From an optimization exercise on the open Yosys and OpenROAD flow, aimed at small area; shortcuts taken in it are not production practice.
Only simulation tests tie the RTL to the original design; equivalence was not proved.

Figure 1. Metal 1.
Bar = 100 µm.
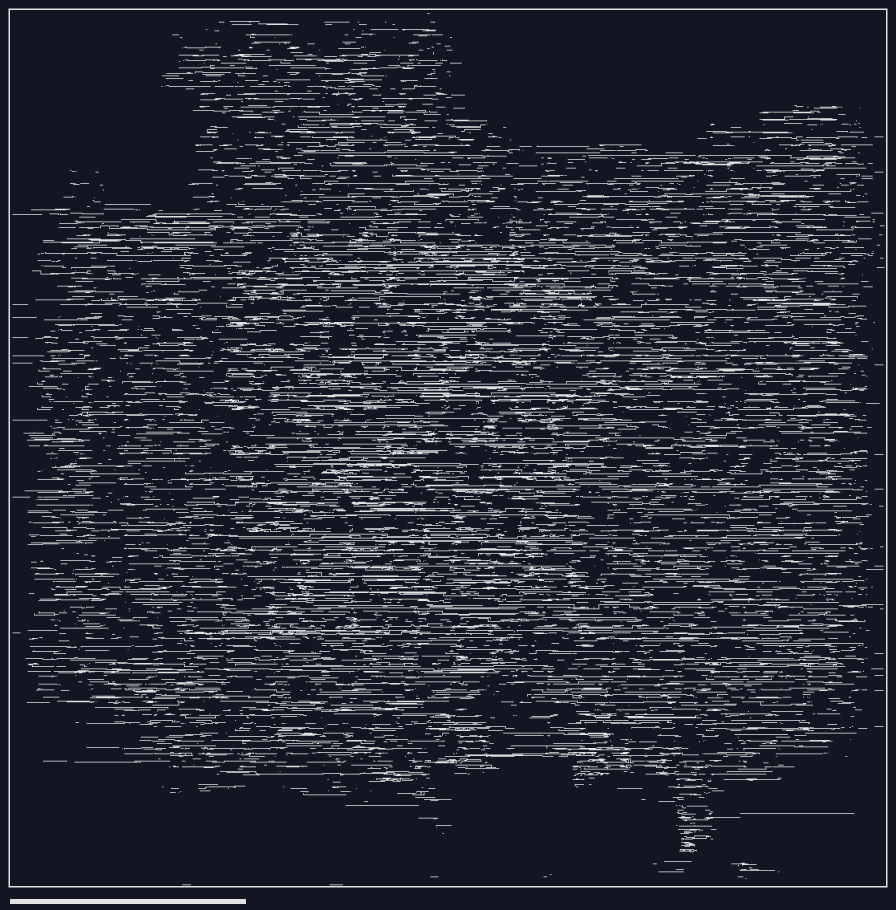
Figure 2. Signal wires on met2.
Bar = 100 µm. Cells faint in the background.
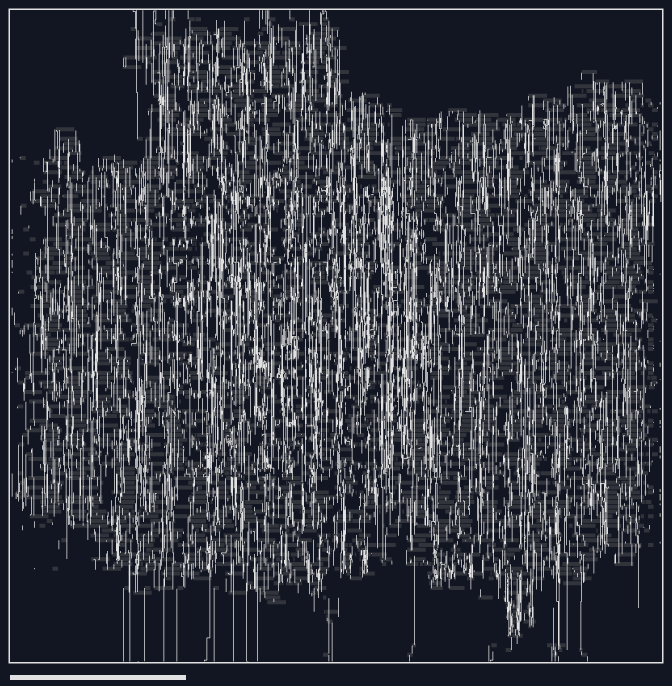
==> flow/design.v <==
module Fifo_0(input clk, input reset,
    input  io_enq_val,
    output io_enq_rdy,
    output io_deq_val,
    input  io_deq_rdy,
    input [63:0] io_enq_dat,
    output[63:0] io_deq_dat
);
  wire[63:0] T0;
  wire[63:0] T1;
  reg [63:0] ram [3:0];
  wire[63:0] T2;
  wire[63:0] T3;
  wire do_enq;
  wire T4;
  reg[0:0] is_full;
  wire is_full_next;
  wire T5;
  wire T6;
  wire do_deq;
  wire T7;
  wire is_empty;
  wire T8;
  reg[1:0] deq_ptr;
  wire[1:0] T9;
  wire[1:0] deq_ptr_inc;
  reg[1:0] enq_ptr;
  wire[1:0] T10;
  wire[1:0] enq_ptr_inc;
  wire T11;
  wire T12;
  wire T13;
  wire T14;
  wire T15;
  wire[1:0] T16;
  wire[1:0] T17;
  wire T18;
  wire T19;
  assign io_deq_dat = T0;
  assign T0 = do_deq ? T1 : 64'h0;
  assign T1 = ram[T17];
  assign T3 = io_enq_dat;
  assign do_enq = T4 && io_enq_val;
  assign T4 = ! is_full;
  assign is_full_next = T12 ? 1'h1 : T5;
  assign T5 = T6 ? 1'h0 : is_full;
  assign T6 = do_deq && is_full;
  assign do_deq = io_deq_rdy && T7;
  assign T7 = ! is_empty;
  assign is_empty = T11 && T8;
  assign T8 = enq_ptr == deq_ptr;
  assign T9 = do_deq ? deq_ptr_inc : deq_ptr;
  assign deq_ptr_inc = deq_ptr + 2'h1;
  assign T10 = do_enq ? enq_ptr_inc : enq_ptr;
  assign enq_ptr_inc = enq_ptr + 2'h1;
  assign T11 = ! is_full;
  assign T12 = T14 && T13;
  assign T13 = enq_ptr_inc == deq_ptr;
  assign T14 = do_enq && T15;
  assign T15 = ~ do_deq;
  assign T16 = enq_ptr[1'h1:1'h0];
  assign T17 = deq_ptr[1'h1:1'h0];
  assign io_deq_val = T18;
  assign T18 = ! is_empty;
  assign io_enq_rdy = T19;
  assign T19 = ! is_full;
  always @(posedge clk) begin
    if (do_enq)
      ram[T16] <= T3;
    is_full <= reset ? 1'h0 : is_full_next;
    deq_ptr <= reset ? 2'h0 : T9;
    enq_ptr <= reset ? 2'h0 : T10;
  end
endmodule
module encode(
    input [63:0] io_rx_dat_int,
    output io_rx_rdy,
    input  io_rx_val,
    output[63:0] io_tx_dat,
    output io_tx_val
);
  assign io_tx_val = io_rx_val;
  assign io_tx_dat = io_rx_dat_int;
  assign io_rx_rdy = 1'h1;
endmodule
module decode(
    input [63:0] io_rx_dat,
    output io_rx_rdy,
    input  io_rx_val,
    output[63:0] io_tx_dat_int,
    output io_tx_val
);
  assign io_tx_val = io_rx_val;
  assign io_tx_dat_int = io_rx_dat;
  assign io_rx_rdy = 1'h1;
endmodule
module Fifo_1(input clk, input reset,
    input  io_enq_val,
    output io_enq_rdy,
    output io_deq_val,
    input  io_deq_rdy,
    input [63:0] io_enq_dat_int,
    output[63:0] io_deq_dat_int
);
  wire[63:0] T0;
  wire[63:0] T1;
  wire[63:0] T2;
  wire[63:0] T3;
  reg [63:0] ram [3:0];
  wire[63:0] T4;
  wire[63:0] T5;
  wire do_enq;
  wire T6;
  reg[0:0] is_full;
  wire is_full_next;
  wire T7;
  wire T8;
  wire do_deq;
  wire T9;
  wire is_empty;
  wire T10;
  reg[1:0] deq_ptr;
  wire[1:0] T11;
  wire[1:0] deq_ptr_inc;
  reg[1:0] enq_ptr;
  wire[1:0] T12;
  wire[1:0] enq_ptr_inc;
  wire T13;
  wire T14;
  wire T15;
  wire T16;
  wire T17;
  wire[1:0] T18;
  wire[1:0] T19;
  wire T20;
  wire T21;
  assign io_deq_dat_int = T0;
  assign T0 = T1[6'h3f:1'h0];
  assign T1 = do_deq ? T2 : 64'h0;
  assign T2 = T3[6'h3f:1'h0];
  assign T3 = ram[T19];
  assign T5 = io_enq_dat_int;
  assign do_enq = T6 && io_enq_val;
  assign T6 = ! is_full;
  assign is_full_next = T14 ? 1'h1 : T7;
  assign T7 = T8 ? 1'h0 : is_full;
  assign T8 = do_deq && is_full;
  assign do_deq = io_deq_rdy && T9;
  assign T9 = ! is_empty;
  assign is_empty = T13 && T10;
  assign T10 = enq_ptr == deq_ptr;
  assign T11 = do_deq ? deq_ptr_inc : deq_ptr;
  assign deq_ptr_inc = deq_ptr + 2'h1;
  assign T12 = do_enq ? enq_ptr_inc : enq_ptr;
  assign enq_ptr_inc = enq_ptr + 2'h1;
  assign T13 = ! is_full;
  assign T14 = T16 && T15;
  assign T15 = enq_ptr_inc == deq_ptr;
  assign T16 = do_enq && T17;
  assign T17 = ~ do_deq;
  assign T18 = enq_ptr[1'h1:1'h0];
  assign T19 = deq_ptr[1'h1:1'h0];
  assign io_deq_val = T20;
  assign T20 = ! is_empty;
  assign io_enq_rdy = T21;
  assign T21 = ! is_full;
  always @(posedge clk) begin
    if (do_enq)
      ram[T18] <= T5;
    is_full <= reset ? 1'h0 : is_full_next;
    deq_ptr <= reset ? 2'h0 : T11;
    enq_ptr <= reset ? 2'h0 : T12;
  end
endmodule
module Cell(input clk,
    input  io_in,
    input  io_in_val,
    input  io_nbrs_0,
    input  io_nbrs_1,
    input  io_nbrs_2,
    input  io_nbrs_3,
    input  io_nbrs_4,
    input  io_nbrs_5,
    input  io_nbrs_6,
    input  io_nbrs_7,
    input  io_nbrs_8,
    output io_out
);
  reg[0:0] isAlive;
  wire T0;
  wire T1;
  wire T2;
  wire T3;
  wire T4;
  wire[2:0] count;
  wire[2:0] T5;
  wire[2:0] T6;
  wire[2:0] T7;
  wire[2:0] T8;
  wire[2:0] T9;
  wire[2:0] T10;
  wire[2:0] T11;
  wire[2:0] T12;
  wire[2:0] T13;
  wire T14;
  wire[2:0] T15;
  wire T16;
  wire[2:0] T17;
  wire T18;
  wire[2:0] T19;
  wire T20;
  wire[2:0] T21;
  wire T22;
  wire[2:0] T23;
  wire T24;
  wire[2:0] T25;
  wire T26;
  wire[2:0] T27;
  wire T28;
  wire T29;
  wire T30;
  wire T31;
  wire T32;
  wire T33;
  wire T34;
  wire T35;
  wire T36;
  wire T37;
  wire T38;
  wire T39;
  wire T40;
  wire T41;
  wire T42;
  wire T43;
  wire T44;
  wire T45;
  wire T46;
  wire T47;
  wire T48;
  wire T49;
  wire T50;
  wire T51;
  wire T52;
  wire T53;
  assign io_out = isAlive;
  assign T0 = T40 || T1;
  assign T1 = T39 && T2;
  assign T2 = T30 && T3;
  assign T3 = T29 && T4;
  assign T4 = count == 3'h3;
  assign count = T27 + T5;
  assign T5 = T25 + T6;
  assign T6 = T23 + T7;
  assign T7 = T21 + T8;
  assign T8 = 3'h0 + T9;
  assign T9 = T19 + T10;
  assign T10 = T17 + T11;
  assign T11 = T15 + T12;
  assign T12 = T13 + 3'h0;
  assign T13 = {2'h0, T14};
  assign T14 = io_nbrs_8;
  assign T15 = {2'h0, T16};
  assign T16 = io_nbrs_7;
  assign T17 = {2'h0, T18};
  assign T18 = io_nbrs_6;
  assign T19 = {2'h0, T20};
  assign T20 = io_nbrs_5;
  assign T21 = {2'h0, T22};
  assign T22 = io_nbrs_3;
  assign T23 = {2'h0, T24};
  assign T24 = io_nbrs_2;
  assign T25 = {2'h0, T26};
  assign T26 = io_nbrs_1;
  assign T27 = {2'h0, T28};
  assign T28 = io_nbrs_0;
  assign T29 = ! isAlive;
  assign T30 = ! T31;
  assign T31 = T34 || T32;
  assign T32 = isAlive && T33;
  assign T33 = 3'h4 <= count;
  assign T34 = T37 || T35;
  assign T35 = isAlive && T36;
  assign T36 = count < 3'h4;
  assign T37 = isAlive && T38;
  assign T38 = count < 3'h2;
  assign T39 = ! io_in_val;
  assign T40 = T44 || T41;
  assign T41 = T39 && T42;
  assign T42 = T43 && T32;
  assign T43 = ! T34;
  assign T44 = T48 || T45;
  assign T45 = T39 && T46;
  assign T46 = T47 && T35;
  assign T47 = ! T37;
  assign T48 = io_in_val || T49;
  assign T49 = T39 && T37;
  assign T50 = T1 ? 1'h1 : T51;
  assign T51 = T41 ? 1'h0 : T52;
  assign T52 = T45 ? 1'h1 : T53;
  assign T53 = T49 ? 1'h0 : io_in;
  always @(posedge clk) begin
    if(T0) begin
      isAlive <= T50;
    end
  end
endmodule
module Mapper(input clk, input reset,
    input [63:0] io_rx_dat_int,
    input  io_rx_val,
    output io_rx_rdy,
    output[63:0] io_tx_dat_int,
    output io_tx_val
);
  wire Cell_0_io_out;
  wire Cell_7_io_out;
  wire Cell_6_io_out;
  wire Cell_56_io_out;
  wire Cell_62_io_out;
  wire Cell_48_io_out;
  wire Cell_55_io_out;
  wire Cell_54_io_out;
  wire T0;
  wire T1;
  wire T2;
  wire T3;
  wire T4;
  wire T5;
  wire[63:0] in;
  wire Cell_63_io_out;
  wire Cell_40_io_out;
  wire Cell_47_io_out;
  wire Cell_46_io_out;
  wire T6;
  wire T7;
  wire T8;
  wire T9;
  wire T10;
  wire T11;
  wire Cell_32_io_out;
  wire Cell_39_io_out;
  wire Cell_38_io_out;
  wire T12;
  wire T13;
  wire T14;
  wire T15;
  wire T16;
  wire T17;
  wire Cell_24_io_out;
  wire Cell_31_io_out;
  wire Cell_30_io_out;
  wire T18;
  wire T19;
  wire T20;
  wire T21;
  wire T22;
  wire T23;
  wire Cell_16_io_out;
  wire Cell_23_io_out;
  wire Cell_22_io_out;
  wire T24;
  wire T25;
  wire T26;
  wire T27;
  wire T28;
  wire T29;
  wire Cell_8_io_out;
  wire Cell_15_io_out;
  wire Cell_14_io_out;
  wire T30;
  wire T31;
  wire T32;
  wire T33;
  wire T34;
  wire T35;
  wire T36;
  wire T37;
  wire T38;
  wire T39;
  wire T40;
  wire T41;
  wire T42;
  wire T43;
  wire T44;
  wire T45;
  wire T46;
  wire T47;
  wire Cell_5_io_out;
  wire Cell_61_io_out;
  wire Cell_53_io_out;
  wire T48;
  wire T49;
  wire T50;
  wire T51;
  wire T52;
  wire T53;
  wire Cell_45_io_out;
  wire T54;
  wire T55;
  wire T56;
  wire T57;
  wire T58;
  wire T59;
  wire Cell_37_io_out;
  wire T60;
  wire T61;
  wire T62;
  wire T63;
  wire T64;
  wire T65;
  wire Cell_29_io_out;
  wire T66;
  wire T67;
  wire T68;
  wire T69;
  wire T70;
  wire T71;
  wire Cell_21_io_out;
  wire T72;
  wire T73;
  wire T74;
  wire T75;
  wire T76;
  wire T77;
  wire Cell_13_io_out;
  wire T78;
  wire T79;
  wire T80;
  wire T81;
  wire T82;
  wire T83;
  wire T84;
  wire T85;
  wire T86;
  wire T87;
  wire T88;
  wire T89;
  wire T90;
  wire T91;
  wire T92;
  wire T93;
  wire T94;
  wire T95;
  wire Cell_4_io_out;
  wire Cell_60_io_out;
  wire Cell_52_io_out;
  wire T96;
  wire T97;
  wire T98;
  wire T99;
  wire T100;
  wire T101;
  wire Cell_44_io_out;
  wire T102;
  wire T103;
  wire T104;
  wire T105;
  wire T106;
  wire T107;
  wire Cell_36_io_out;
  wire T108;
  wire T109;
  wire T110;
  wire T111;
  wire T112;
  wire T113;
  wire Cell_28_io_out;
  wire T114;
  wire T115;
  wire T116;
  wire T117;
  wire T118;
  wire T119;
  wire Cell_20_io_out;
  wire T120;
  wire T121;
  wire T122;
  wire T123;
  wire T124;
  wire T125;
  wire Cell_12_io_out;
  wire T126;
  wire T127;
  wire T128;
  wire T129;
  wire T130;
  wire T131;
  wire T132;
  wire T133;
  wire T134;
  wire T135;
  wire T136;
  wire T137;
  wire T138;
  wire T139;
  wire T140;
  wire T141;
  wire T142;
  wire T143;
  wire Cell_3_io_out;
  wire Cell_59_io_out;
  wire Cell_51_io_out;
  wire T144;
  wire T145;
  wire T146;
  wire T147;
  wire T148;
  wire T149;
  wire Cell_43_io_out;
  wire T150;
  wire T151;
  wire T152;
  wire T153;
  wire T154;
  wire T155;
  wire Cell_35_io_out;
  wire T156;
  wire T157;
  wire T158;
  wire T159;
  wire T160;
  wire T161;
  wire Cell_27_io_out;
  wire T162;
  wire T163;
  wire T164;
  wire T165;
  wire T166;
  wire T167;
  wire Cell_19_io_out;
  wire T168;
  wire T169;
  wire T170;
  wire T171;
  wire T172;
  wire T173;
  wire Cell_11_io_out;
  wire T174;
  wire T175;
  wire T176;
  wire T177;
  wire T178;
  wire T179;
  wire T180;
  wire T181;
  wire T182;
  wire T183;
  wire T184;
  wire T185;
  wire T186;
  wire T187;
  wire T188;
  wire T189;
  wire T190;
  wire T191;
  wire Cell_2_io_out;
  wire Cell_58_io_out;
  wire Cell_50_io_out;
  wire T192;
  wire T193;
  wire T194;
  wire T195;
  wire T196;
  wire T197;
  wire Cell_42_io_out;
  wire T198;
  wire T199;
  wire T200;
  wire T201;
  wire T202;
  wire T203;
  wire Cell_34_io_out;
  wire T204;
  wire T205;
  wire T206;
  wire T207;
  wire T208;
  wire T209;
  wire Cell_26_io_out;
  wire T210;
  wire T211;
  wire T212;
  wire T213;
  wire T214;
  wire T215;
  wire Cell_18_io_out;
  wire T216;
  wire T217;
  wire T218;
  wire T219;
  wire T220;
  wire T221;
  wire Cell_10_io_out;
  wire T222;
  wire T223;
  wire T224;
  wire T225;
  wire T226;
  wire T227;
  wire T228;
  wire T229;
  wire T230;
  wire T231;
  wire T232;
  wire T233;
  wire T234;
  wire T235;
  wire T236;
  wire T237;
  wire T238;
  wire T239;
  wire Cell_1_io_out;
  wire Cell_57_io_out;
  wire Cell_49_io_out;
  wire T240;
  wire T241;
  wire T242;
  wire T243;
  wire T244;
  wire T245;
  wire Cell_41_io_out;
  wire T246;
  wire T247;
  wire T248;
  wire T249;
  wire T250;
  wire T251;
  wire Cell_33_io_out;
  wire T252;
  wire T253;
  wire T254;
  wire T255;
  wire T256;
  wire T257;
  wire Cell_25_io_out;
  wire T258;
  wire T259;
  wire T260;
  wire T261;
  wire T262;
  wire T263;
  wire Cell_17_io_out;
  wire T264;
  wire T265;
  wire T266;
  wire T267;
  wire T268;
  wire T269;
  wire Cell_9_io_out;
  wire T270;
  wire T271;
  wire T272;
  wire T273;
  wire T274;
  wire T275;
  wire T276;
  wire T277;
  wire T278;
  wire T279;
  wire T280;
  wire T281;
  wire T282;
  wire T283;
  wire T284;
  wire T285;
  wire T286;
  wire T287;
  wire T288;
  wire T289;
  wire T290;
  wire T291;
  wire T292;
  wire T293;
  wire T294;
  wire T295;
  wire T296;
  wire T297;
  wire T298;
  wire T299;
  wire T300;
  wire T301;
  wire T302;
  wire T303;
  wire T304;
  wire T305;
  wire T306;
  wire T307;
  wire T308;
  wire T309;
  wire T310;
  wire T311;
  wire T312;
  wire T313;
  wire T314;
  wire T315;
  wire T316;
  wire T317;
  wire T318;
  wire T319;
  wire T320;
  wire T321;
  wire T322;
  wire T323;
  wire T324;
  wire T325;
  wire T326;
  wire T327;
  wire T328;
  wire T329;
  wire T330;
  wire T331;
  wire T332;
  wire T333;
  wire T334;
  wire T335;
  wire T336;
  wire T337;
  wire T338;
  wire T339;
  wire T340;
  wire T341;
  wire T342;
  wire T343;
  wire T344;
  wire T345;
  wire T346;
  wire T347;
  wire T348;
  wire T349;
  wire T350;
  wire T351;
  wire T352;
  wire T353;
  wire T354;
  wire T355;
  wire T356;
  wire T357;
  wire T358;
  wire T359;
  wire T360;
  wire T361;
  wire T362;
  wire T363;
  wire T364;
  wire T365;
  wire T366;
  wire T367;
  wire T368;
  wire T369;
  wire T370;
  wire T371;
  wire T372;
  wire T373;
  wire T374;
  wire T375;
  wire T376;
  wire T377;
  wire T378;
  wire T379;
  wire T380;
  wire T381;
  wire T382;
  wire T383;
  wire T384;
  wire T385;
  reg[6:0] R386;
  wire[6:0] T387;
  wire[6:0] T388;
  wire T389;
  wire T390;
  wire[63:0] T391;
  wire[63:0] T392;
  reg[63:0] check_out;
  wire T393;
  wire[63:0] T394;
  wire[63:0] T395;
  wire[63:0] T396;
  wire[63:0] T397;
  wire out_0;
  wire[62:0] T398;
  wire out_1;
  wire[61:0] T399;
  wire out_2;
  wire[60:0] T400;
  wire out_3;
  wire[59:0] T401;
  wire out_4;
  wire[58:0] T402;
  wire out_5;
  wire[57:0] T403;
  wire out_6;
  wire[56:0] T404;
  wire out_7;
  wire[55:0] T405;
  wire out_8;
  wire[54:0] T406;
  wire out_9;
  wire[53:0] T407;
  wire out_10;
  wire[52:0] T408;
  wire out_11;
  wire[51:0] T409;
  wire out_12;
  wire[50:0] T410;
  wire out_13;
  wire[49:0] T411;
  wire out_14;
  wire[48:0] T412;
  wire out_15;
  wire[47:0] T413;
  wire out_16;
  wire[46:0] T414;
  wire out_17;
  wire[45:0] T415;
  wire out_18;
  wire[44:0] T416;
  wire out_19;
  wire[43:0] T417;
  wire out_20;
  wire[42:0] T418;
  wire out_21;
  wire[41:0] T419;
  wire out_22;
  wire[40:0] T420;
  wire out_23;
  wire[39:0] T421;
  wire out_24;
  wire[38:0] T422;
  wire out_25;
  wire[37:0] T423;
  wire out_26;
  wire[36:0] T424;
  wire out_27;
  wire[35:0] T425;
  wire out_28;
  wire[34:0] T426;
  wire out_29;
  wire[33:0] T427;
  wire out_30;
  wire[32:0] T428;
  wire out_31;
  wire[31:0] T429;
  wire out_32;
  wire[30:0] T430;
  wire out_33;
  wire[29:0] T431;
  wire out_34;
  wire[28:0] T432;
  wire out_35;
  wire[27:0] T433;
  wire out_36;
  wire[26:0] T434;
  wire out_37;
  wire[25:0] T435;
  wire out_38;
  wire[24:0] T436;
  wire out_39;
  wire[23:0] T437;
  wire out_40;
  wire[22:0] T438;
  wire out_41;
  wire[21:0] T439;
  wire out_42;
  wire[20:0] T440;
  wire out_43;
  wire[19:0] T441;
  wire out_44;
  wire[18:0] T442;
  wire out_45;
  wire[17:0] T443;
  wire out_46;
  wire[16:0] T444;
  wire out_47;
  wire[15:0] T445;
  wire out_48;
  wire[14:0] T446;
  wire out_49;
  wire[13:0] T447;
  wire out_50;
  wire[12:0] T448;
  wire out_51;
  wire[11:0] T449;
  wire out_52;
  wire[10:0] T450;
  wire out_53;
  wire[9:0] T451;
  wire out_54;
  wire[8:0] T452;
  wire out_55;
  wire[7:0] T453;
  wire out_56;
  wire[6:0] T454;
  wire out_57;
  wire[5:0] T455;
  wire out_58;
  wire[4:0] T456;
  wire out_59;
  wire[3:0] T457;
  wire out_60;
  wire[2:0] T458;
  wire out_61;
  wire[1:0] T459;
  wire out_62;
  wire out_63;
  wire T460;
  reg[0:0] is_full;
  wire T461;
  wire T462;
  wire T463;
  wire T464;
  wire T465;
  wire T466;
  wire T467;
  wire T468;
  wire T469;
  wire T470;
  wire T471;
  wire T472;
  wire T473;
  wire T474;
  wire T475;
  wire T476;
  wire T477;
  wire T478;
  wire T479;
  wire T480;
  wire T481;
  wire T482;
  wire T483;
  wire T484;
  wire T485;
  wire T486;
  wire T487;
  wire T488;
  wire T489;
  wire T490;
  wire T491;
  wire T492;
  wire T493;
  wire T494;
  wire T495;
  wire T496;
  wire T497;
  wire T498;
  wire T499;
  wire T500;
  wire T501;
  wire T502;
  wire T503;
  wire T504;
  wire T505;
  wire T506;
  wire T507;
  wire T508;
  wire T509;
  wire T510;
  wire T511;
  wire T512;
  wire T513;
  wire T514;
  wire T515;
  wire T516;
  wire T517;
  wire T518;
  wire T519;
  wire T520;
  wire T521;
  wire T522;
  wire T523;
  wire T524;
  wire T525;
  assign T0 = T1 ? 1'h0 : io_rx_val;
  assign T1 = ! io_rx_val;
  assign T2 = T1 ? 1'h0 : T3;
  assign T3 = io_rx_val ? T4 : 1'h0;
  assign T4 = T5;
  assign T5 = in[6'h3f:6'h3f];
  assign in = io_rx_dat_int;
  assign T6 = T7 ? 1'h0 : io_rx_val;
  assign T7 = ! io_rx_val;
  assign T8 = T7 ? 1'h0 : T9;
  assign T9 = io_rx_val ? T10 : 1'h0;
  assign T10 = T11;
  assign T11 = in[6'h3e:6'h3e];
  assign T12 = T13 ? 1'h0 : io_rx_val;
  assign T13 = ! io_rx_val;
  assign T14 = T13 ? 1'h0 : T15;
  assign T15 = io_rx_val ? T16 : 1'h0;
  assign T16 = T17;
  assign T17 = in[6'h3d:6'h3d];
  assign T18 = T19 ? 1'h0 : io_rx_val;
  assign T19 = ! io_rx_val;
  assign T20 = T19 ? 1'h0 : T21;
  assign T21 = io_rx_val ? T22 : 1'h0;
  assign T22 = T23;
  assign T23 = in[6'h3c:6'h3c];
  assign T24 = T25 ? 1'h0 : io_rx_val;
  assign T25 = ! io_rx_val;
  assign T26 = T25 ? 1'h0 : T27;
  assign T27 = io_rx_val ? T28 : 1'h0;
  assign T28 = T29;
  assign T29 = in[6'h3b:6'h3b];
  assign T30 = T31 ? 1'h0 : io_rx_val;
  assign T31 = ! io_rx_val;
  assign T32 = T31 ? 1'h0 : T33;
  assign T33 = io_rx_val ? T34 : 1'h0;
  assign T34 = T35;
  assign T35 = in[6'h3a:6'h3a];
  assign T36 = T37 ? 1'h0 : io_rx_val;
  assign T37 = ! io_rx_val;
  assign T38 = T37 ? 1'h0 : T39;
  assign T39 = io_rx_val ? T40 : 1'h0;
  assign T40 = T41;
  assign T41 = in[6'h39:6'h39];
  assign T42 = T43 ? 1'h0 : io_rx_val;
  assign T43 = ! io_rx_val;
  assign T44 = T43 ? 1'h0 : T45;
  assign T45 = io_rx_val ? T46 : 1'h0;
  assign T46 = T47;
  assign T47 = in[6'h38:6'h38];
  assign T48 = T49 ? 1'h0 : io_rx_val;
  assign T49 = ! io_rx_val;
  assign T50 = T49 ? 1'h0 : T51;
  assign T51 = io_rx_val ? T52 : 1'h0;
  assign T52 = T53;
  assign T53 = in[6'h37:6'h37];
  assign T54 = T55 ? 1'h0 : io_rx_val;
  assign T55 = ! io_rx_val;
  assign T56 = T55 ? 1'h0 : T57;
  assign T57 = io_rx_val ? T58 : 1'h0;
  assign T58 = T59;
  assign T59 = in[6'h36:6'h36];
  assign T60 = T61 ? 1'h0 : io_rx_val;
  assign T61 = ! io_rx_val;
  assign T62 = T61 ? 1'h0 : T63;
  assign T63 = io_rx_val ? T64 : 1'h0;
  assign T64 = T65;
  assign T65 = in[6'h35:6'h35];
  assign T66 = T67 ? 1'h0 : io_rx_val;
  assign T67 = ! io_rx_val;
  assign T68 = T67 ? 1'h0 : T69;
  assign T69 = io_rx_val ? T70 : 1'h0;
  assign T70 = T71;
  assign T71 = in[6'h34:6'h34];
  assign T72 = T73 ? 1'h0 : io_rx_val;
  assign T73 = ! io_rx_val;
  assign T74 = T73 ? 1'h0 : T75;
  assign T75 = io_rx_val ? T76 : 1'h0;
  assign T76 = T77;
  assign T77 = in[6'h33:6'h33];
  assign T78 = T79 ? 1'h0 : io_rx_val;
  assign T79 = ! io_rx_val;
  assign T80 = T79 ? 1'h0 : T81;
  assign T81 = io_rx_val ? T82 : 1'h0;
  assign T82 = T83;
  assign T83 = in[6'h32:6'h32];
  assign T84 = T85 ? 1'h0 : io_rx_val;
  assign T85 = ! io_rx_val;
  assign T86 = T85 ? 1'h0 : T87;
  assign T87 = io_rx_val ? T88 : 1'h0;
  assign T88 = T89;
  assign T89 = in[6'h31:6'h31];
  assign T90 = T91 ? 1'h0 : io_rx_val;
  assign T91 = ! io_rx_val;
  assign T92 = T91 ? 1'h0 : T93;
  assign T93 = io_rx_val ? T94 : 1'h0;
  assign T94 = T95;
  assign T95 = in[6'h30:6'h30];
  assign T96 = T97 ? 1'h0 : io_rx_val;
  assign T97 = ! io_rx_val;
  assign T98 = T97 ? 1'h0 : T99;
  assign T99 = io_rx_val ? T100 : 1'h0;
  assign T100 = T101;
  assign T101 = in[6'h2f:6'h2f];
  assign T102 = T103 ? 1'h0 : io_rx_val;
  assign T103 = ! io_rx_val;
  assign T104 = T103 ? 1'h0 : T105;
  assign T105 = io_rx_val ? T106 : 1'h0;
  assign T106 = T107;
  assign T107 = in[6'h2e:6'h2e];
  assign T108 = T109 ? 1'h0 : io_rx_val;
  assign T109 = ! io_rx_val;
  assign T110 = T109 ? 1'h0 : T111;
  assign T111 = io_rx_val ? T112 : 1'h0;
  assign T112 = T113;
  assign T113 = in[6'h2d:6'h2d];
  assign T114 = T115 ? 1'h0 : io_rx_val;
  assign T115 = ! io_rx_val;
  assign T116 = T115 ? 1'h0 : T117;
  assign T117 = io_rx_val ? T118 : 1'h0;
  assign T118 = T119;
  assign T119 = in[6'h2c:6'h2c];
  assign T120 = T121 ? 1'h0 : io_rx_val;
  assign T121 = ! io_rx_val;
  assign T122 = T121 ? 1'h0 : T123;
  assign T123 = io_rx_val ? T124 : 1'h0;
  assign T124 = T125;
  assign T125 = in[6'h2b:6'h2b];
  assign T126 = T127 ? 1'h0 : io_rx_val;
  assign T127 = ! io_rx_val;
  assign T128 = T127 ? 1'h0 : T129;
  assign T129 = io_rx_val ? T130 : 1'h0;
  assign T130 = T131;
  assign T131 = in[6'h2a:6'h2a];
  assign T132 = T133 ? 1'h0 : io_rx_val;
  assign T133 = ! io_rx_val;
  assign T134 = T133 ? 1'h0 : T135;
  assign T135 = io_rx_val ? T136 : 1'h0;
  assign T136 = T137;
  assign T137 = in[6'h29:6'h29];
  assign T138 = T139 ? 1'h0 : io_rx_val;
  assign T139 = ! io_rx_val;
  assign T140 = T139 ? 1'h0 : T141;
  assign T141 = io_rx_val ? T142 : 1'h0;
  assign T142 = T143;
  assign T143 = in[6'h28:6'h28];
  assign T144 = T145 ? 1'h0 : io_rx_val;
  assign T145 = ! io_rx_val;
  assign T146 = T145 ? 1'h0 : T147;
  assign T147 = io_rx_val ? T148 : 1'h0;
  assign T148 = T149;
  assign T149 = in[6'h27:6'h27];
  assign T150 = T151 ? 1'h0 : io_rx_val;
  assign T151 = ! io_rx_val;
  assign T152 = T151 ? 1'h0 : T153;
  assign T153 = io_rx_val ? T154 : 1'h0;
  assign T154 = T155;
  assign T155 = in[6'h26:6'h26];
  assign T156 = T157 ? 1'h0 : io_rx_val;
  assign T157 = ! io_rx_val;
  assign T158 = T157 ? 1'h0 : T159;
  assign T159 = io_rx_val ? T160 : 1'h0;
  assign T160 = T161;
  assign T161 = in[6'h25:6'h25];
  assign T162 = T163 ? 1'h0 : io_rx_val;
  assign T163 = ! io_rx_val;
  assign T164 = T163 ? 1'h0 : T165;
  assign T165 = io_rx_val ? T166 : 1'h0;
  assign T166 = T167;
  assign T167 = in[6'h24:6'h24];
  assign T168 = T169 ? 1'h0 : io_rx_val;
  assign T169 = ! io_rx_val;
  assign T170 = T169 ? 1'h0 : T171;
  assign T171 = io_rx_val ? T172 : 1'h0;
  assign T172 = T173;
  assign T173 = in[6'h23:6'h23];
  assign T174 = T175 ? 1'h0 : io_rx_val;
  assign T175 = ! io_rx_val;
  assign T176 = T175 ? 1'h0 : T177;
  assign T177 = io_rx_val ? T178 : 1'h0;
  assign T178 = T179;
  assign T179 = in[6'h22:6'h22];
  assign T180 = T181 ? 1'h0 : io_rx_val;
  assign T181 = ! io_rx_val;
  assign T182 = T181 ? 1'h0 : T183;
  assign T183 = io_rx_val ? T184 : 1'h0;
  assign T184 = T185;
  assign T185 = in[6'h21:6'h21];
  assign T186 = T187 ? 1'h0 : io_rx_val;
  assign T187 = ! io_rx_val;
  assign T188 = T187 ? 1'h0 : T189;
  assign T189 = io_rx_val ? T190 : 1'h0;
  assign T190 = T191;
  assign T191 = in[6'h20:6'h20];
  assign T192 = T193 ? 1'h0 : io_rx_val;
  assign T193 = ! io_rx_val;
  assign T194 = T193 ? 1'h0 : T195;
  assign T195 = io_rx_val ? T196 : 1'h0;
  assign T196 = T197;
  assign T197 = in[5'h1f:5'h1f];
  assign T198 = T199 ? 1'h0 : io_rx_val;
  assign T199 = ! io_rx_val;
  assign T200 = T199 ? 1'h0 : T201;
  assign T201 = io_rx_val ? T202 : 1'h0;
  assign T202 = T203;
  assign T203 = in[5'h1e:5'h1e];
  assign T204 = T205 ? 1'h0 : io_rx_val;
  assign T205 = ! io_rx_val;
  assign T206 = T205 ? 1'h0 : T207;
  assign T207 = io_rx_val ? T208 : 1'h0;
  assign T208 = T209;
  assign T209 = in[5'h1d:5'h1d];
  assign T210 = T211 ? 1'h0 : io_rx_val;
  assign T211 = ! io_rx_val;
  assign T212 = T211 ? 1'h0 : T213;
  assign T213 = io_rx_val ? T214 : 1'h0;
  assign T214 = T215;
  assign T215 = in[5'h1c:5'h1c];
  assign T216 = T217 ? 1'h0 : io_rx_val;
  assign T217 = ! io_rx_val;
  assign T218 = T217 ? 1'h0 : T219;
  assign T219 = io_rx_val ? T220 : 1'h0;
  assign T220 = T221;
  assign T221 = in[5'h1b:5'h1b];
  assign T222 = T223 ? 1'h0 : io_rx_val;
  assign T223 = ! io_rx_val;
  assign T224 = T223 ? 1'h0 : T225;
  assign T225 = io_rx_val ? T226 : 1'h0;
  assign T226 = T227;
  assign T227 = in[5'h1a:5'h1a];
  assign T228 = T229 ? 1'h0 : io_rx_val;
  assign T229 = ! io_rx_val;
  assign T230 = T229 ? 1'h0 : T231;
  assign T231 = io_rx_val ? T232 : 1'h0;
  assign T232 = T233;
  assign T233 = in[5'h19:5'h19];
  assign T234 = T235 ? 1'h0 : io_rx_val;
  assign T235 = ! io_rx_val;
  assign T236 = T235 ? 1'h0 : T237;
  assign T237 = io_rx_val ? T238 : 1'h0;
  assign T238 = T239;
  assign T239 = in[5'h18:5'h18];
  assign T240 = T241 ? 1'h0 : io_rx_val;
  assign T241 = ! io_rx_val;
  assign T242 = T241 ? 1'h0 : T243;
  assign T243 = io_rx_val ? T244 : 1'h0;
  assign T244 = T245;
  assign T245 = in[5'h17:5'h17];
  assign T246 = T247 ? 1'h0 : io_rx_val;
  assign T247 = ! io_rx_val;
  assign T248 = T247 ? 1'h0 : T249;
  assign T249 = io_rx_val ? T250 : 1'h0;
  assign T250 = T251;
  assign T251 = in[5'h16:5'h16];
  assign T252 = T253 ? 1'h0 : io_rx_val;
  assign T253 = ! io_rx_val;
  assign T254 = T253 ? 1'h0 : T255;
  assign T255 = io_rx_val ? T256 : 1'h0;
  assign T256 = T257;
  assign T257 = in[5'h15:5'h15];
  assign T258 = T259 ? 1'h0 : io_rx_val;
  assign T259 = ! io_rx_val;
  assign T260 = T259 ? 1'h0 : T261;
  assign T261 = io_rx_val ? T262 : 1'h0;
  assign T262 = T263;
  assign T263 = in[5'h14:5'h14];
  assign T264 = T265 ? 1'h0 : io_rx_val;
  assign T265 = ! io_rx_val;
  assign T266 = T265 ? 1'h0 : T267;
  assign T267 = io_rx_val ? T268 : 1'h0;
  assign T268 = T269;
  assign T269 = in[5'h13:5'h13];
  assign T270 = T271 ? 1'h0 : io_rx_val;
  assign T271 = ! io_rx_val;
  assign T272 = T271 ? 1'h0 : T273;
  assign T273 = io_rx_val ? T274 : 1'h0;
  assign T274 = T275;
  assign T275 = in[5'h12:5'h12];
  assign T276 = T277 ? 1'h0 : io_rx_val;
  assign T277 = ! io_rx_val;
  assign T278 = T277 ? 1'h0 : T279;
  assign T279 = io_rx_val ? T280 : 1'h0;
  assign T280 = T281;
  assign T281 = in[5'h11:5'h11];
  assign T282 = T283 ? 1'h0 : io_rx_val;
  assign T283 = ! io_rx_val;
  assign T284 = T283 ? 1'h0 : T285;
  assign T285 = io_rx_val ? T286 : 1'h0;
  assign T286 = T287;
  assign T287 = in[5'h10:5'h10];
  assign T288 = T289 ? 1'h0 : io_rx_val;
  assign T289 = ! io_rx_val;
  assign T290 = T289 ? 1'h0 : T291;
  assign T291 = io_rx_val ? T292 : 1'h0;
  assign T292 = T293;
  assign T293 = in[4'hf:4'hf];
  assign T294 = T295 ? 1'h0 : io_rx_val;
  assign T295 = ! io_rx_val;
  assign T296 = T295 ? 1'h0 : T297;
  assign T297 = io_rx_val ? T298 : 1'h0;
  assign T298 = T299;
  assign T299 = in[4'he:4'he];
  assign T300 = T301 ? 1'h0 : io_rx_val;
  assign T301 = ! io_rx_val;
  assign T302 = T301 ? 1'h0 : T303;
  assign T303 = io_rx_val ? T304 : 1'h0;
  assign T304 = T305;
  assign T305 = in[4'hd:4'hd];
  assign T306 = T307 ? 1'h0 : io_rx_val;
  assign T307 = ! io_rx_val;
  assign T308 = T307 ? 1'h0 : T309;
  assign T309 = io_rx_val ? T310 : 1'h0;
  assign T310 = T311;
  assign T311 = in[4'hc:4'hc];
  assign T312 = T313 ? 1'h0 : io_rx_val;
  assign T313 = ! io_rx_val;
  assign T314 = T313 ? 1'h0 : T315;
  assign T315 = io_rx_val ? T316 : 1'h0;
  assign T316 = T317;
  assign T317 = in[4'hb:4'hb];
  assign T318 = T319 ? 1'h0 : io_rx_val;
  assign T319 = ! io_rx_val;
  assign T320 = T319 ? 1'h0 : T321;
  assign T321 = io_rx_val ? T322 : 1'h0;
  assign T322 = T323;
  assign T323 = in[4'ha:4'ha];
  assign T324 = T325 ? 1'h0 : io_rx_val;
  assign T325 = ! io_rx_val;
  assign T326 = T325 ? 1'h0 : T327;
  assign T327 = io_rx_val ? T328 : 1'h0;
  assign T328 = T329;
  assign T329 = in[4'h9:4'h9];
  assign T330 = T331 ? 1'h0 : io_rx_val;
  assign T331 = ! io_rx_val;
  assign T332 = T331 ? 1'h0 : T333;
  assign T333 = io_rx_val ? T334 : 1'h0;
  assign T334 = T335;
  assign T335 = in[4'h8:4'h8];
  assign T336 = T337 ? 1'h0 : io_rx_val;
  assign T337 = ! io_rx_val;
  assign T338 = T337 ? 1'h0 : T339;
  assign T339 = io_rx_val ? T340 : 1'h0;
  assign T340 = T341;
  assign T341 = in[3'h7:3'h7];
  assign T342 = T343 ? 1'h0 : io_rx_val;
  assign T343 = ! io_rx_val;
  assign T344 = T343 ? 1'h0 : T345;
  assign T345 = io_rx_val ? T346 : 1'h0;
  assign T346 = T347;
  assign T347 = in[3'h6:3'h6];
  assign T348 = T349 ? 1'h0 : io_rx_val;
  assign T349 = ! io_rx_val;
  assign T350 = T349 ? 1'h0 : T351;
  assign T351 = io_rx_val ? T352 : 1'h0;
  assign T352 = T353;
  assign T353 = in[3'h5:3'h5];
  assign T354 = T355 ? 1'h0 : io_rx_val;
  assign T355 = ! io_rx_val;
  assign T356 = T355 ? 1'h0 : T357;
  assign T357 = io_rx_val ? T358 : 1'h0;
  assign T358 = T359;
  assign T359 = in[3'h4:3'h4];
  assign T360 = T361 ? 1'h0 : io_rx_val;
  assign T361 = ! io_rx_val;
  assign T362 = T361 ? 1'h0 : T363;
  assign T363 = io_rx_val ? T364 : 1'h0;
  assign T364 = T365;
  assign T365 = in[2'h3:2'h3];
  assign T366 = T367 ? 1'h0 : io_rx_val;
  assign T367 = ! io_rx_val;
  assign T368 = T367 ? 1'h0 : T369;
  assign T369 = io_rx_val ? T370 : 1'h0;
  assign T370 = T371;
  assign T371 = in[2'h2:2'h2];
  assign T372 = T373 ? 1'h0 : io_rx_val;
  assign T373 = ! io_rx_val;
  assign T374 = T373 ? 1'h0 : T375;
  assign T375 = io_rx_val ? T376 : 1'h0;
  assign T376 = T377;
  assign T377 = in[1'h1:1'h1];
  assign T378 = T379 ? 1'h0 : io_rx_val;
  assign T379 = ! io_rx_val;
  assign T380 = T379 ? 1'h0 : T381;
  assign T381 = io_rx_val ? T382 : 1'h0;
  assign T382 = T383;
  assign T383 = in[1'h0:1'h0];
  assign io_tx_val = T384;
  assign T384 = T390 ? 1'h0 : T385;
  assign T385 = R386 == 7'h63;
  assign T387 = T389 ? 7'h0 : T388;
  assign T388 = R386 + 7'h1;
  assign T389 = R386 == 7'h63;
  assign T390 = ! T385;
  assign io_tx_dat_int = T391;
  assign T391 = T390 ? check_out : T392;
  assign T392 = T385 ? check_out : check_out;
  assign T393 = T385 || T390;
  assign T394 = T390 ? T395 : 64'h0;
  assign T395 = T396;
  assign T396 = T397;
  assign T397 = {T398, out_0};
  assign out_0 = Cell_0_io_out;
  assign T398 = {T399, out_1};
  assign out_1 = Cell_1_io_out;
  assign T399 = {T400, out_2};
  assign out_2 = Cell_2_io_out;
  assign T400 = {T401, out_3};
  assign out_3 = Cell_3_io_out;
  assign T401 = {T402, out_4};
  assign out_4 = Cell_4_io_out;
  assign T402 = {T403, out_5};
  assign out_5 = Cell_5_io_out;
  assign T403 = {T404, out_6};
  assign out_6 = Cell_6_io_out;
  assign T404 = {T405, out_7};
  assign out_7 = Cell_7_io_out;
  assign T405 = {T406, out_8};
  assign out_8 = Cell_8_io_out;
  assign T406 = {T407, out_9};
  assign out_9 = Cell_9_io_out;
  assign T407 = {T408, out_10};
  assign out_10 = Cell_10_io_out;
  assign T408 = {T409, out_11};
  assign out_11 = Cell_11_io_out;
  assign T409 = {T410, out_12};
  assign out_12 = Cell_12_io_out;
  assign T410 = {T411, out_13};
  assign out_13 = Cell_13_io_out;
  assign T411 = {T412, out_14};
  assign out_14 = Cell_14_io_out;
  assign T412 = {T413, out_15};
  assign out_15 = Cell_15_io_out;
  assign T413 = {T414, out_16};
  assign out_16 = Cell_16_io_out;
  assign T414 = {T415, out_17};
  assign out_17 = Cell_17_io_out;
  assign T415 = {T416, out_18};
  assign out_18 = Cell_18_io_out;
  assign T416 = {T417, out_19};
  assign out_19 = Cell_19_io_out;
  assign T417 = {T418, out_20};
  assign out_20 = Cell_20_io_out;
  assign T418 = {T419, out_21};
  assign out_21 = Cell_21_io_out;
  assign T419 = {T420, out_22};
  assign out_22 = Cell_22_io_out;
  assign T420 = {T421, out_23};
  assign out_23 = Cell_23_io_out;
  assign T421 = {T422, out_24};
  assign out_24 = Cell_24_io_out;
  assign T422 = {T423, out_25};
  assign out_25 = Cell_25_io_out;
  assign T423 = {T424, out_26};
  assign out_26 = Cell_26_io_out;
  assign T424 = {T425, out_27};
  assign out_27 = Cell_27_io_out;
  assign T425 = {T426, out_28};
  assign out_28 = Cell_28_io_out;
  assign T426 = {T427, out_29};
  assign out_29 = Cell_29_io_out;
  assign T427 = {T428, out_30};
  assign out_30 = Cell_30_io_out;
  assign T428 = {T429, out_31};
  assign out_31 = Cell_31_io_out;
  assign T429 = {T430, out_32};
  assign out_32 = Cell_32_io_out;
  assign T430 = {T431, out_33};
  assign out_33 = Cell_33_io_out;
  assign T431 = {T432, out_34};
  assign out_34 = Cell_34_io_out;
  assign T432 = {T433, out_35};
  assign out_35 = Cell_35_io_out;
  assign T433 = {T434, out_36};
  assign out_36 = Cell_36_io_out;
  assign T434 = {T435, out_37};
  assign out_37 = Cell_37_io_out;
  assign T435 = {T436, out_38};
  assign out_38 = Cell_38_io_out;
  assign T436 = {T437, out_39};
  assign out_39 = Cell_39_io_out;
  assign T437 = {T438, out_40};
  assign out_40 = Cell_40_io_out;
  assign T438 = {T439, out_41};
  assign out_41 = Cell_41_io_out;
  assign T439 = {T440, out_42};
  assign out_42 = Cell_42_io_out;
  assign T440 = {T441, out_43};
  assign out_43 = Cell_43_io_out;
  assign T441 = {T442, out_44};
  assign out_44 = Cell_44_io_out;
  assign T442 = {T443, out_45};
  assign out_45 = Cell_45_io_out;
  assign T443 = {T444, out_46};
  assign out_46 = Cell_46_io_out;
  assign T444 = {T445, out_47};
  assign out_47 = Cell_47_io_out;
  assign T445 = {T446, out_48};
  assign out_48 = Cell_48_io_out;
  assign T446 = {T447, out_49};
  assign out_49 = Cell_49_io_out;
  assign T447 = {T448, out_50};
  assign out_50 = Cell_50_io_out;
  assign T448 = {T449, out_51};
  assign out_51 = Cell_51_io_out;
  assign T449 = {T450, out_52};
  assign out_52 = Cell_52_io_out;
  assign T450 = {T451, out_53};
  assign out_53 = Cell_53_io_out;
  assign T451 = {T452, out_54};
  assign out_54 = Cell_54_io_out;
  assign T452 = {T453, out_55};
  assign out_55 = Cell_55_io_out;
  assign T453 = {T454, out_56};
  assign out_56 = Cell_56_io_out;
  assign T454 = {T455, out_57};
  assign out_57 = Cell_57_io_out;
  assign T455 = {T456, out_58};
  assign out_58 = Cell_58_io_out;
  assign T456 = {T457, out_59};
  assign out_59 = Cell_59_io_out;
  assign T457 = {T458, out_60};
  assign out_60 = Cell_60_io_out;
  assign T458 = {T459, out_61};
  assign out_61 = Cell_61_io_out;
  assign T459 = {out_63, out_62};
  assign out_62 = Cell_62_io_out;
  assign out_63 = Cell_63_io_out;
  assign io_rx_rdy = T460;
  assign T460 = ! is_full;
  assign T461 = T462 || T385;
  assign T462 = T463 || io_rx_val;
  assign T463 = T464 || io_rx_val;
  assign T464 = T465 || io_rx_val;
  assign T465 = T466 || io_rx_val;
  assign T466 = T467 || io_rx_val;
  assign T467 = T468 || io_rx_val;
  assign T468 = T469 || io_rx_val;
  assign T469 = T470 || io_rx_val;
  assign T470 = T471 || io_rx_val;
  assign T471 = T472 || io_rx_val;
  assign T472 = T473 || io_rx_val;
  assign T473 = T474 || io_rx_val;
  assign T474 = T475 || io_rx_val;
  assign T475 = T476 || io_rx_val;
  assign T476 = T477 || io_rx_val;
  assign T477 = T478 || io_rx_val;
  assign T478 = T479 || io_rx_val;
  assign T479 = T480 || io_rx_val;
  assign T480 = T481 || io_rx_val;
  assign T481 = T482 || io_rx_val;
  assign T482 = T483 || io_rx_val;
  assign T483 = T484 || io_rx_val;
  assign T484 = T485 || io_rx_val;
  assign T485 = T486 || io_rx_val;
  assign T486 = T487 || io_rx_val;
  assign T487 = T488 || io_rx_val;
  assign T488 = T489 || io_rx_val;
  assign T489 = T490 || io_rx_val;
  assign T490 = T491 || io_rx_val;
  assign T491 = T492 || io_rx_val;
  assign T492 = T493 || io_rx_val;
  assign T493 = T494 || io_rx_val;
  assign T494 = T495 || io_rx_val;
  assign T495 = T496 || io_rx_val;
  assign T496 = T497 || io_rx_val;
  assign T497 = T498 || io_rx_val;
  assign T498 = T499 || io_rx_val;
  assign T499 = T500 || io_rx_val;
  assign T500 = T501 || io_rx_val;
  assign T501 = T502 || io_rx_val;
  assign T502 = T503 || io_rx_val;
  assign T503 = T504 || io_rx_val;
  assign T504 = T505 || io_rx_val;
  assign T505 = T506 || io_rx_val;
  assign T506 = T507 || io_rx_val;
  assign T507 = T508 || io_rx_val;
  assign T508 = T509 || io_rx_val;
  assign T509 = T510 || io_rx_val;
  assign T510 = T511 || io_rx_val;
  assign T511 = T512 || io_rx_val;
  assign T512 = T513 || io_rx_val;
  assign T513 = T514 || io_rx_val;
  assign T514 = T515 || io_rx_val;
  assign T515 = T516 || io_rx_val;
  assign T516 = T517 || io_rx_val;
  assign T517 = T518 || io_rx_val;
  assign T518 = T519 || io_rx_val;
  assign T519 = T520 || io_rx_val;
  assign T520 = T521 || io_rx_val;
  assign T521 = T522 || io_rx_val;
  assign T522 = T523 || io_rx_val;
  assign T523 = T524 || io_rx_val;
  assign T524 = io_rx_val || io_rx_val;
  assign T525 = T385 ? 1'h0 : 1'h1;
  Cell Cell_0(.clk(clk),
       .io_in( T380 ),
       .io_in_val( T378 ),
       .io_nbrs_0( Cell_63_io_out ),
       .io_nbrs_1( Cell_56_io_out ),
       .io_nbrs_2( Cell_57_io_out ),
       .io_nbrs_3( Cell_7_io_out ),
       .io_nbrs_4( 1'h0 ),
       .io_nbrs_5( Cell_1_io_out ),
       .io_nbrs_6( Cell_15_io_out ),
       .io_nbrs_7( Cell_8_io_out ),
       .io_nbrs_8( Cell_9_io_out ),
       .io_out( Cell_0_io_out )
  );
  Cell Cell_1(.clk(clk),
       .io_in( T374 ),
       .io_in_val( T372 ),
       .io_nbrs_0( Cell_7_io_out ),
       .io_nbrs_1( Cell_0_io_out ),
       .io_nbrs_2( Cell_1_io_out ),
       .io_nbrs_3( Cell_15_io_out ),
       .io_nbrs_4( 1'h0 ),
       .io_nbrs_5( Cell_9_io_out ),
       .io_nbrs_6( Cell_23_io_out ),
       .io_nbrs_7( Cell_16_io_out ),
       .io_nbrs_8( Cell_17_io_out ),
       .io_out( Cell_1_io_out )
  );
  Cell Cell_2(.clk(clk),
       .io_in( T368 ),
       .io_in_val( T366 ),
       .io_nbrs_0( Cell_15_io_out ),
       .io_nbrs_1( Cell_8_io_out ),
       .io_nbrs_2( Cell_9_io_out ),
       .io_nbrs_3( Cell_23_io_out ),
       .io_nbrs_4( 1'h0 ),
       .io_nbrs_5( Cell_17_io_out ),
       .io_nbrs_6( Cell_31_io_out ),
       .io_nbrs_7( Cell_24_io_out ),
       .io_nbrs_8( Cell_25_io_out ),
       .io_out( Cell_2_io_out )
  );
  Cell Cell_3(.clk(clk),
       .io_in( T362 ),
       .io_in_val( T360 ),
       .io_nbrs_0( Cell_23_io_out ),
       .io_nbrs_1( Cell_16_io_out ),
       .io_nbrs_2( Cell_17_io_out ),
       .io_nbrs_3( Cell_31_io_out ),
       .io_nbrs_4( 1'h0 ),
       .io_nbrs_5( Cell_25_io_out ),
       .io_nbrs_6( Cell_39_io_out ),
       .io_nbrs_7( Cell_32_io_out ),
       .io_nbrs_8( Cell_33_io_out ),
       .io_out( Cell_3_io_out )
  );
  Cell Cell_4(.clk(clk),
       .io_in( T356 ),
       .io_in_val( T354 ),
       .io_nbrs_0( Cell_31_io_out ),
       .io_nbrs_1( Cell_24_io_out ),
       .io_nbrs_2( Cell_25_io_out ),
       .io_nbrs_3( Cell_39_io_out ),
       .io_nbrs_4( 1'h0 ),
       .io_nbrs_5( Cell_33_io_out ),
       .io_nbrs_6( Cell_47_io_out ),
       .io_nbrs_7( Cell_40_io_out ),
       .io_nbrs_8( Cell_41_io_out ),
       .io_out( Cell_4_io_out )
  );
  Cell Cell_5(.clk(clk),
       .io_in( T350 ),
       .io_in_val( T348 ),
       .io_nbrs_0( Cell_39_io_out ),
       .io_nbrs_1( Cell_32_io_out ),
       .io_nbrs_2( Cell_33_io_out ),
       .io_nbrs_3( Cell_47_io_out ),
       .io_nbrs_4( 1'h0 ),
       .io_nbrs_5( Cell_41_io_out ),
       .io_nbrs_6( Cell_55_io_out ),
       .io_nbrs_7( Cell_48_io_out ),
       .io_nbrs_8( Cell_49_io_out ),
       .io_out( Cell_5_io_out )
  );
  Cell Cell_6(.clk(clk),
       .io_in( T344 ),
       .io_in_val( T342 ),
       .io_nbrs_0( Cell_47_io_out ),
       .io_nbrs_1( Cell_40_io_out ),
       .io_nbrs_2( Cell_41_io_out ),
       .io_nbrs_3( Cell_55_io_out ),
       .io_nbrs_4( 1'h0 ),
       .io_nbrs_5( Cell_49_io_out ),
       .io_nbrs_6( Cell_63_io_out ),
       .io_nbrs_7( Cell_56_io_out ),
       .io_nbrs_8( Cell_57_io_out ),
       .io_out( Cell_6_io_out )
  );
  Cell Cell_7(.clk(clk),
       .io_in( T338 ),
       .io_in_val( T336 ),
       .io_nbrs_0( Cell_55_io_out ),
       .io_nbrs_1( Cell_48_io_out ),
       .io_nbrs_2( Cell_49_io_out ),
       .io_nbrs_3( Cell_63_io_out ),
       .io_nbrs_4( 1'h0 ),
       .io_nbrs_5( Cell_57_io_out ),
       .io_nbrs_6( Cell_7_io_out ),
       .io_nbrs_7( Cell_0_io_out ),
       .io_nbrs_8( Cell_1_io_out ),
       .io_out( Cell_7_io_out )
  );
  Cell Cell_8(.clk(clk),
       .io_in( T332 ),
       .io_in_val( T330 ),
       .io_nbrs_0( Cell_56_io_out ),
       .io_nbrs_1( Cell_57_io_out ),
       .io_nbrs_2( Cell_58_io_out ),
       .io_nbrs_3( Cell_0_io_out ),
       .io_nbrs_4( 1'h0 ),
       .io_nbrs_5( Cell_2_io_out ),
       .io_nbrs_6( Cell_8_io_out ),
       .io_nbrs_7( Cell_9_io_out ),
       .io_nbrs_8( Cell_10_io_out ),
       .io_out( Cell_8_io_out )
  );
  Cell Cell_9(.clk(clk),
       .io_in( T326 ),
       .io_in_val( T324 ),
       .io_nbrs_0( Cell_0_io_out ),
       .io_nbrs_1( Cell_1_io_out ),
       .io_nbrs_2( Cell_2_io_out ),
       .io_nbrs_3( Cell_8_io_out ),
       .io_nbrs_4( 1'h0 ),
       .io_nbrs_5( Cell_10_io_out ),
       .io_nbrs_6( Cell_16_io_out ),
       .io_nbrs_7( Cell_17_io_out ),
       .io_nbrs_8( Cell_18_io_out ),
       .io_out( Cell_9_io_out )
  );
  Cell Cell_10(.clk(clk),
       .io_in( T320 ),
       .io_in_val( T318 ),
       .io_nbrs_0( Cell_8_io_out ),
       .io_nbrs_1( Cell_9_io_out ),
       .io_nbrs_2( Cell_10_io_out ),
       .io_nbrs_3( Cell_16_io_out ),
       .io_nbrs_4( 1'h0 ),
       .io_nbrs_5( Cell_18_io_out ),
       .io_nbrs_6( Cell_24_io_out ),
       .io_nbrs_7( Cell_25_io_out ),
       .io_nbrs_8( Cell_26_io_out ),
       .io_out( Cell_10_io_out )
  );
  Cell Cell_11(.clk(clk),
       .io_in( T314 ),
       .io_in_val( T312 ),
       .io_nbrs_0( Cell_16_io_out ),
       .io_nbrs_1( Cell_17_io_out ),
       .io_nbrs_2( Cell_18_io_out ),
       .io_nbrs_3( Cell_24_io_out ),
       .io_nbrs_4( 1'h0 ),
       .io_nbrs_5( Cell_26_io_out ),
       .io_nbrs_6( Cell_32_io_out ),
       .io_nbrs_7( Cell_33_io_out ),
       .io_nbrs_8( Cell_34_io_out ),
       .io_out( Cell_11_io_out )
  );
  Cell Cell_12(.clk(clk),
       .io_in( T308 ),
       .io_in_val( T306 ),
       .io_nbrs_0( Cell_24_io_out ),
       .io_nbrs_1( Cell_25_io_out ),
       .io_nbrs_2( Cell_26_io_out ),
       .io_nbrs_3( Cell_32_io_out ),
       .io_nbrs_4( 1'h0 ),
       .io_nbrs_5( Cell_34_io_out ),
       .io_nbrs_6( Cell_40_io_out ),
       .io_nbrs_7( Cell_41_io_out ),
       .io_nbrs_8( Cell_42_io_out ),
       .io_out( Cell_12_io_out )
  );
  Cell Cell_13(.clk(clk),
       .io_in( T302 ),
       .io_in_val( T300 ),
       .io_nbrs_0( Cell_32_io_out ),
       .io_nbrs_1( Cell_33_io_out ),
       .io_nbrs_2( Cell_34_io_out ),
       .io_nbrs_3( Cell_40_io_out ),
       .io_nbrs_4( 1'h0 ),
       .io_nbrs_5( Cell_42_io_out ),
       .io_nbrs_6( Cell_48_io_out ),
       .io_nbrs_7( Cell_49_io_out ),
       .io_nbrs_8( Cell_50_io_out ),
       .io_out( Cell_13_io_out )
  );
  Cell Cell_14(.clk(clk),
       .io_in( T296 ),
       .io_in_val( T294 ),
       .io_nbrs_0( Cell_40_io_out ),
       .io_nbrs_1( Cell_41_io_out ),
       .io_nbrs_2( Cell_42_io_out ),
       .io_nbrs_3( Cell_48_io_out ),
       .io_nbrs_4( 1'h0 ),
       .io_nbrs_5( Cell_50_io_out ),
       .io_nbrs_6( Cell_56_io_out ),
       .io_nbrs_7( Cell_57_io_out ),
       .io_nbrs_8( Cell_58_io_out ),
       .io_out( Cell_14_io_out )
  );
  Cell Cell_15(.clk(clk),
       .io_in( T290 ),
       .io_in_val( T288 ),
       .io_nbrs_0( Cell_48_io_out ),
       .io_nbrs_1( Cell_49_io_out ),
       .io_nbrs_2( Cell_50_io_out ),
       .io_nbrs_3( Cell_56_io_out ),
       .io_nbrs_4( 1'h0 ),
       .io_nbrs_5( Cell_58_io_out ),
       .io_nbrs_6( Cell_0_io_out ),
       .io_nbrs_7( Cell_1_io_out ),
       .io_nbrs_8( Cell_2_io_out ),
       .io_out( Cell_15_io_out )
  );
  Cell Cell_16(.clk(clk),
       .io_in( T284 ),
       .io_in_val( T282 ),
       .io_nbrs_0( Cell_57_io_out ),
       .io_nbrs_1( Cell_58_io_out ),
       .io_nbrs_2( Cell_59_io_out ),
       .io_nbrs_3( Cell_1_io_out ),
       .io_nbrs_4( 1'h0 ),
       .io_nbrs_5( Cell_3_io_out ),
       .io_nbrs_6( Cell_9_io_out ),
       .io_nbrs_7( Cell_10_io_out ),
       .io_nbrs_8( Cell_11_io_out ),
       .io_out( Cell_16_io_out )
  );
  Cell Cell_17(.clk(clk),
       .io_in( T278 ),
       .io_in_val( T276 ),
       .io_nbrs_0( Cell_1_io_out ),
       .io_nbrs_1( Cell_2_io_out ),
       .io_nbrs_2( Cell_3_io_out ),
       .io_nbrs_3( Cell_9_io_out ),
       .io_nbrs_4( 1'h0 ),
       .io_nbrs_5( Cell_11_io_out ),
       .io_nbrs_6( Cell_17_io_out ),
       .io_nbrs_7( Cell_18_io_out ),
       .io_nbrs_8( Cell_19_io_out ),
       .io_out( Cell_17_io_out )
  );
  Cell Cell_18(.clk(clk),
       .io_in( T272 ),
       .io_in_val( T270 ),
       .io_nbrs_0( Cell_9_io_out ),
       .io_nbrs_1( Cell_10_io_out ),
       .io_nbrs_2( Cell_11_io_out ),
       .io_nbrs_3( Cell_17_io_out ),
       .io_nbrs_4( 1'h0 ),
       .io_nbrs_5( Cell_19_io_out ),
       .io_nbrs_6( Cell_25_io_out ),
       .io_nbrs_7( Cell_26_io_out ),
       .io_nbrs_8( Cell_27_io_out ),
       .io_out( Cell_18_io_out )
  );
  Cell Cell_19(.clk(clk),
       .io_in( T266 ),
       .io_in_val( T264 ),
       .io_nbrs_0( Cell_17_io_out ),
       .io_nbrs_1( Cell_18_io_out ),
       .io_nbrs_2( Cell_19_io_out ),
       .io_nbrs_3( Cell_25_io_out ),
       .io_nbrs_4( 1'h0 ),
       .io_nbrs_5( Cell_27_io_out ),
       .io_nbrs_6( Cell_33_io_out ),
       .io_nbrs_7( Cell_34_io_out ),
       .io_nbrs_8( Cell_35_io_out ),
       .io_out( Cell_19_io_out )
  );
  Cell Cell_20(.clk(clk),
       .io_in( T260 ),
       .io_in_val( T258 ),
       .io_nbrs_0( Cell_25_io_out ),
       .io_nbrs_1( Cell_26_io_out ),
       .io_nbrs_2( Cell_27_io_out ),
       .io_nbrs_3( Cell_33_io_out ),
       .io_nbrs_4( 1'h0 ),
       .io_nbrs_5( Cell_35_io_out ),
       .io_nbrs_6( Cell_41_io_out ),
       .io_nbrs_7( Cell_42_io_out ),
       .io_nbrs_8( Cell_43_io_out ),
       .io_out( Cell_20_io_out )
  );
  Cell Cell_21(.clk(clk),
       .io_in( T254 ),
       .io_in_val( T252 ),
       .io_nbrs_0( Cell_33_io_out ),
       .io_nbrs_1( Cell_34_io_out ),
       .io_nbrs_2( Cell_35_io_out ),
       .io_nbrs_3( Cell_41_io_out ),
       .io_nbrs_4( 1'h0 ),
       .io_nbrs_5( Cell_43_io_out ),
       .io_nbrs_6( Cell_49_io_out ),
       .io_nbrs_7( Cell_50_io_out ),
       .io_nbrs_8( Cell_51_io_out ),
       .io_out( Cell_21_io_out )
  );
  Cell Cell_22(.clk(clk),
       .io_in( T248 ),
       .io_in_val( T246 ),
       .io_nbrs_0( Cell_41_io_out ),
       .io_nbrs_1( Cell_42_io_out ),
       .io_nbrs_2( Cell_43_io_out ),
       .io_nbrs_3( Cell_49_io_out ),
       .io_nbrs_4( 1'h0 ),
       .io_nbrs_5( Cell_51_io_out ),
       .io_nbrs_6( Cell_57_io_out ),
       .io_nbrs_7( Cell_58_io_out ),
       .io_nbrs_8( Cell_59_io_out ),
       .io_out( Cell_22_io_out )
  );
  Cell Cell_23(.clk(clk),
       .io_in( T242 ),
       .io_in_val( T240 ),
       .io_nbrs_0( Cell_49_io_out ),
       .io_nbrs_1( Cell_50_io_out ),
       .io_nbrs_2( Cell_51_io_out ),
       .io_nbrs_3( Cell_57_io_out ),
       .io_nbrs_4( 1'h0 ),
       .io_nbrs_5( Cell_59_io_out ),
       .io_nbrs_6( Cell_1_io_out ),
       .io_nbrs_7( Cell_2_io_out ),
       .io_nbrs_8( Cell_3_io_out ),
       .io_out( Cell_23_io_out )
  );
  Cell Cell_24(.clk(clk),
       .io_in( T236 ),
       .io_in_val( T234 ),
       .io_nbrs_0( Cell_58_io_out ),
       .io_nbrs_1( Cell_59_io_out ),
       .io_nbrs_2( Cell_60_io_out ),
       .io_nbrs_3( Cell_2_io_out ),
       .io_nbrs_4( 1'h0 ),
       .io_nbrs_5( Cell_4_io_out ),
       .io_nbrs_6( Cell_10_io_out ),
       .io_nbrs_7( Cell_11_io_out ),
       .io_nbrs_8( Cell_12_io_out ),
       .io_out( Cell_24_io_out )
  );
  Cell Cell_25(.clk(clk),
       .io_in( T230 ),
       .io_in_val( T228 ),
       .io_nbrs_0( Cell_2_io_out ),
       .io_nbrs_1( Cell_3_io_out ),
       .io_nbrs_2( Cell_4_io_out ),
       .io_nbrs_3( Cell_10_io_out ),
       .io_nbrs_4( 1'h0 ),
       .io_nbrs_5( Cell_12_io_out ),
       .io_nbrs_6( Cell_18_io_out ),
       .io_nbrs_7( Cell_19_io_out ),
       .io_nbrs_8( Cell_20_io_out ),
       .io_out( Cell_25_io_out )
  );
  Cell Cell_26(.clk(clk),
       .io_in( T224 ),
       .io_in_val( T222 ),
       .io_nbrs_0( Cell_10_io_out ),
       .io_nbrs_1( Cell_11_io_out ),
       .io_nbrs_2( Cell_12_io_out ),
       .io_nbrs_3( Cell_18_io_out ),
       .io_nbrs_4( 1'h0 ),
       .io_nbrs_5( Cell_20_io_out ),
       .io_nbrs_6( Cell_26_io_out ),
       .io_nbrs_7( Cell_27_io_out ),
       .io_nbrs_8( Cell_28_io_out ),
       .io_out( Cell_26_io_out )
  );
  Cell Cell_27(.clk(clk),
       .io_in( T218 ),
       .io_in_val( T216 ),
       .io_nbrs_0( Cell_18_io_out ),
       .io_nbrs_1( Cell_19_io_out ),
       .io_nbrs_2( Cell_20_io_out ),
       .io_nbrs_3( Cell_26_io_out ),
       .io_nbrs_4( 1'h0 ),
       .io_nbrs_5( Cell_28_io_out ),
       .io_nbrs_6( Cell_34_io_out ),
       .io_nbrs_7( Cell_35_io_out ),
       .io_nbrs_8( Cell_36_io_out ),
       .io_out( Cell_27_io_out )
  );
  Cell Cell_28(.clk(clk),
       .io_in( T212 ),
       .io_in_val( T210 ),
       .io_nbrs_0( Cell_26_io_out ),
       .io_nbrs_1( Cell_27_io_out ),
       .io_nbrs_2( Cell_28_io_out ),
       .io_nbrs_3( Cell_34_io_out ),
       .io_nbrs_4( 1'h0 ),
       .io_nbrs_5( Cell_36_io_out ),
       .io_nbrs_6( Cell_42_io_out ),
       .io_nbrs_7( Cell_43_io_out ),
       .io_nbrs_8( Cell_44_io_out ),
       .io_out( Cell_28_io_out )
  );
  Cell Cell_29(.clk(clk),
       .io_in( T206 ),
       .io_in_val( T204 ),
       .io_nbrs_0( Cell_34_io_out ),
       .io_nbrs_1( Cell_35_io_out ),
       .io_nbrs_2( Cell_36_io_out ),
       .io_nbrs_3( Cell_42_io_out ),
       .io_nbrs_4( 1'h0 ),
       .io_nbrs_5( Cell_44_io_out ),
       .io_nbrs_6( Cell_50_io_out ),
       .io_nbrs_7( Cell_51_io_out ),
       .io_nbrs_8( Cell_52_io_out ),
       .io_out( Cell_29_io_out )
  );
  Cell Cell_30(.clk(clk),
       .io_in( T200 ),
       .io_in_val( T198 ),
       .io_nbrs_0( Cell_42_io_out ),
       .io_nbrs_1( Cell_43_io_out ),
       .io_nbrs_2( Cell_44_io_out ),
       .io_nbrs_3( Cell_50_io_out ),
       .io_nbrs_4( 1'h0 ),
       .io_nbrs_5( Cell_52_io_out ),
       .io_nbrs_6( Cell_58_io_out ),
       .io_nbrs_7( Cell_59_io_out ),
       .io_nbrs_8( Cell_60_io_out ),
       .io_out( Cell_30_io_out )
  );
  Cell Cell_31(.clk(clk),
       .io_in( T194 ),
       .io_in_val( T192 ),
       .io_nbrs_0( Cell_50_io_out ),
       .io_nbrs_1( Cell_51_io_out ),
       .io_nbrs_2( Cell_52_io_out ),
       .io_nbrs_3( Cell_58_io_out ),
       .io_nbrs_4( 1'h0 ),
       .io_nbrs_5( Cell_60_io_out ),
       .io_nbrs_6( Cell_2_io_out ),
       .io_nbrs_7( Cell_3_io_out ),
       .io_nbrs_8( Cell_4_io_out ),
       .io_out( Cell_31_io_out )
  );
  Cell Cell_32(.clk(clk),
       .io_in( T188 ),
       .io_in_val( T186 ),
       .io_nbrs_0( Cell_59_io_out ),
       .io_nbrs_1( Cell_60_io_out ),
       .io_nbrs_2( Cell_61_io_out ),
       .io_nbrs_3( Cell_3_io_out ),
       .io_nbrs_4( 1'h0 ),
       .io_nbrs_5( Cell_5_io_out ),
       .io_nbrs_6( Cell_11_io_out ),
       .io_nbrs_7( Cell_12_io_out ),
       .io_nbrs_8( Cell_13_io_out ),
       .io_out( Cell_32_io_out )
  );
  Cell Cell_33(.clk(clk),
       .io_in( T182 ),
       .io_in_val( T180 ),
       .io_nbrs_0( Cell_3_io_out ),
       .io_nbrs_1( Cell_4_io_out ),
       .io_nbrs_2( Cell_5_io_out ),
       .io_nbrs_3( Cell_11_io_out ),
       .io_nbrs_4( 1'h0 ),
       .io_nbrs_5( Cell_13_io_out ),
       .io_nbrs_6( Cell_19_io_out ),
       .io_nbrs_7( Cell_20_io_out ),
       .io_nbrs_8( Cell_21_io_out ),
       .io_out( Cell_33_io_out )
  );
  Cell Cell_34(.clk(clk),
       .io_in( T176 ),
       .io_in_val( T174 ),
       .io_nbrs_0( Cell_11_io_out ),
       .io_nbrs_1( Cell_12_io_out ),
       .io_nbrs_2( Cell_13_io_out ),
       .io_nbrs_3( Cell_19_io_out ),
       .io_nbrs_4( 1'h0 ),
       .io_nbrs_5( Cell_21_io_out ),
       .io_nbrs_6( Cell_27_io_out ),
       .io_nbrs_7( Cell_28_io_out ),
       .io_nbrs_8( Cell_29_io_out ),
       .io_out( Cell_34_io_out )
  );
  Cell Cell_35(.clk(clk),
       .io_in( T170 ),
       .io_in_val( T168 ),
       .io_nbrs_0( Cell_19_io_out ),
       .io_nbrs_1( Cell_20_io_out ),
       .io_nbrs_2( Cell_21_io_out ),
       .io_nbrs_3( Cell_27_io_out ),
       .io_nbrs_4( 1'h0 ),
       .io_nbrs_5( Cell_29_io_out ),
       .io_nbrs_6( Cell_35_io_out ),
       .io_nbrs_7( Cell_36_io_out ),
       .io_nbrs_8( Cell_37_io_out ),
       .io_out( Cell_35_io_out )
  );
  Cell Cell_36(.clk(clk),
       .io_in( T164 ),
       .io_in_val( T162 ),
       .io_nbrs_0( Cell_27_io_out ),
       .io_nbrs_1( Cell_28_io_out ),
       .io_nbrs_2( Cell_29_io_out ),
       .io_nbrs_3( Cell_35_io_out ),
       .io_nbrs_4( 1'h0 ),
       .io_nbrs_5( Cell_37_io_out ),
       .io_nbrs_6( Cell_43_io_out ),
       .io_nbrs_7( Cell_44_io_out ),
       .io_nbrs_8( Cell_45_io_out ),
       .io_out( Cell_36_io_out )
  );
  Cell Cell_37(.clk(clk),
       .io_in( T158 ),
       .io_in_val( T156 ),
       .io_nbrs_0( Cell_35_io_out ),
       .io_nbrs_1( Cell_36_io_out ),
       .io_nbrs_2( Cell_37_io_out ),
       .io_nbrs_3( Cell_43_io_out ),
       .io_nbrs_4( 1'h0 ),
       .io_nbrs_5( Cell_45_io_out ),
       .io_nbrs_6( Cell_51_io_out ),
       .io_nbrs_7( Cell_52_io_out ),
       .io_nbrs_8( Cell_53_io_out ),
       .io_out( Cell_37_io_out )
  );
  Cell Cell_38(.clk(clk),
       .io_in( T152 ),
       .io_in_val( T150 ),
       .io_nbrs_0( Cell_43_io_out ),
       .io_nbrs_1( Cell_44_io_out ),
       .io_nbrs_2( Cell_45_io_out ),
       .io_nbrs_3( Cell_51_io_out ),
       .io_nbrs_4( 1'h0 ),
       .io_nbrs_5( Cell_53_io_out ),
       .io_nbrs_6( Cell_59_io_out ),
       .io_nbrs_7( Cell_60_io_out ),
       .io_nbrs_8( Cell_61_io_out ),
       .io_out( Cell_38_io_out )
  );
  Cell Cell_39(.clk(clk),
       .io_in( T146 ),
       .io_in_val( T144 ),
       .io_nbrs_0( Cell_51_io_out ),
       .io_nbrs_1( Cell_52_io_out ),
       .io_nbrs_2( Cell_53_io_out ),
       .io_nbrs_3( Cell_59_io_out ),
       .io_nbrs_4( 1'h0 ),
       .io_nbrs_5( Cell_61_io_out ),
       .io_nbrs_6( Cell_3_io_out ),
       .io_nbrs_7( Cell_4_io_out ),
       .io_nbrs_8( Cell_5_io_out ),
       .io_out( Cell_39_io_out )
  );
  Cell Cell_40(.clk(clk),
       .io_in( T140 ),
       .io_in_val( T138 ),
       .io_nbrs_0( Cell_60_io_out ),
       .io_nbrs_1( Cell_61_io_out ),
       .io_nbrs_2( Cell_62_io_out ),
       .io_nbrs_3( Cell_4_io_out ),
       .io_nbrs_4( 1'h0 ),
       .io_nbrs_5( Cell_6_io_out ),
       .io_nbrs_6( Cell_12_io_out ),
       .io_nbrs_7( Cell_13_io_out ),
       .io_nbrs_8( Cell_14_io_out ),
       .io_out( Cell_40_io_out )
  );
  Cell Cell_41(.clk(clk),
       .io_in( T134 ),
       .io_in_val( T132 ),
       .io_nbrs_0( Cell_4_io_out ),
       .io_nbrs_1( Cell_5_io_out ),
       .io_nbrs_2( Cell_6_io_out ),
       .io_nbrs_3( Cell_12_io_out ),
       .io_nbrs_4( 1'h0 ),
       .io_nbrs_5( Cell_14_io_out ),
       .io_nbrs_6( Cell_20_io_out ),
       .io_nbrs_7( Cell_21_io_out ),
       .io_nbrs_8( Cell_22_io_out ),
       .io_out( Cell_41_io_out )
  );
  Cell Cell_42(.clk(clk),
       .io_in( T128 ),
       .io_in_val( T126 ),
       .io_nbrs_0( Cell_12_io_out ),
       .io_nbrs_1( Cell_13_io_out ),
       .io_nbrs_2( Cell_14_io_out ),
       .io_nbrs_3( Cell_20_io_out ),
       .io_nbrs_4( 1'h0 ),
       .io_nbrs_5( Cell_22_io_out ),
       .io_nbrs_6( Cell_28_io_out ),
       .io_nbrs_7( Cell_29_io_out ),
       .io_nbrs_8( Cell_30_io_out ),
       .io_out( Cell_42_io_out )
  );
  Cell Cell_43(.clk(clk),
       .io_in( T122 ),
       .io_in_val( T120 ),
       .io_nbrs_0( Cell_20_io_out ),
       .io_nbrs_1( Cell_21_io_out ),
       .io_nbrs_2( Cell_22_io_out ),
       .io_nbrs_3( Cell_28_io_out ),
       .io_nbrs_4( 1'h0 ),
       .io_nbrs_5( Cell_30_io_out ),
       .io_nbrs_6( Cell_36_io_out ),
       .io_nbrs_7( Cell_37_io_out ),
       .io_nbrs_8( Cell_38_io_out ),
       .io_out( Cell_43_io_out )
  );
  Cell Cell_44(.clk(clk),
       .io_in( T116 ),
       .io_in_val( T114 ),
       .io_nbrs_0( Cell_28_io_out ),
       .io_nbrs_1( Cell_29_io_out ),
       .io_nbrs_2( Cell_30_io_out ),
       .io_nbrs_3( Cell_36_io_out ),
       .io_nbrs_4( 1'h0 ),
       .io_nbrs_5( Cell_38_io_out ),
       .io_nbrs_6( Cell_44_io_out ),
       .io_nbrs_7( Cell_45_io_out ),
       .io_nbrs_8( Cell_46_io_out ),
       .io_out( Cell_44_io_out )
  );
  Cell Cell_45(.clk(clk),
       .io_in( T110 ),
       .io_in_val( T108 ),
       .io_nbrs_0( Cell_36_io_out ),
       .io_nbrs_1( Cell_37_io_out ),
       .io_nbrs_2( Cell_38_io_out ),
       .io_nbrs_3( Cell_44_io_out ),
       .io_nbrs_4( 1'h0 ),
       .io_nbrs_5( Cell_46_io_out ),
       .io_nbrs_6( Cell_52_io_out ),
       .io_nbrs_7( Cell_53_io_out ),
       .io_nbrs_8( Cell_54_io_out ),
       .io_out( Cell_45_io_out )
  );
  Cell Cell_46(.clk(clk),
       .io_in( T104 ),
       .io_in_val( T102 ),
       .io_nbrs_0( Cell_44_io_out ),
       .io_nbrs_1( Cell_45_io_out ),
       .io_nbrs_2( Cell_46_io_out ),
       .io_nbrs_3( Cell_52_io_out ),
       .io_nbrs_4( 1'h0 ),
       .io_nbrs_5( Cell_54_io_out ),
       .io_nbrs_6( Cell_60_io_out ),
       .io_nbrs_7( Cell_61_io_out ),
       .io_nbrs_8( Cell_62_io_out ),
       .io_out( Cell_46_io_out )
  );
  Cell Cell_47(.clk(clk),
       .io_in( T98 ),
       .io_in_val( T96 ),
       .io_nbrs_0( Cell_52_io_out ),
       .io_nbrs_1( Cell_53_io_out ),
       .io_nbrs_2( Cell_54_io_out ),
       .io_nbrs_3( Cell_60_io_out ),
       .io_nbrs_4( 1'h0 ),
       .io_nbrs_5( Cell_62_io_out ),
       .io_nbrs_6( Cell_4_io_out ),
       .io_nbrs_7( Cell_5_io_out ),
       .io_nbrs_8( Cell_6_io_out ),
       .io_out( Cell_47_io_out )
  );
  Cell Cell_48(.clk(clk),
       .io_in( T92 ),
       .io_in_val( T90 ),
       .io_nbrs_0( Cell_61_io_out ),
       .io_nbrs_1( Cell_62_io_out ),
       .io_nbrs_2( Cell_63_io_out ),
       .io_nbrs_3( Cell_5_io_out ),
       .io_nbrs_4( 1'h0 ),
       .io_nbrs_5( Cell_7_io_out ),
       .io_nbrs_6( Cell_13_io_out ),
       .io_nbrs_7( Cell_14_io_out ),
       .io_nbrs_8( Cell_15_io_out ),
       .io_out( Cell_48_io_out )
  );
  Cell Cell_49(.clk(clk),
       .io_in( T86 ),
       .io_in_val( T84 ),
       .io_nbrs_0( Cell_5_io_out ),
       .io_nbrs_1( Cell_6_io_out ),
       .io_nbrs_2( Cell_7_io_out ),
       .io_nbrs_3( Cell_13_io_out ),
       .io_nbrs_4( 1'h0 ),
       .io_nbrs_5( Cell_15_io_out ),
       .io_nbrs_6( Cell_21_io_out ),
       .io_nbrs_7( Cell_22_io_out ),
       .io_nbrs_8( Cell_23_io_out ),
       .io_out( Cell_49_io_out )
  );
  Cell Cell_50(.clk(clk),
       .io_in( T80 ),
       .io_in_val( T78 ),
       .io_nbrs_0( Cell_13_io_out ),
       .io_nbrs_1( Cell_14_io_out ),
       .io_nbrs_2( Cell_15_io_out ),
       .io_nbrs_3( Cell_21_io_out ),
       .io_nbrs_4( 1'h0 ),
       .io_nbrs_5( Cell_23_io_out ),
       .io_nbrs_6( Cell_29_io_out ),
       .io_nbrs_7( Cell_30_io_out ),
       .io_nbrs_8( Cell_31_io_out ),
       .io_out( Cell_50_io_out )
  );
  Cell Cell_51(.clk(clk),
       .io_in( T74 ),
       .io_in_val( T72 ),
       .io_nbrs_0( Cell_21_io_out ),
       .io_nbrs_1( Cell_22_io_out ),
       .io_nbrs_2( Cell_23_io_out ),
       .io_nbrs_3( Cell_29_io_out ),
       .io_nbrs_4( 1'h0 ),
       .io_nbrs_5( Cell_31_io_out ),
       .io_nbrs_6( Cell_37_io_out ),
       .io_nbrs_7( Cell_38_io_out ),
       .io_nbrs_8( Cell_39_io_out ),
       .io_out( Cell_51_io_out )
  );
  Cell Cell_52(.clk(clk),
       .io_in( T68 ),
       .io_in_val( T66 ),
       .io_nbrs_0( Cell_29_io_out ),
       .io_nbrs_1( Cell_30_io_out ),
       .io_nbrs_2( Cell_31_io_out ),
       .io_nbrs_3( Cell_37_io_out ),
       .io_nbrs_4( 1'h0 ),
       .io_nbrs_5( Cell_39_io_out ),
       .io_nbrs_6( Cell_45_io_out ),
       .io_nbrs_7( Cell_46_io_out ),
       .io_nbrs_8( Cell_47_io_out ),
       .io_out( Cell_52_io_out )
  );
  Cell Cell_53(.clk(clk),
       .io_in( T62 ),
       .io_in_val( T60 ),
       .io_nbrs_0( Cell_37_io_out ),
       .io_nbrs_1( Cell_38_io_out ),
       .io_nbrs_2( Cell_39_io_out ),
       .io_nbrs_3( Cell_45_io_out ),
       .io_nbrs_4( 1'h0 ),
       .io_nbrs_5( Cell_47_io_out ),
       .io_nbrs_6( Cell_53_io_out ),
       .io_nbrs_7( Cell_54_io_out ),
       .io_nbrs_8( Cell_55_io_out ),
       .io_out( Cell_53_io_out )
  );
  Cell Cell_54(.clk(clk),
       .io_in( T56 ),
       .io_in_val( T54 ),
       .io_nbrs_0( Cell_45_io_out ),
       .io_nbrs_1( Cell_46_io_out ),
       .io_nbrs_2( Cell_47_io_out ),
       .io_nbrs_3( Cell_53_io_out ),
       .io_nbrs_4( 1'h0 ),
       .io_nbrs_5( Cell_55_io_out ),
       .io_nbrs_6( Cell_61_io_out ),
       .io_nbrs_7( Cell_62_io_out ),
       .io_nbrs_8( Cell_63_io_out ),
       .io_out( Cell_54_io_out )
  );
  Cell Cell_55(.clk(clk),
       .io_in( T50 ),
       .io_in_val( T48 ),
       .io_nbrs_0( Cell_53_io_out ),
       .io_nbrs_1( Cell_54_io_out ),
       .io_nbrs_2( Cell_55_io_out ),
       .io_nbrs_3( Cell_61_io_out ),
       .io_nbrs_4( 1'h0 ),
       .io_nbrs_5( Cell_63_io_out ),
       .io_nbrs_6( Cell_5_io_out ),
       .io_nbrs_7( Cell_6_io_out ),
       .io_nbrs_8( Cell_7_io_out ),
       .io_out( Cell_55_io_out )
  );
  Cell Cell_56(.clk(clk),
       .io_in( T44 ),
       .io_in_val( T42 ),
       .io_nbrs_0( Cell_62_io_out ),
       .io_nbrs_1( Cell_63_io_out ),
       .io_nbrs_2( Cell_56_io_out ),
       .io_nbrs_3( Cell_6_io_out ),
       .io_nbrs_4( 1'h0 ),
       .io_nbrs_5( Cell_0_io_out ),
       .io_nbrs_6( Cell_14_io_out ),
       .io_nbrs_7( Cell_15_io_out ),
       .io_nbrs_8( Cell_8_io_out ),
       .io_out( Cell_56_io_out )
  );
  Cell Cell_57(.clk(clk),
       .io_in( T38 ),
       .io_in_val( T36 ),
       .io_nbrs_0( Cell_6_io_out ),
       .io_nbrs_1( Cell_7_io_out ),
       .io_nbrs_2( Cell_0_io_out ),
       .io_nbrs_3( Cell_14_io_out ),
       .io_nbrs_4( 1'h0 ),
       .io_nbrs_5( Cell_8_io_out ),
       .io_nbrs_6( Cell_22_io_out ),
       .io_nbrs_7( Cell_23_io_out ),
       .io_nbrs_8( Cell_16_io_out ),
       .io_out( Cell_57_io_out )
  );
  Cell Cell_58(.clk(clk),
       .io_in( T32 ),
       .io_in_val( T30 ),
       .io_nbrs_0( Cell_14_io_out ),
       .io_nbrs_1( Cell_15_io_out ),
       .io_nbrs_2( Cell_8_io_out ),
       .io_nbrs_3( Cell_22_io_out ),
       .io_nbrs_4( 1'h0 ),
       .io_nbrs_5( Cell_16_io_out ),
       .io_nbrs_6( Cell_30_io_out ),
       .io_nbrs_7( Cell_31_io_out ),
       .io_nbrs_8( Cell_24_io_out ),
       .io_out( Cell_58_io_out )
  );
  Cell Cell_59(.clk(clk),
       .io_in( T26 ),
       .io_in_val( T24 ),
       .io_nbrs_0( Cell_22_io_out ),
       .io_nbrs_1( Cell_23_io_out ),
       .io_nbrs_2( Cell_16_io_out ),
       .io_nbrs_3( Cell_30_io_out ),
       .io_nbrs_4( 1'h0 ),
       .io_nbrs_5( Cell_24_io_out ),
       .io_nbrs_6( Cell_38_io_out ),
       .io_nbrs_7( Cell_39_io_out ),
       .io_nbrs_8( Cell_32_io_out ),
       .io_out( Cell_59_io_out )
  );
  Cell Cell_60(.clk(clk),
       .io_in( T20 ),
       .io_in_val( T18 ),
       .io_nbrs_0( Cell_30_io_out ),
       .io_nbrs_1( Cell_31_io_out ),
       .io_nbrs_2( Cell_24_io_out ),
       .io_nbrs_3( Cell_38_io_out ),
       .io_nbrs_4( 1'h0 ),
       .io_nbrs_5( Cell_32_io_out ),
       .io_nbrs_6( Cell_46_io_out ),
       .io_nbrs_7( Cell_47_io_out ),
       .io_nbrs_8( Cell_40_io_out ),
       .io_out( Cell_60_io_out )
  );
  Cell Cell_61(.clk(clk),
       .io_in( T14 ),
       .io_in_val( T12 ),
       .io_nbrs_0( Cell_38_io_out ),
       .io_nbrs_1( Cell_39_io_out ),
       .io_nbrs_2( Cell_32_io_out ),
       .io_nbrs_3( Cell_46_io_out ),
       .io_nbrs_4( 1'h0 ),
       .io_nbrs_5( Cell_40_io_out ),
       .io_nbrs_6( Cell_54_io_out ),
       .io_nbrs_7( Cell_55_io_out ),
       .io_nbrs_8( Cell_48_io_out ),
       .io_out( Cell_61_io_out )
  );
  Cell Cell_62(.clk(clk),
       .io_in( T8 ),
       .io_in_val( T6 ),
       .io_nbrs_0( Cell_46_io_out ),
       .io_nbrs_1( Cell_47_io_out ),
       .io_nbrs_2( Cell_40_io_out ),
       .io_nbrs_3( Cell_54_io_out ),
       .io_nbrs_4( 1'h0 ),
       .io_nbrs_5( Cell_48_io_out ),
       .io_nbrs_6( Cell_62_io_out ),
       .io_nbrs_7( Cell_63_io_out ),
       .io_nbrs_8( Cell_56_io_out ),
       .io_out( Cell_62_io_out )
  );
  Cell Cell_63(.clk(clk),
       .io_in( T2 ),
       .io_in_val( T0 ),
       .io_nbrs_0( Cell_54_io_out ),
       .io_nbrs_1( Cell_55_io_out ),
       .io_nbrs_2( Cell_48_io_out ),
       .io_nbrs_3( Cell_62_io_out ),
       .io_nbrs_4( 1'h0 ),
       .io_nbrs_5( Cell_56_io_out ),
       .io_nbrs_6( Cell_6_io_out ),
       .io_nbrs_7( Cell_7_io_out ),
       .io_nbrs_8( Cell_0_io_out ),
       .io_out( Cell_63_io_out )
  );
  always @(posedge clk) begin
    R386 <= reset ? 7'h0 : T387;
    if(reset) begin
      check_out <= 64'h1;
    end else if(T393) begin
      check_out <= T394;
    end
    if(reset) begin
      is_full <= 1'h0;
    end else if(T461) begin
      is_full <= T525;
    end
  end
endmodule
module Controller(input clk, input reset,
    input [63:0] io_rx_dat_int,
    input  io_rx_val,
    output[63:0] io_tx_dat_int,
    output io_tx_val
);
  wire T0;
  wire T1;
  wire Fifo_0_io_deq_val;
  wire Mapper_io_rx_rdy;
  wire T2;
  wire[63:0] Fifo_0_io_deq_dat_int;
  wire[63:0] Mapper_io_tx_dat_int;
  wire T3;
  wire Fifo_1_io_deq_val;
  wire T4;
  wire T5;
  wire T6;
  wire Fifo_1_io_enq_rdy;
  wire Mapper_io_tx_val;
  wire T7;
  wire T8;
  wire T9;
  wire T10;
  wire Fifo_0_io_enq_rdy;
  wire T11;
  wire T12;
  reg[0:0] inCounter;
  wire T13;
  wire T14;
  wire T15;
  wire T16;
  wire[63:0] T17;
  wire[63:0] Fifo_1_io_deq_dat_int;
  assign T0 = T2 ? 1'h0 : T1;
  assign T1 = Mapper_io_rx_rdy && Fifo_0_io_deq_val;
  assign T2 = ! T1;
  assign T3 = T4 ? 1'h0 : Fifo_1_io_deq_val;
  assign T4 = ! Fifo_1_io_deq_val;
  assign T5 = T7 ? 1'h0 : T6;
  assign T6 = Mapper_io_tx_val && Fifo_1_io_enq_rdy;
  assign T7 = ! T6;
  assign T8 = T2 ? 1'h0 : T1;
  assign T9 = T16 ? 1'h0 : T10;
  assign T10 = T11 && Fifo_0_io_enq_rdy;
  assign T11 = T12 && io_rx_val;
  assign T12 = 1'h0 == inCounter;
  assign T13 = T15 ? 1'h0 : T14;
  assign T14 = inCounter + 1'h1;
  assign T15 = inCounter == 1'h0;
  assign T16 = ! T10;
  assign io_tx_val = Fifo_1_io_deq_val;
  assign io_tx_dat_int = T17;
  assign T17 = Fifo_1_io_deq_val ? Fifo_1_io_deq_dat_int : 64'h0;
  Fifo_1 Fifo_0(.clk(clk), .reset(reset),
       .io_enq_val( T9 ),
       .io_enq_rdy( Fifo_0_io_enq_rdy ),
       .io_deq_val( Fifo_0_io_deq_val ),
       .io_deq_rdy( T8 ),
       .io_enq_dat_int( io_rx_dat_int ),
       .io_deq_dat_int( Fifo_0_io_deq_dat_int )
  );
  Fifo_1 Fifo_1(.clk(clk), .reset(reset),
       .io_enq_val( T5 ),
       .io_enq_rdy( Fifo_1_io_enq_rdy ),
       .io_deq_val( Fifo_1_io_deq_val ),
       .io_deq_rdy( T3 ),
       .io_enq_dat_int( Mapper_io_tx_dat_int ),
       .io_deq_dat_int( Fifo_1_io_deq_dat_int )
  );
  Mapper Mapper(.clk(clk), .reset(reset),
       .io_rx_dat_int( Fifo_0_io_deq_dat_int ),
       .io_rx_val( T0 ),
       .io_rx_rdy( Mapper_io_rx_rdy ),
       .io_tx_dat_int( Mapper_io_tx_dat_int ),
       .io_tx_val( Mapper_io_tx_val )
  );
  always @(posedge clk) begin
    if(reset) begin
      inCounter <= 1'h0;
    end else if(T10) begin
      inCounter <= T13;
    end
  end
endmodule
module MrSimSimulation(input clk, input reset,
    input [63:0] io_enq_dat,
    input  io_enq_val,
    output io_enq_rdy,
    output[63:0] io_deq_dat,
    output io_deq_val,
    input  io_deq_rdy
);
  wire decode_io_tx_val;
  wire[63:0] decode_io_tx_dat_int;
  wire T0;
  wire decode_io_rx_rdy;
  wire Fifo_0_io_deq_val;
  wire[63:0] Fifo_0_io_deq_dat;
  wire Controller_io_tx_val;
  wire[63:0] Controller_io_tx_dat_int;
  wire[63:0] encode_io_tx_dat;
  wire encode_io_tx_val;
  wire T1;
  wire Fifo_1_io_deq_val;
  wire[63:0] Fifo_1_io_deq_dat;
  wire Fifo_0_io_enq_rdy;
  assign T0 = Fifo_0_io_deq_val && decode_io_rx_rdy;
  assign T1 = decode_io_rx_rdy && Fifo_0_io_deq_val;
  assign io_deq_val = Fifo_1_io_deq_val;
  assign io_deq_dat = Fifo_1_io_deq_dat;
  assign io_enq_rdy = Fifo_0_io_enq_rdy;
  Fifo_0 Fifo_0(.clk(clk), .reset(reset),
       .io_enq_val( io_enq_val ),
       .io_enq_rdy( Fifo_0_io_enq_rdy ),
       .io_deq_val( Fifo_0_io_deq_val ),
       .io_deq_rdy( T1 ),
       .io_enq_dat( io_enq_dat ),
       .io_deq_dat( Fifo_0_io_deq_dat )
  );
  Fifo_0 Fifo_1(.clk(clk), .reset(reset),
       .io_enq_val( encode_io_tx_val ),
       .io_deq_val( Fifo_1_io_deq_val ),
       .io_deq_rdy( io_deq_rdy ),
       .io_enq_dat( encode_io_tx_dat ),
       .io_deq_dat( Fifo_1_io_deq_dat )
  );
  encode encode(
       .io_rx_dat_int( Controller_io_tx_dat_int ),
       .io_rx_val( Controller_io_tx_val ),
       .io_tx_dat( encode_io_tx_dat ),
       .io_tx_val( encode_io_tx_val )
  );
  decode decode(
       .io_rx_dat( Fifo_0_io_deq_dat ),
       .io_rx_rdy( decode_io_rx_rdy ),
       .io_rx_val( T0 ),
       .io_tx_dat_int( decode_io_tx_dat_int ),
       .io_tx_val( decode_io_tx_val )
  );
  Controller Controller(.clk(clk), .reset(reset),
       .io_rx_dat_int( decode_io_tx_dat_int ),
       .io_rx_val( decode_io_tx_val ),
       .io_tx_dat_int( Controller_io_tx_dat_int ),
       .io_tx_val( Controller_io_tx_val )
  );
endmodule
==> flow/run.sh <==
#!/bin/bash
# synth_recipe.tcl (not shown) runs the flow's synth.tcl, then flattens the netlist and writes it again
# the make line also repeats each setting of config.mk as NAME=value (left out here)
make -C /OpenROAD-flow-scripts/flow DESIGN_CONFIG=/design/flow/config.mk WORK_HOME=/design/flow/orfs CLKGATE_MAP_FILE= SYNTH_SCRIPT=/design/flow/synth_recipe.tcl finish
==> flow/config.mk <==
export PLATFORM = sky130hd
export DESIGN_NAME = MrSimSimulation
export DESIGN_NICKNAME = MrSimSimulation
export VERILOG_FILES = /design/flow/design.v
export SDC_FILE = /design/flow/constraint.sdc
export NUM_CORES = 4
export LEC_CHECK = 0
export CAP_MARGIN = 20
export CORE_MARGIN = 2
export CORE_UTILIZATION = 40
export PLACE_DENSITY = 0.6
export SLEW_MARGIN = 20
==> flow/constraint.sdc <==
create_clock -name core_clock -period 10.0 [get_ports {clk}]
set_input_delay 2.0000 -clock core_clock [delete_from_list [all_inputs] [get_ports {clk}]]
set_output_delay 2.0000 -clock core_clock [all_outputs]
set_load 0.01 [all_outputs]
==> summary.txt <==
- Outcome: complete, no violations
- Total standard cell area after synthesis: 53,900 µm²
- Max FO, Critical Path: 67
- Count of cell types in the netlist: 45
- Final-stage net count: 3,628
- Time the final worst path needs with I/O delays and setup: 5.83 ns
- Clock buffer count from CTS: 120
- Start-to-end type of the worst setup path: input pin to output pin
- Cell chosen for the clock root: clkbuf_16
- Warning count from the yosys run: 5
- Diodes inserted: 0
- IO Pins: 134
- Routability congestion estimate from global placement: 0.807
- #FFs+latches synth: 1,188
- Hold Crit Class: register to register
- Number of antenna violations at the first check in global routing: 3
- Largest cells by area after synthesis: edfxtp_1 61%, mux4_2 11%, fa_1 9.5%
- Number of iterations in the first detailed-routing pass: 5
- Largest net degree at the start of global routing: 70
- Sequential element share of the synthesized area: 0.643
- Max-capacitance violation count: 0
- Cell count after synthesis: 2,972
- First-pass GRT wire length: 165 mm
- Upper clock frequency limit: 172 MHz
- Die extent in y: 371 µm
- Clock network latency to the later pin of the worst-skew pair: 0.74 ns
- Fraction of final layout cells with drive strength greater than 1: 0.156
- Pre-CTS worst setup slack: 3.76 ns
- Setup crit start kind: input pin
- Wire length after detailed routing: 104 mm
- Worst EP arrival: 3.83 ns
- H-tree levels: 3
- Maximum clock path buffer count: 3
- Final-layout setup total negative slack: 0 ns
- Effective utilization at floorplan: 0.404
- HPWL after detailed placement: 67.2 mm
- Number of buffers added to fix hold violations after cts: 0
- Number of pins with negative max-slew slack in the final report: 0
- Number of sinks driven by the clock tree: 1,188
- Predominant post-synthesis flop cell: edfxtp_1
- Std-Cell Core Area: 134,000 µm²
- Number of core rows: 134
- Smallest setup slack after layout: 4.17 ns
- Total of cells resized after clock tree synthesis: 0
- Clock edge transition at the registers on the reported setup and hold paths: 0.06 ns
- Area of the multi-input gates: 17,300 µm²
- Post-synth EDFFs: 1,088
- Data required time at the worst endpoint: 8.00 ns
- Portion of synthesized cell area occupied by the leading cell type: 0.606
- Syn Area/Cell: 18.1 µm²
- # setup viols final: 0
- RSZ-0062 raised after global routing: false
- CP endpoint kind: output pin
- Fin Clk Skew: 0.0324 ns
- Global-route congestion overflow total: 0
- Post-route DRC violation count: 0
- Final hold vios: 0
- Synth async-reset ratio: 0
- Final cycle utilization of the critical path: 0.583
- Avg WL per Cell: 20.7 µm
- Via count of the first global-routing pass: 27,100
- Area added between synthesis and finish: 13.7%
- Number of nets still failing antenna checks after routing: 0
- Biggest area consumer among synthesized cells: edfxtp_1
- Sequential cell area in the final layout: 34,700 µm²
- Die footprint: 138,000 µm²
- Slew @ Worst Pin: 1.03 ns
- Width of the die: 371 µm
- Post-CTS setup repair buffer count: 0
- # fillers: 11,400
- Violation count after the first detailed-routing iteration: 2,060
- Total via count in the routed design: 25,200
- Port bufs: 133
- CTS tree: done
- Total Routing Usage GR: 0.157
- Slew headroom: 0.314
- Routed via count divided by cell count: 5.02
Back to the opening pictures, Figure 1:
longest straight run: 108 µm
main direction: horizontal
wire length on this layer: 48.2 mm

Back to the opening pictures, Figure 2:
nets with wire on the layer: 3,106
wire length on this layer: 49.8 mm
share of all routed wire: 48%

## state kept, by name (all words and copies together), names as in the netlist, 2 cells and up, named ones only
register,count
Controller.Fifo_0.ram,256
Controller.Fifo_1.deq_ptr,2
Controller.Mapper.R386,7
Fifo_1.deq_ptr,2
Fifo_0.enq_ptr,2
Controller.Fifo_0.enq_ptr,2
Controller.Fifo_0.deq_ptr,2
Fifo_0.deq_ptr,2
Fifo_1.enq_ptr,2
Controller.Fifo_1.enq_ptr,2
Fifo_0.ram,256
Controller.Mapper.check_out,64
Fifo_1.ram,256
Controller.Fifo_1.ram,256
## metrics by stage
stage	hold WS [ns]	util	std cells	instance area, µm²
after floorplan	0.418	-	2973	53900
after global placement	0.430	0.429	4806	57300
after detailed placement	0.441	0.429	4806	57300
after CTS	0.455	0.459	5030	61300
after global routing	0.484	0.459	5030	61300
final	0.452	0.459	5030	61300
## per-layer routing
metal	track usage	share of wire	up-vias	routed length [µm]
met5	0	0.00015	-	16
met4	0.0376	0.020	2	2060
met3	0.0277	0.041	133	4280
met2	0.255	0.48	458	49800
met1	0.221	0.46	13200	48200
li1	-	-	11400	-
## logic make-up (layout without fill, tap and decap cells)
kind of cell	after synthesis	count (layout)	synth area share
xor gates and xnor gates	79	79	0.0128
and+or+nand+nor	320	320	0.0334
buffers and inverters	497	786	0.0367
muxes	332	332	0.121
DFF	1188	1188	0.643
AOI/OAI and AO/OA	155	155	0.0244
adders and majority gates	400	400	0.128
other	1	2	0.0000695
## layout by cell type, fill, tap and decap left out, types with 67 or more instances in the layout
cell | netlist | layout
dfxtp_1 | 100 | 92
nor2b_1 | 133 | 133
ha_1 | 145 | 145
clkbuf_16 | 0 | 120
xnor2_1 | 70 | 70
fa_1 | 255 | 255
nor2_1 | 79 | 79
clkdlybuf4s50_1 | 0 | 133
inv_1 | 396 | 396
mux4_2 | 256 | 256
mux2i_1 | 67 | 67
edfxtp_1 | 1088 | 1088
## critical path, cell delays in order
cell             delay [ns]
clkdlybuf4s50_1        0.53
o31a_4                 0.48
and2_1                 0.20
clkdlybuf4s50_1        0.54
## synthesized netlist by cell type, types with 3 or more instances
cell type / count
a21oi_1: 8
a311o_1: 64
and2_1: 81
buf_1: 7
buf_2: 37
buf_4: 3
buf_6: 7
clkbuf_1: 46
dfxtp_1: 100
edfxtp_1: 1088
fa_1: 255
ha_1: 145
inv_1: 396
mux2_2: 9
mux2i_1: 67
mux4_2: 256
nand2b_1: 5
nand3_1: 3
nor2_1: 79
nor2b_1: 133
nor3_1: 4
o211ai_1: 64
o21ai_0: 3
o31a_1: 5
or3_1: 3
xnor2_1: 70
xor2_1: 9
## layout make-up
| class | instances | share of cell area |
|---|---|---|
| flip-flops and latches | 1188 | 0.566 |
| multi-input cells | 1288 | 0.283 |
| clock buffers | 140 | 0.0502 |
| well taps | 1768 | 0.0361 |
| repair buffers | 166 | 0.0257 |
| inverters | 396 | 0.0242 |
| clock inverters | 84 | 0.0155 |
## final timing paths
path,from,to,slack (ns),cells after the start
hold / removal,Controller.Mapper.R386[0],Controller.Mapper.R386[0],0.45,1
hold reg to reg,Controller.Mapper.R386[0],Controller.Mapper.R386[0],0.45,1
setup reg to reg,Controller.Mapper.Cell_20.isAlive,Controller.Mapper.Cell_35.isAlive,5.86,9
setup / recovery,io_deq_rdy,io_deq_dat[44],4.17,4

[what the ideal ports hide]
How much do the figures lean on ideal ports? The routed layout below was timed once more, with nothing changed but the port constraints.
Step 1 assumes that a clkbuf_16 drives the clock port and a buf_2 every other input.
Step 2 moves the port delays by t, midway between the first and last clock arrival at a register: inputs arrive t later, outputs are due t later. That takes back most of the time a late clock gives input paths.
Three values: ideal, step 1, step 2; two values: the first two.
t, ns: 0.796
slack for setup (ns): 4.174 / 4.148 / 4.148
worst hold slack (ns): 0.452 / 0.452 / 0.452
worst setup path at the end: input to output
latest minus earliest clock arrival (ns): 0.038 / 0.037
After both steps setup and hold are still met in this run. For this run, drivers alone change the setup slack by -0.026 ns; drivers and shift together by -0.026 ns.
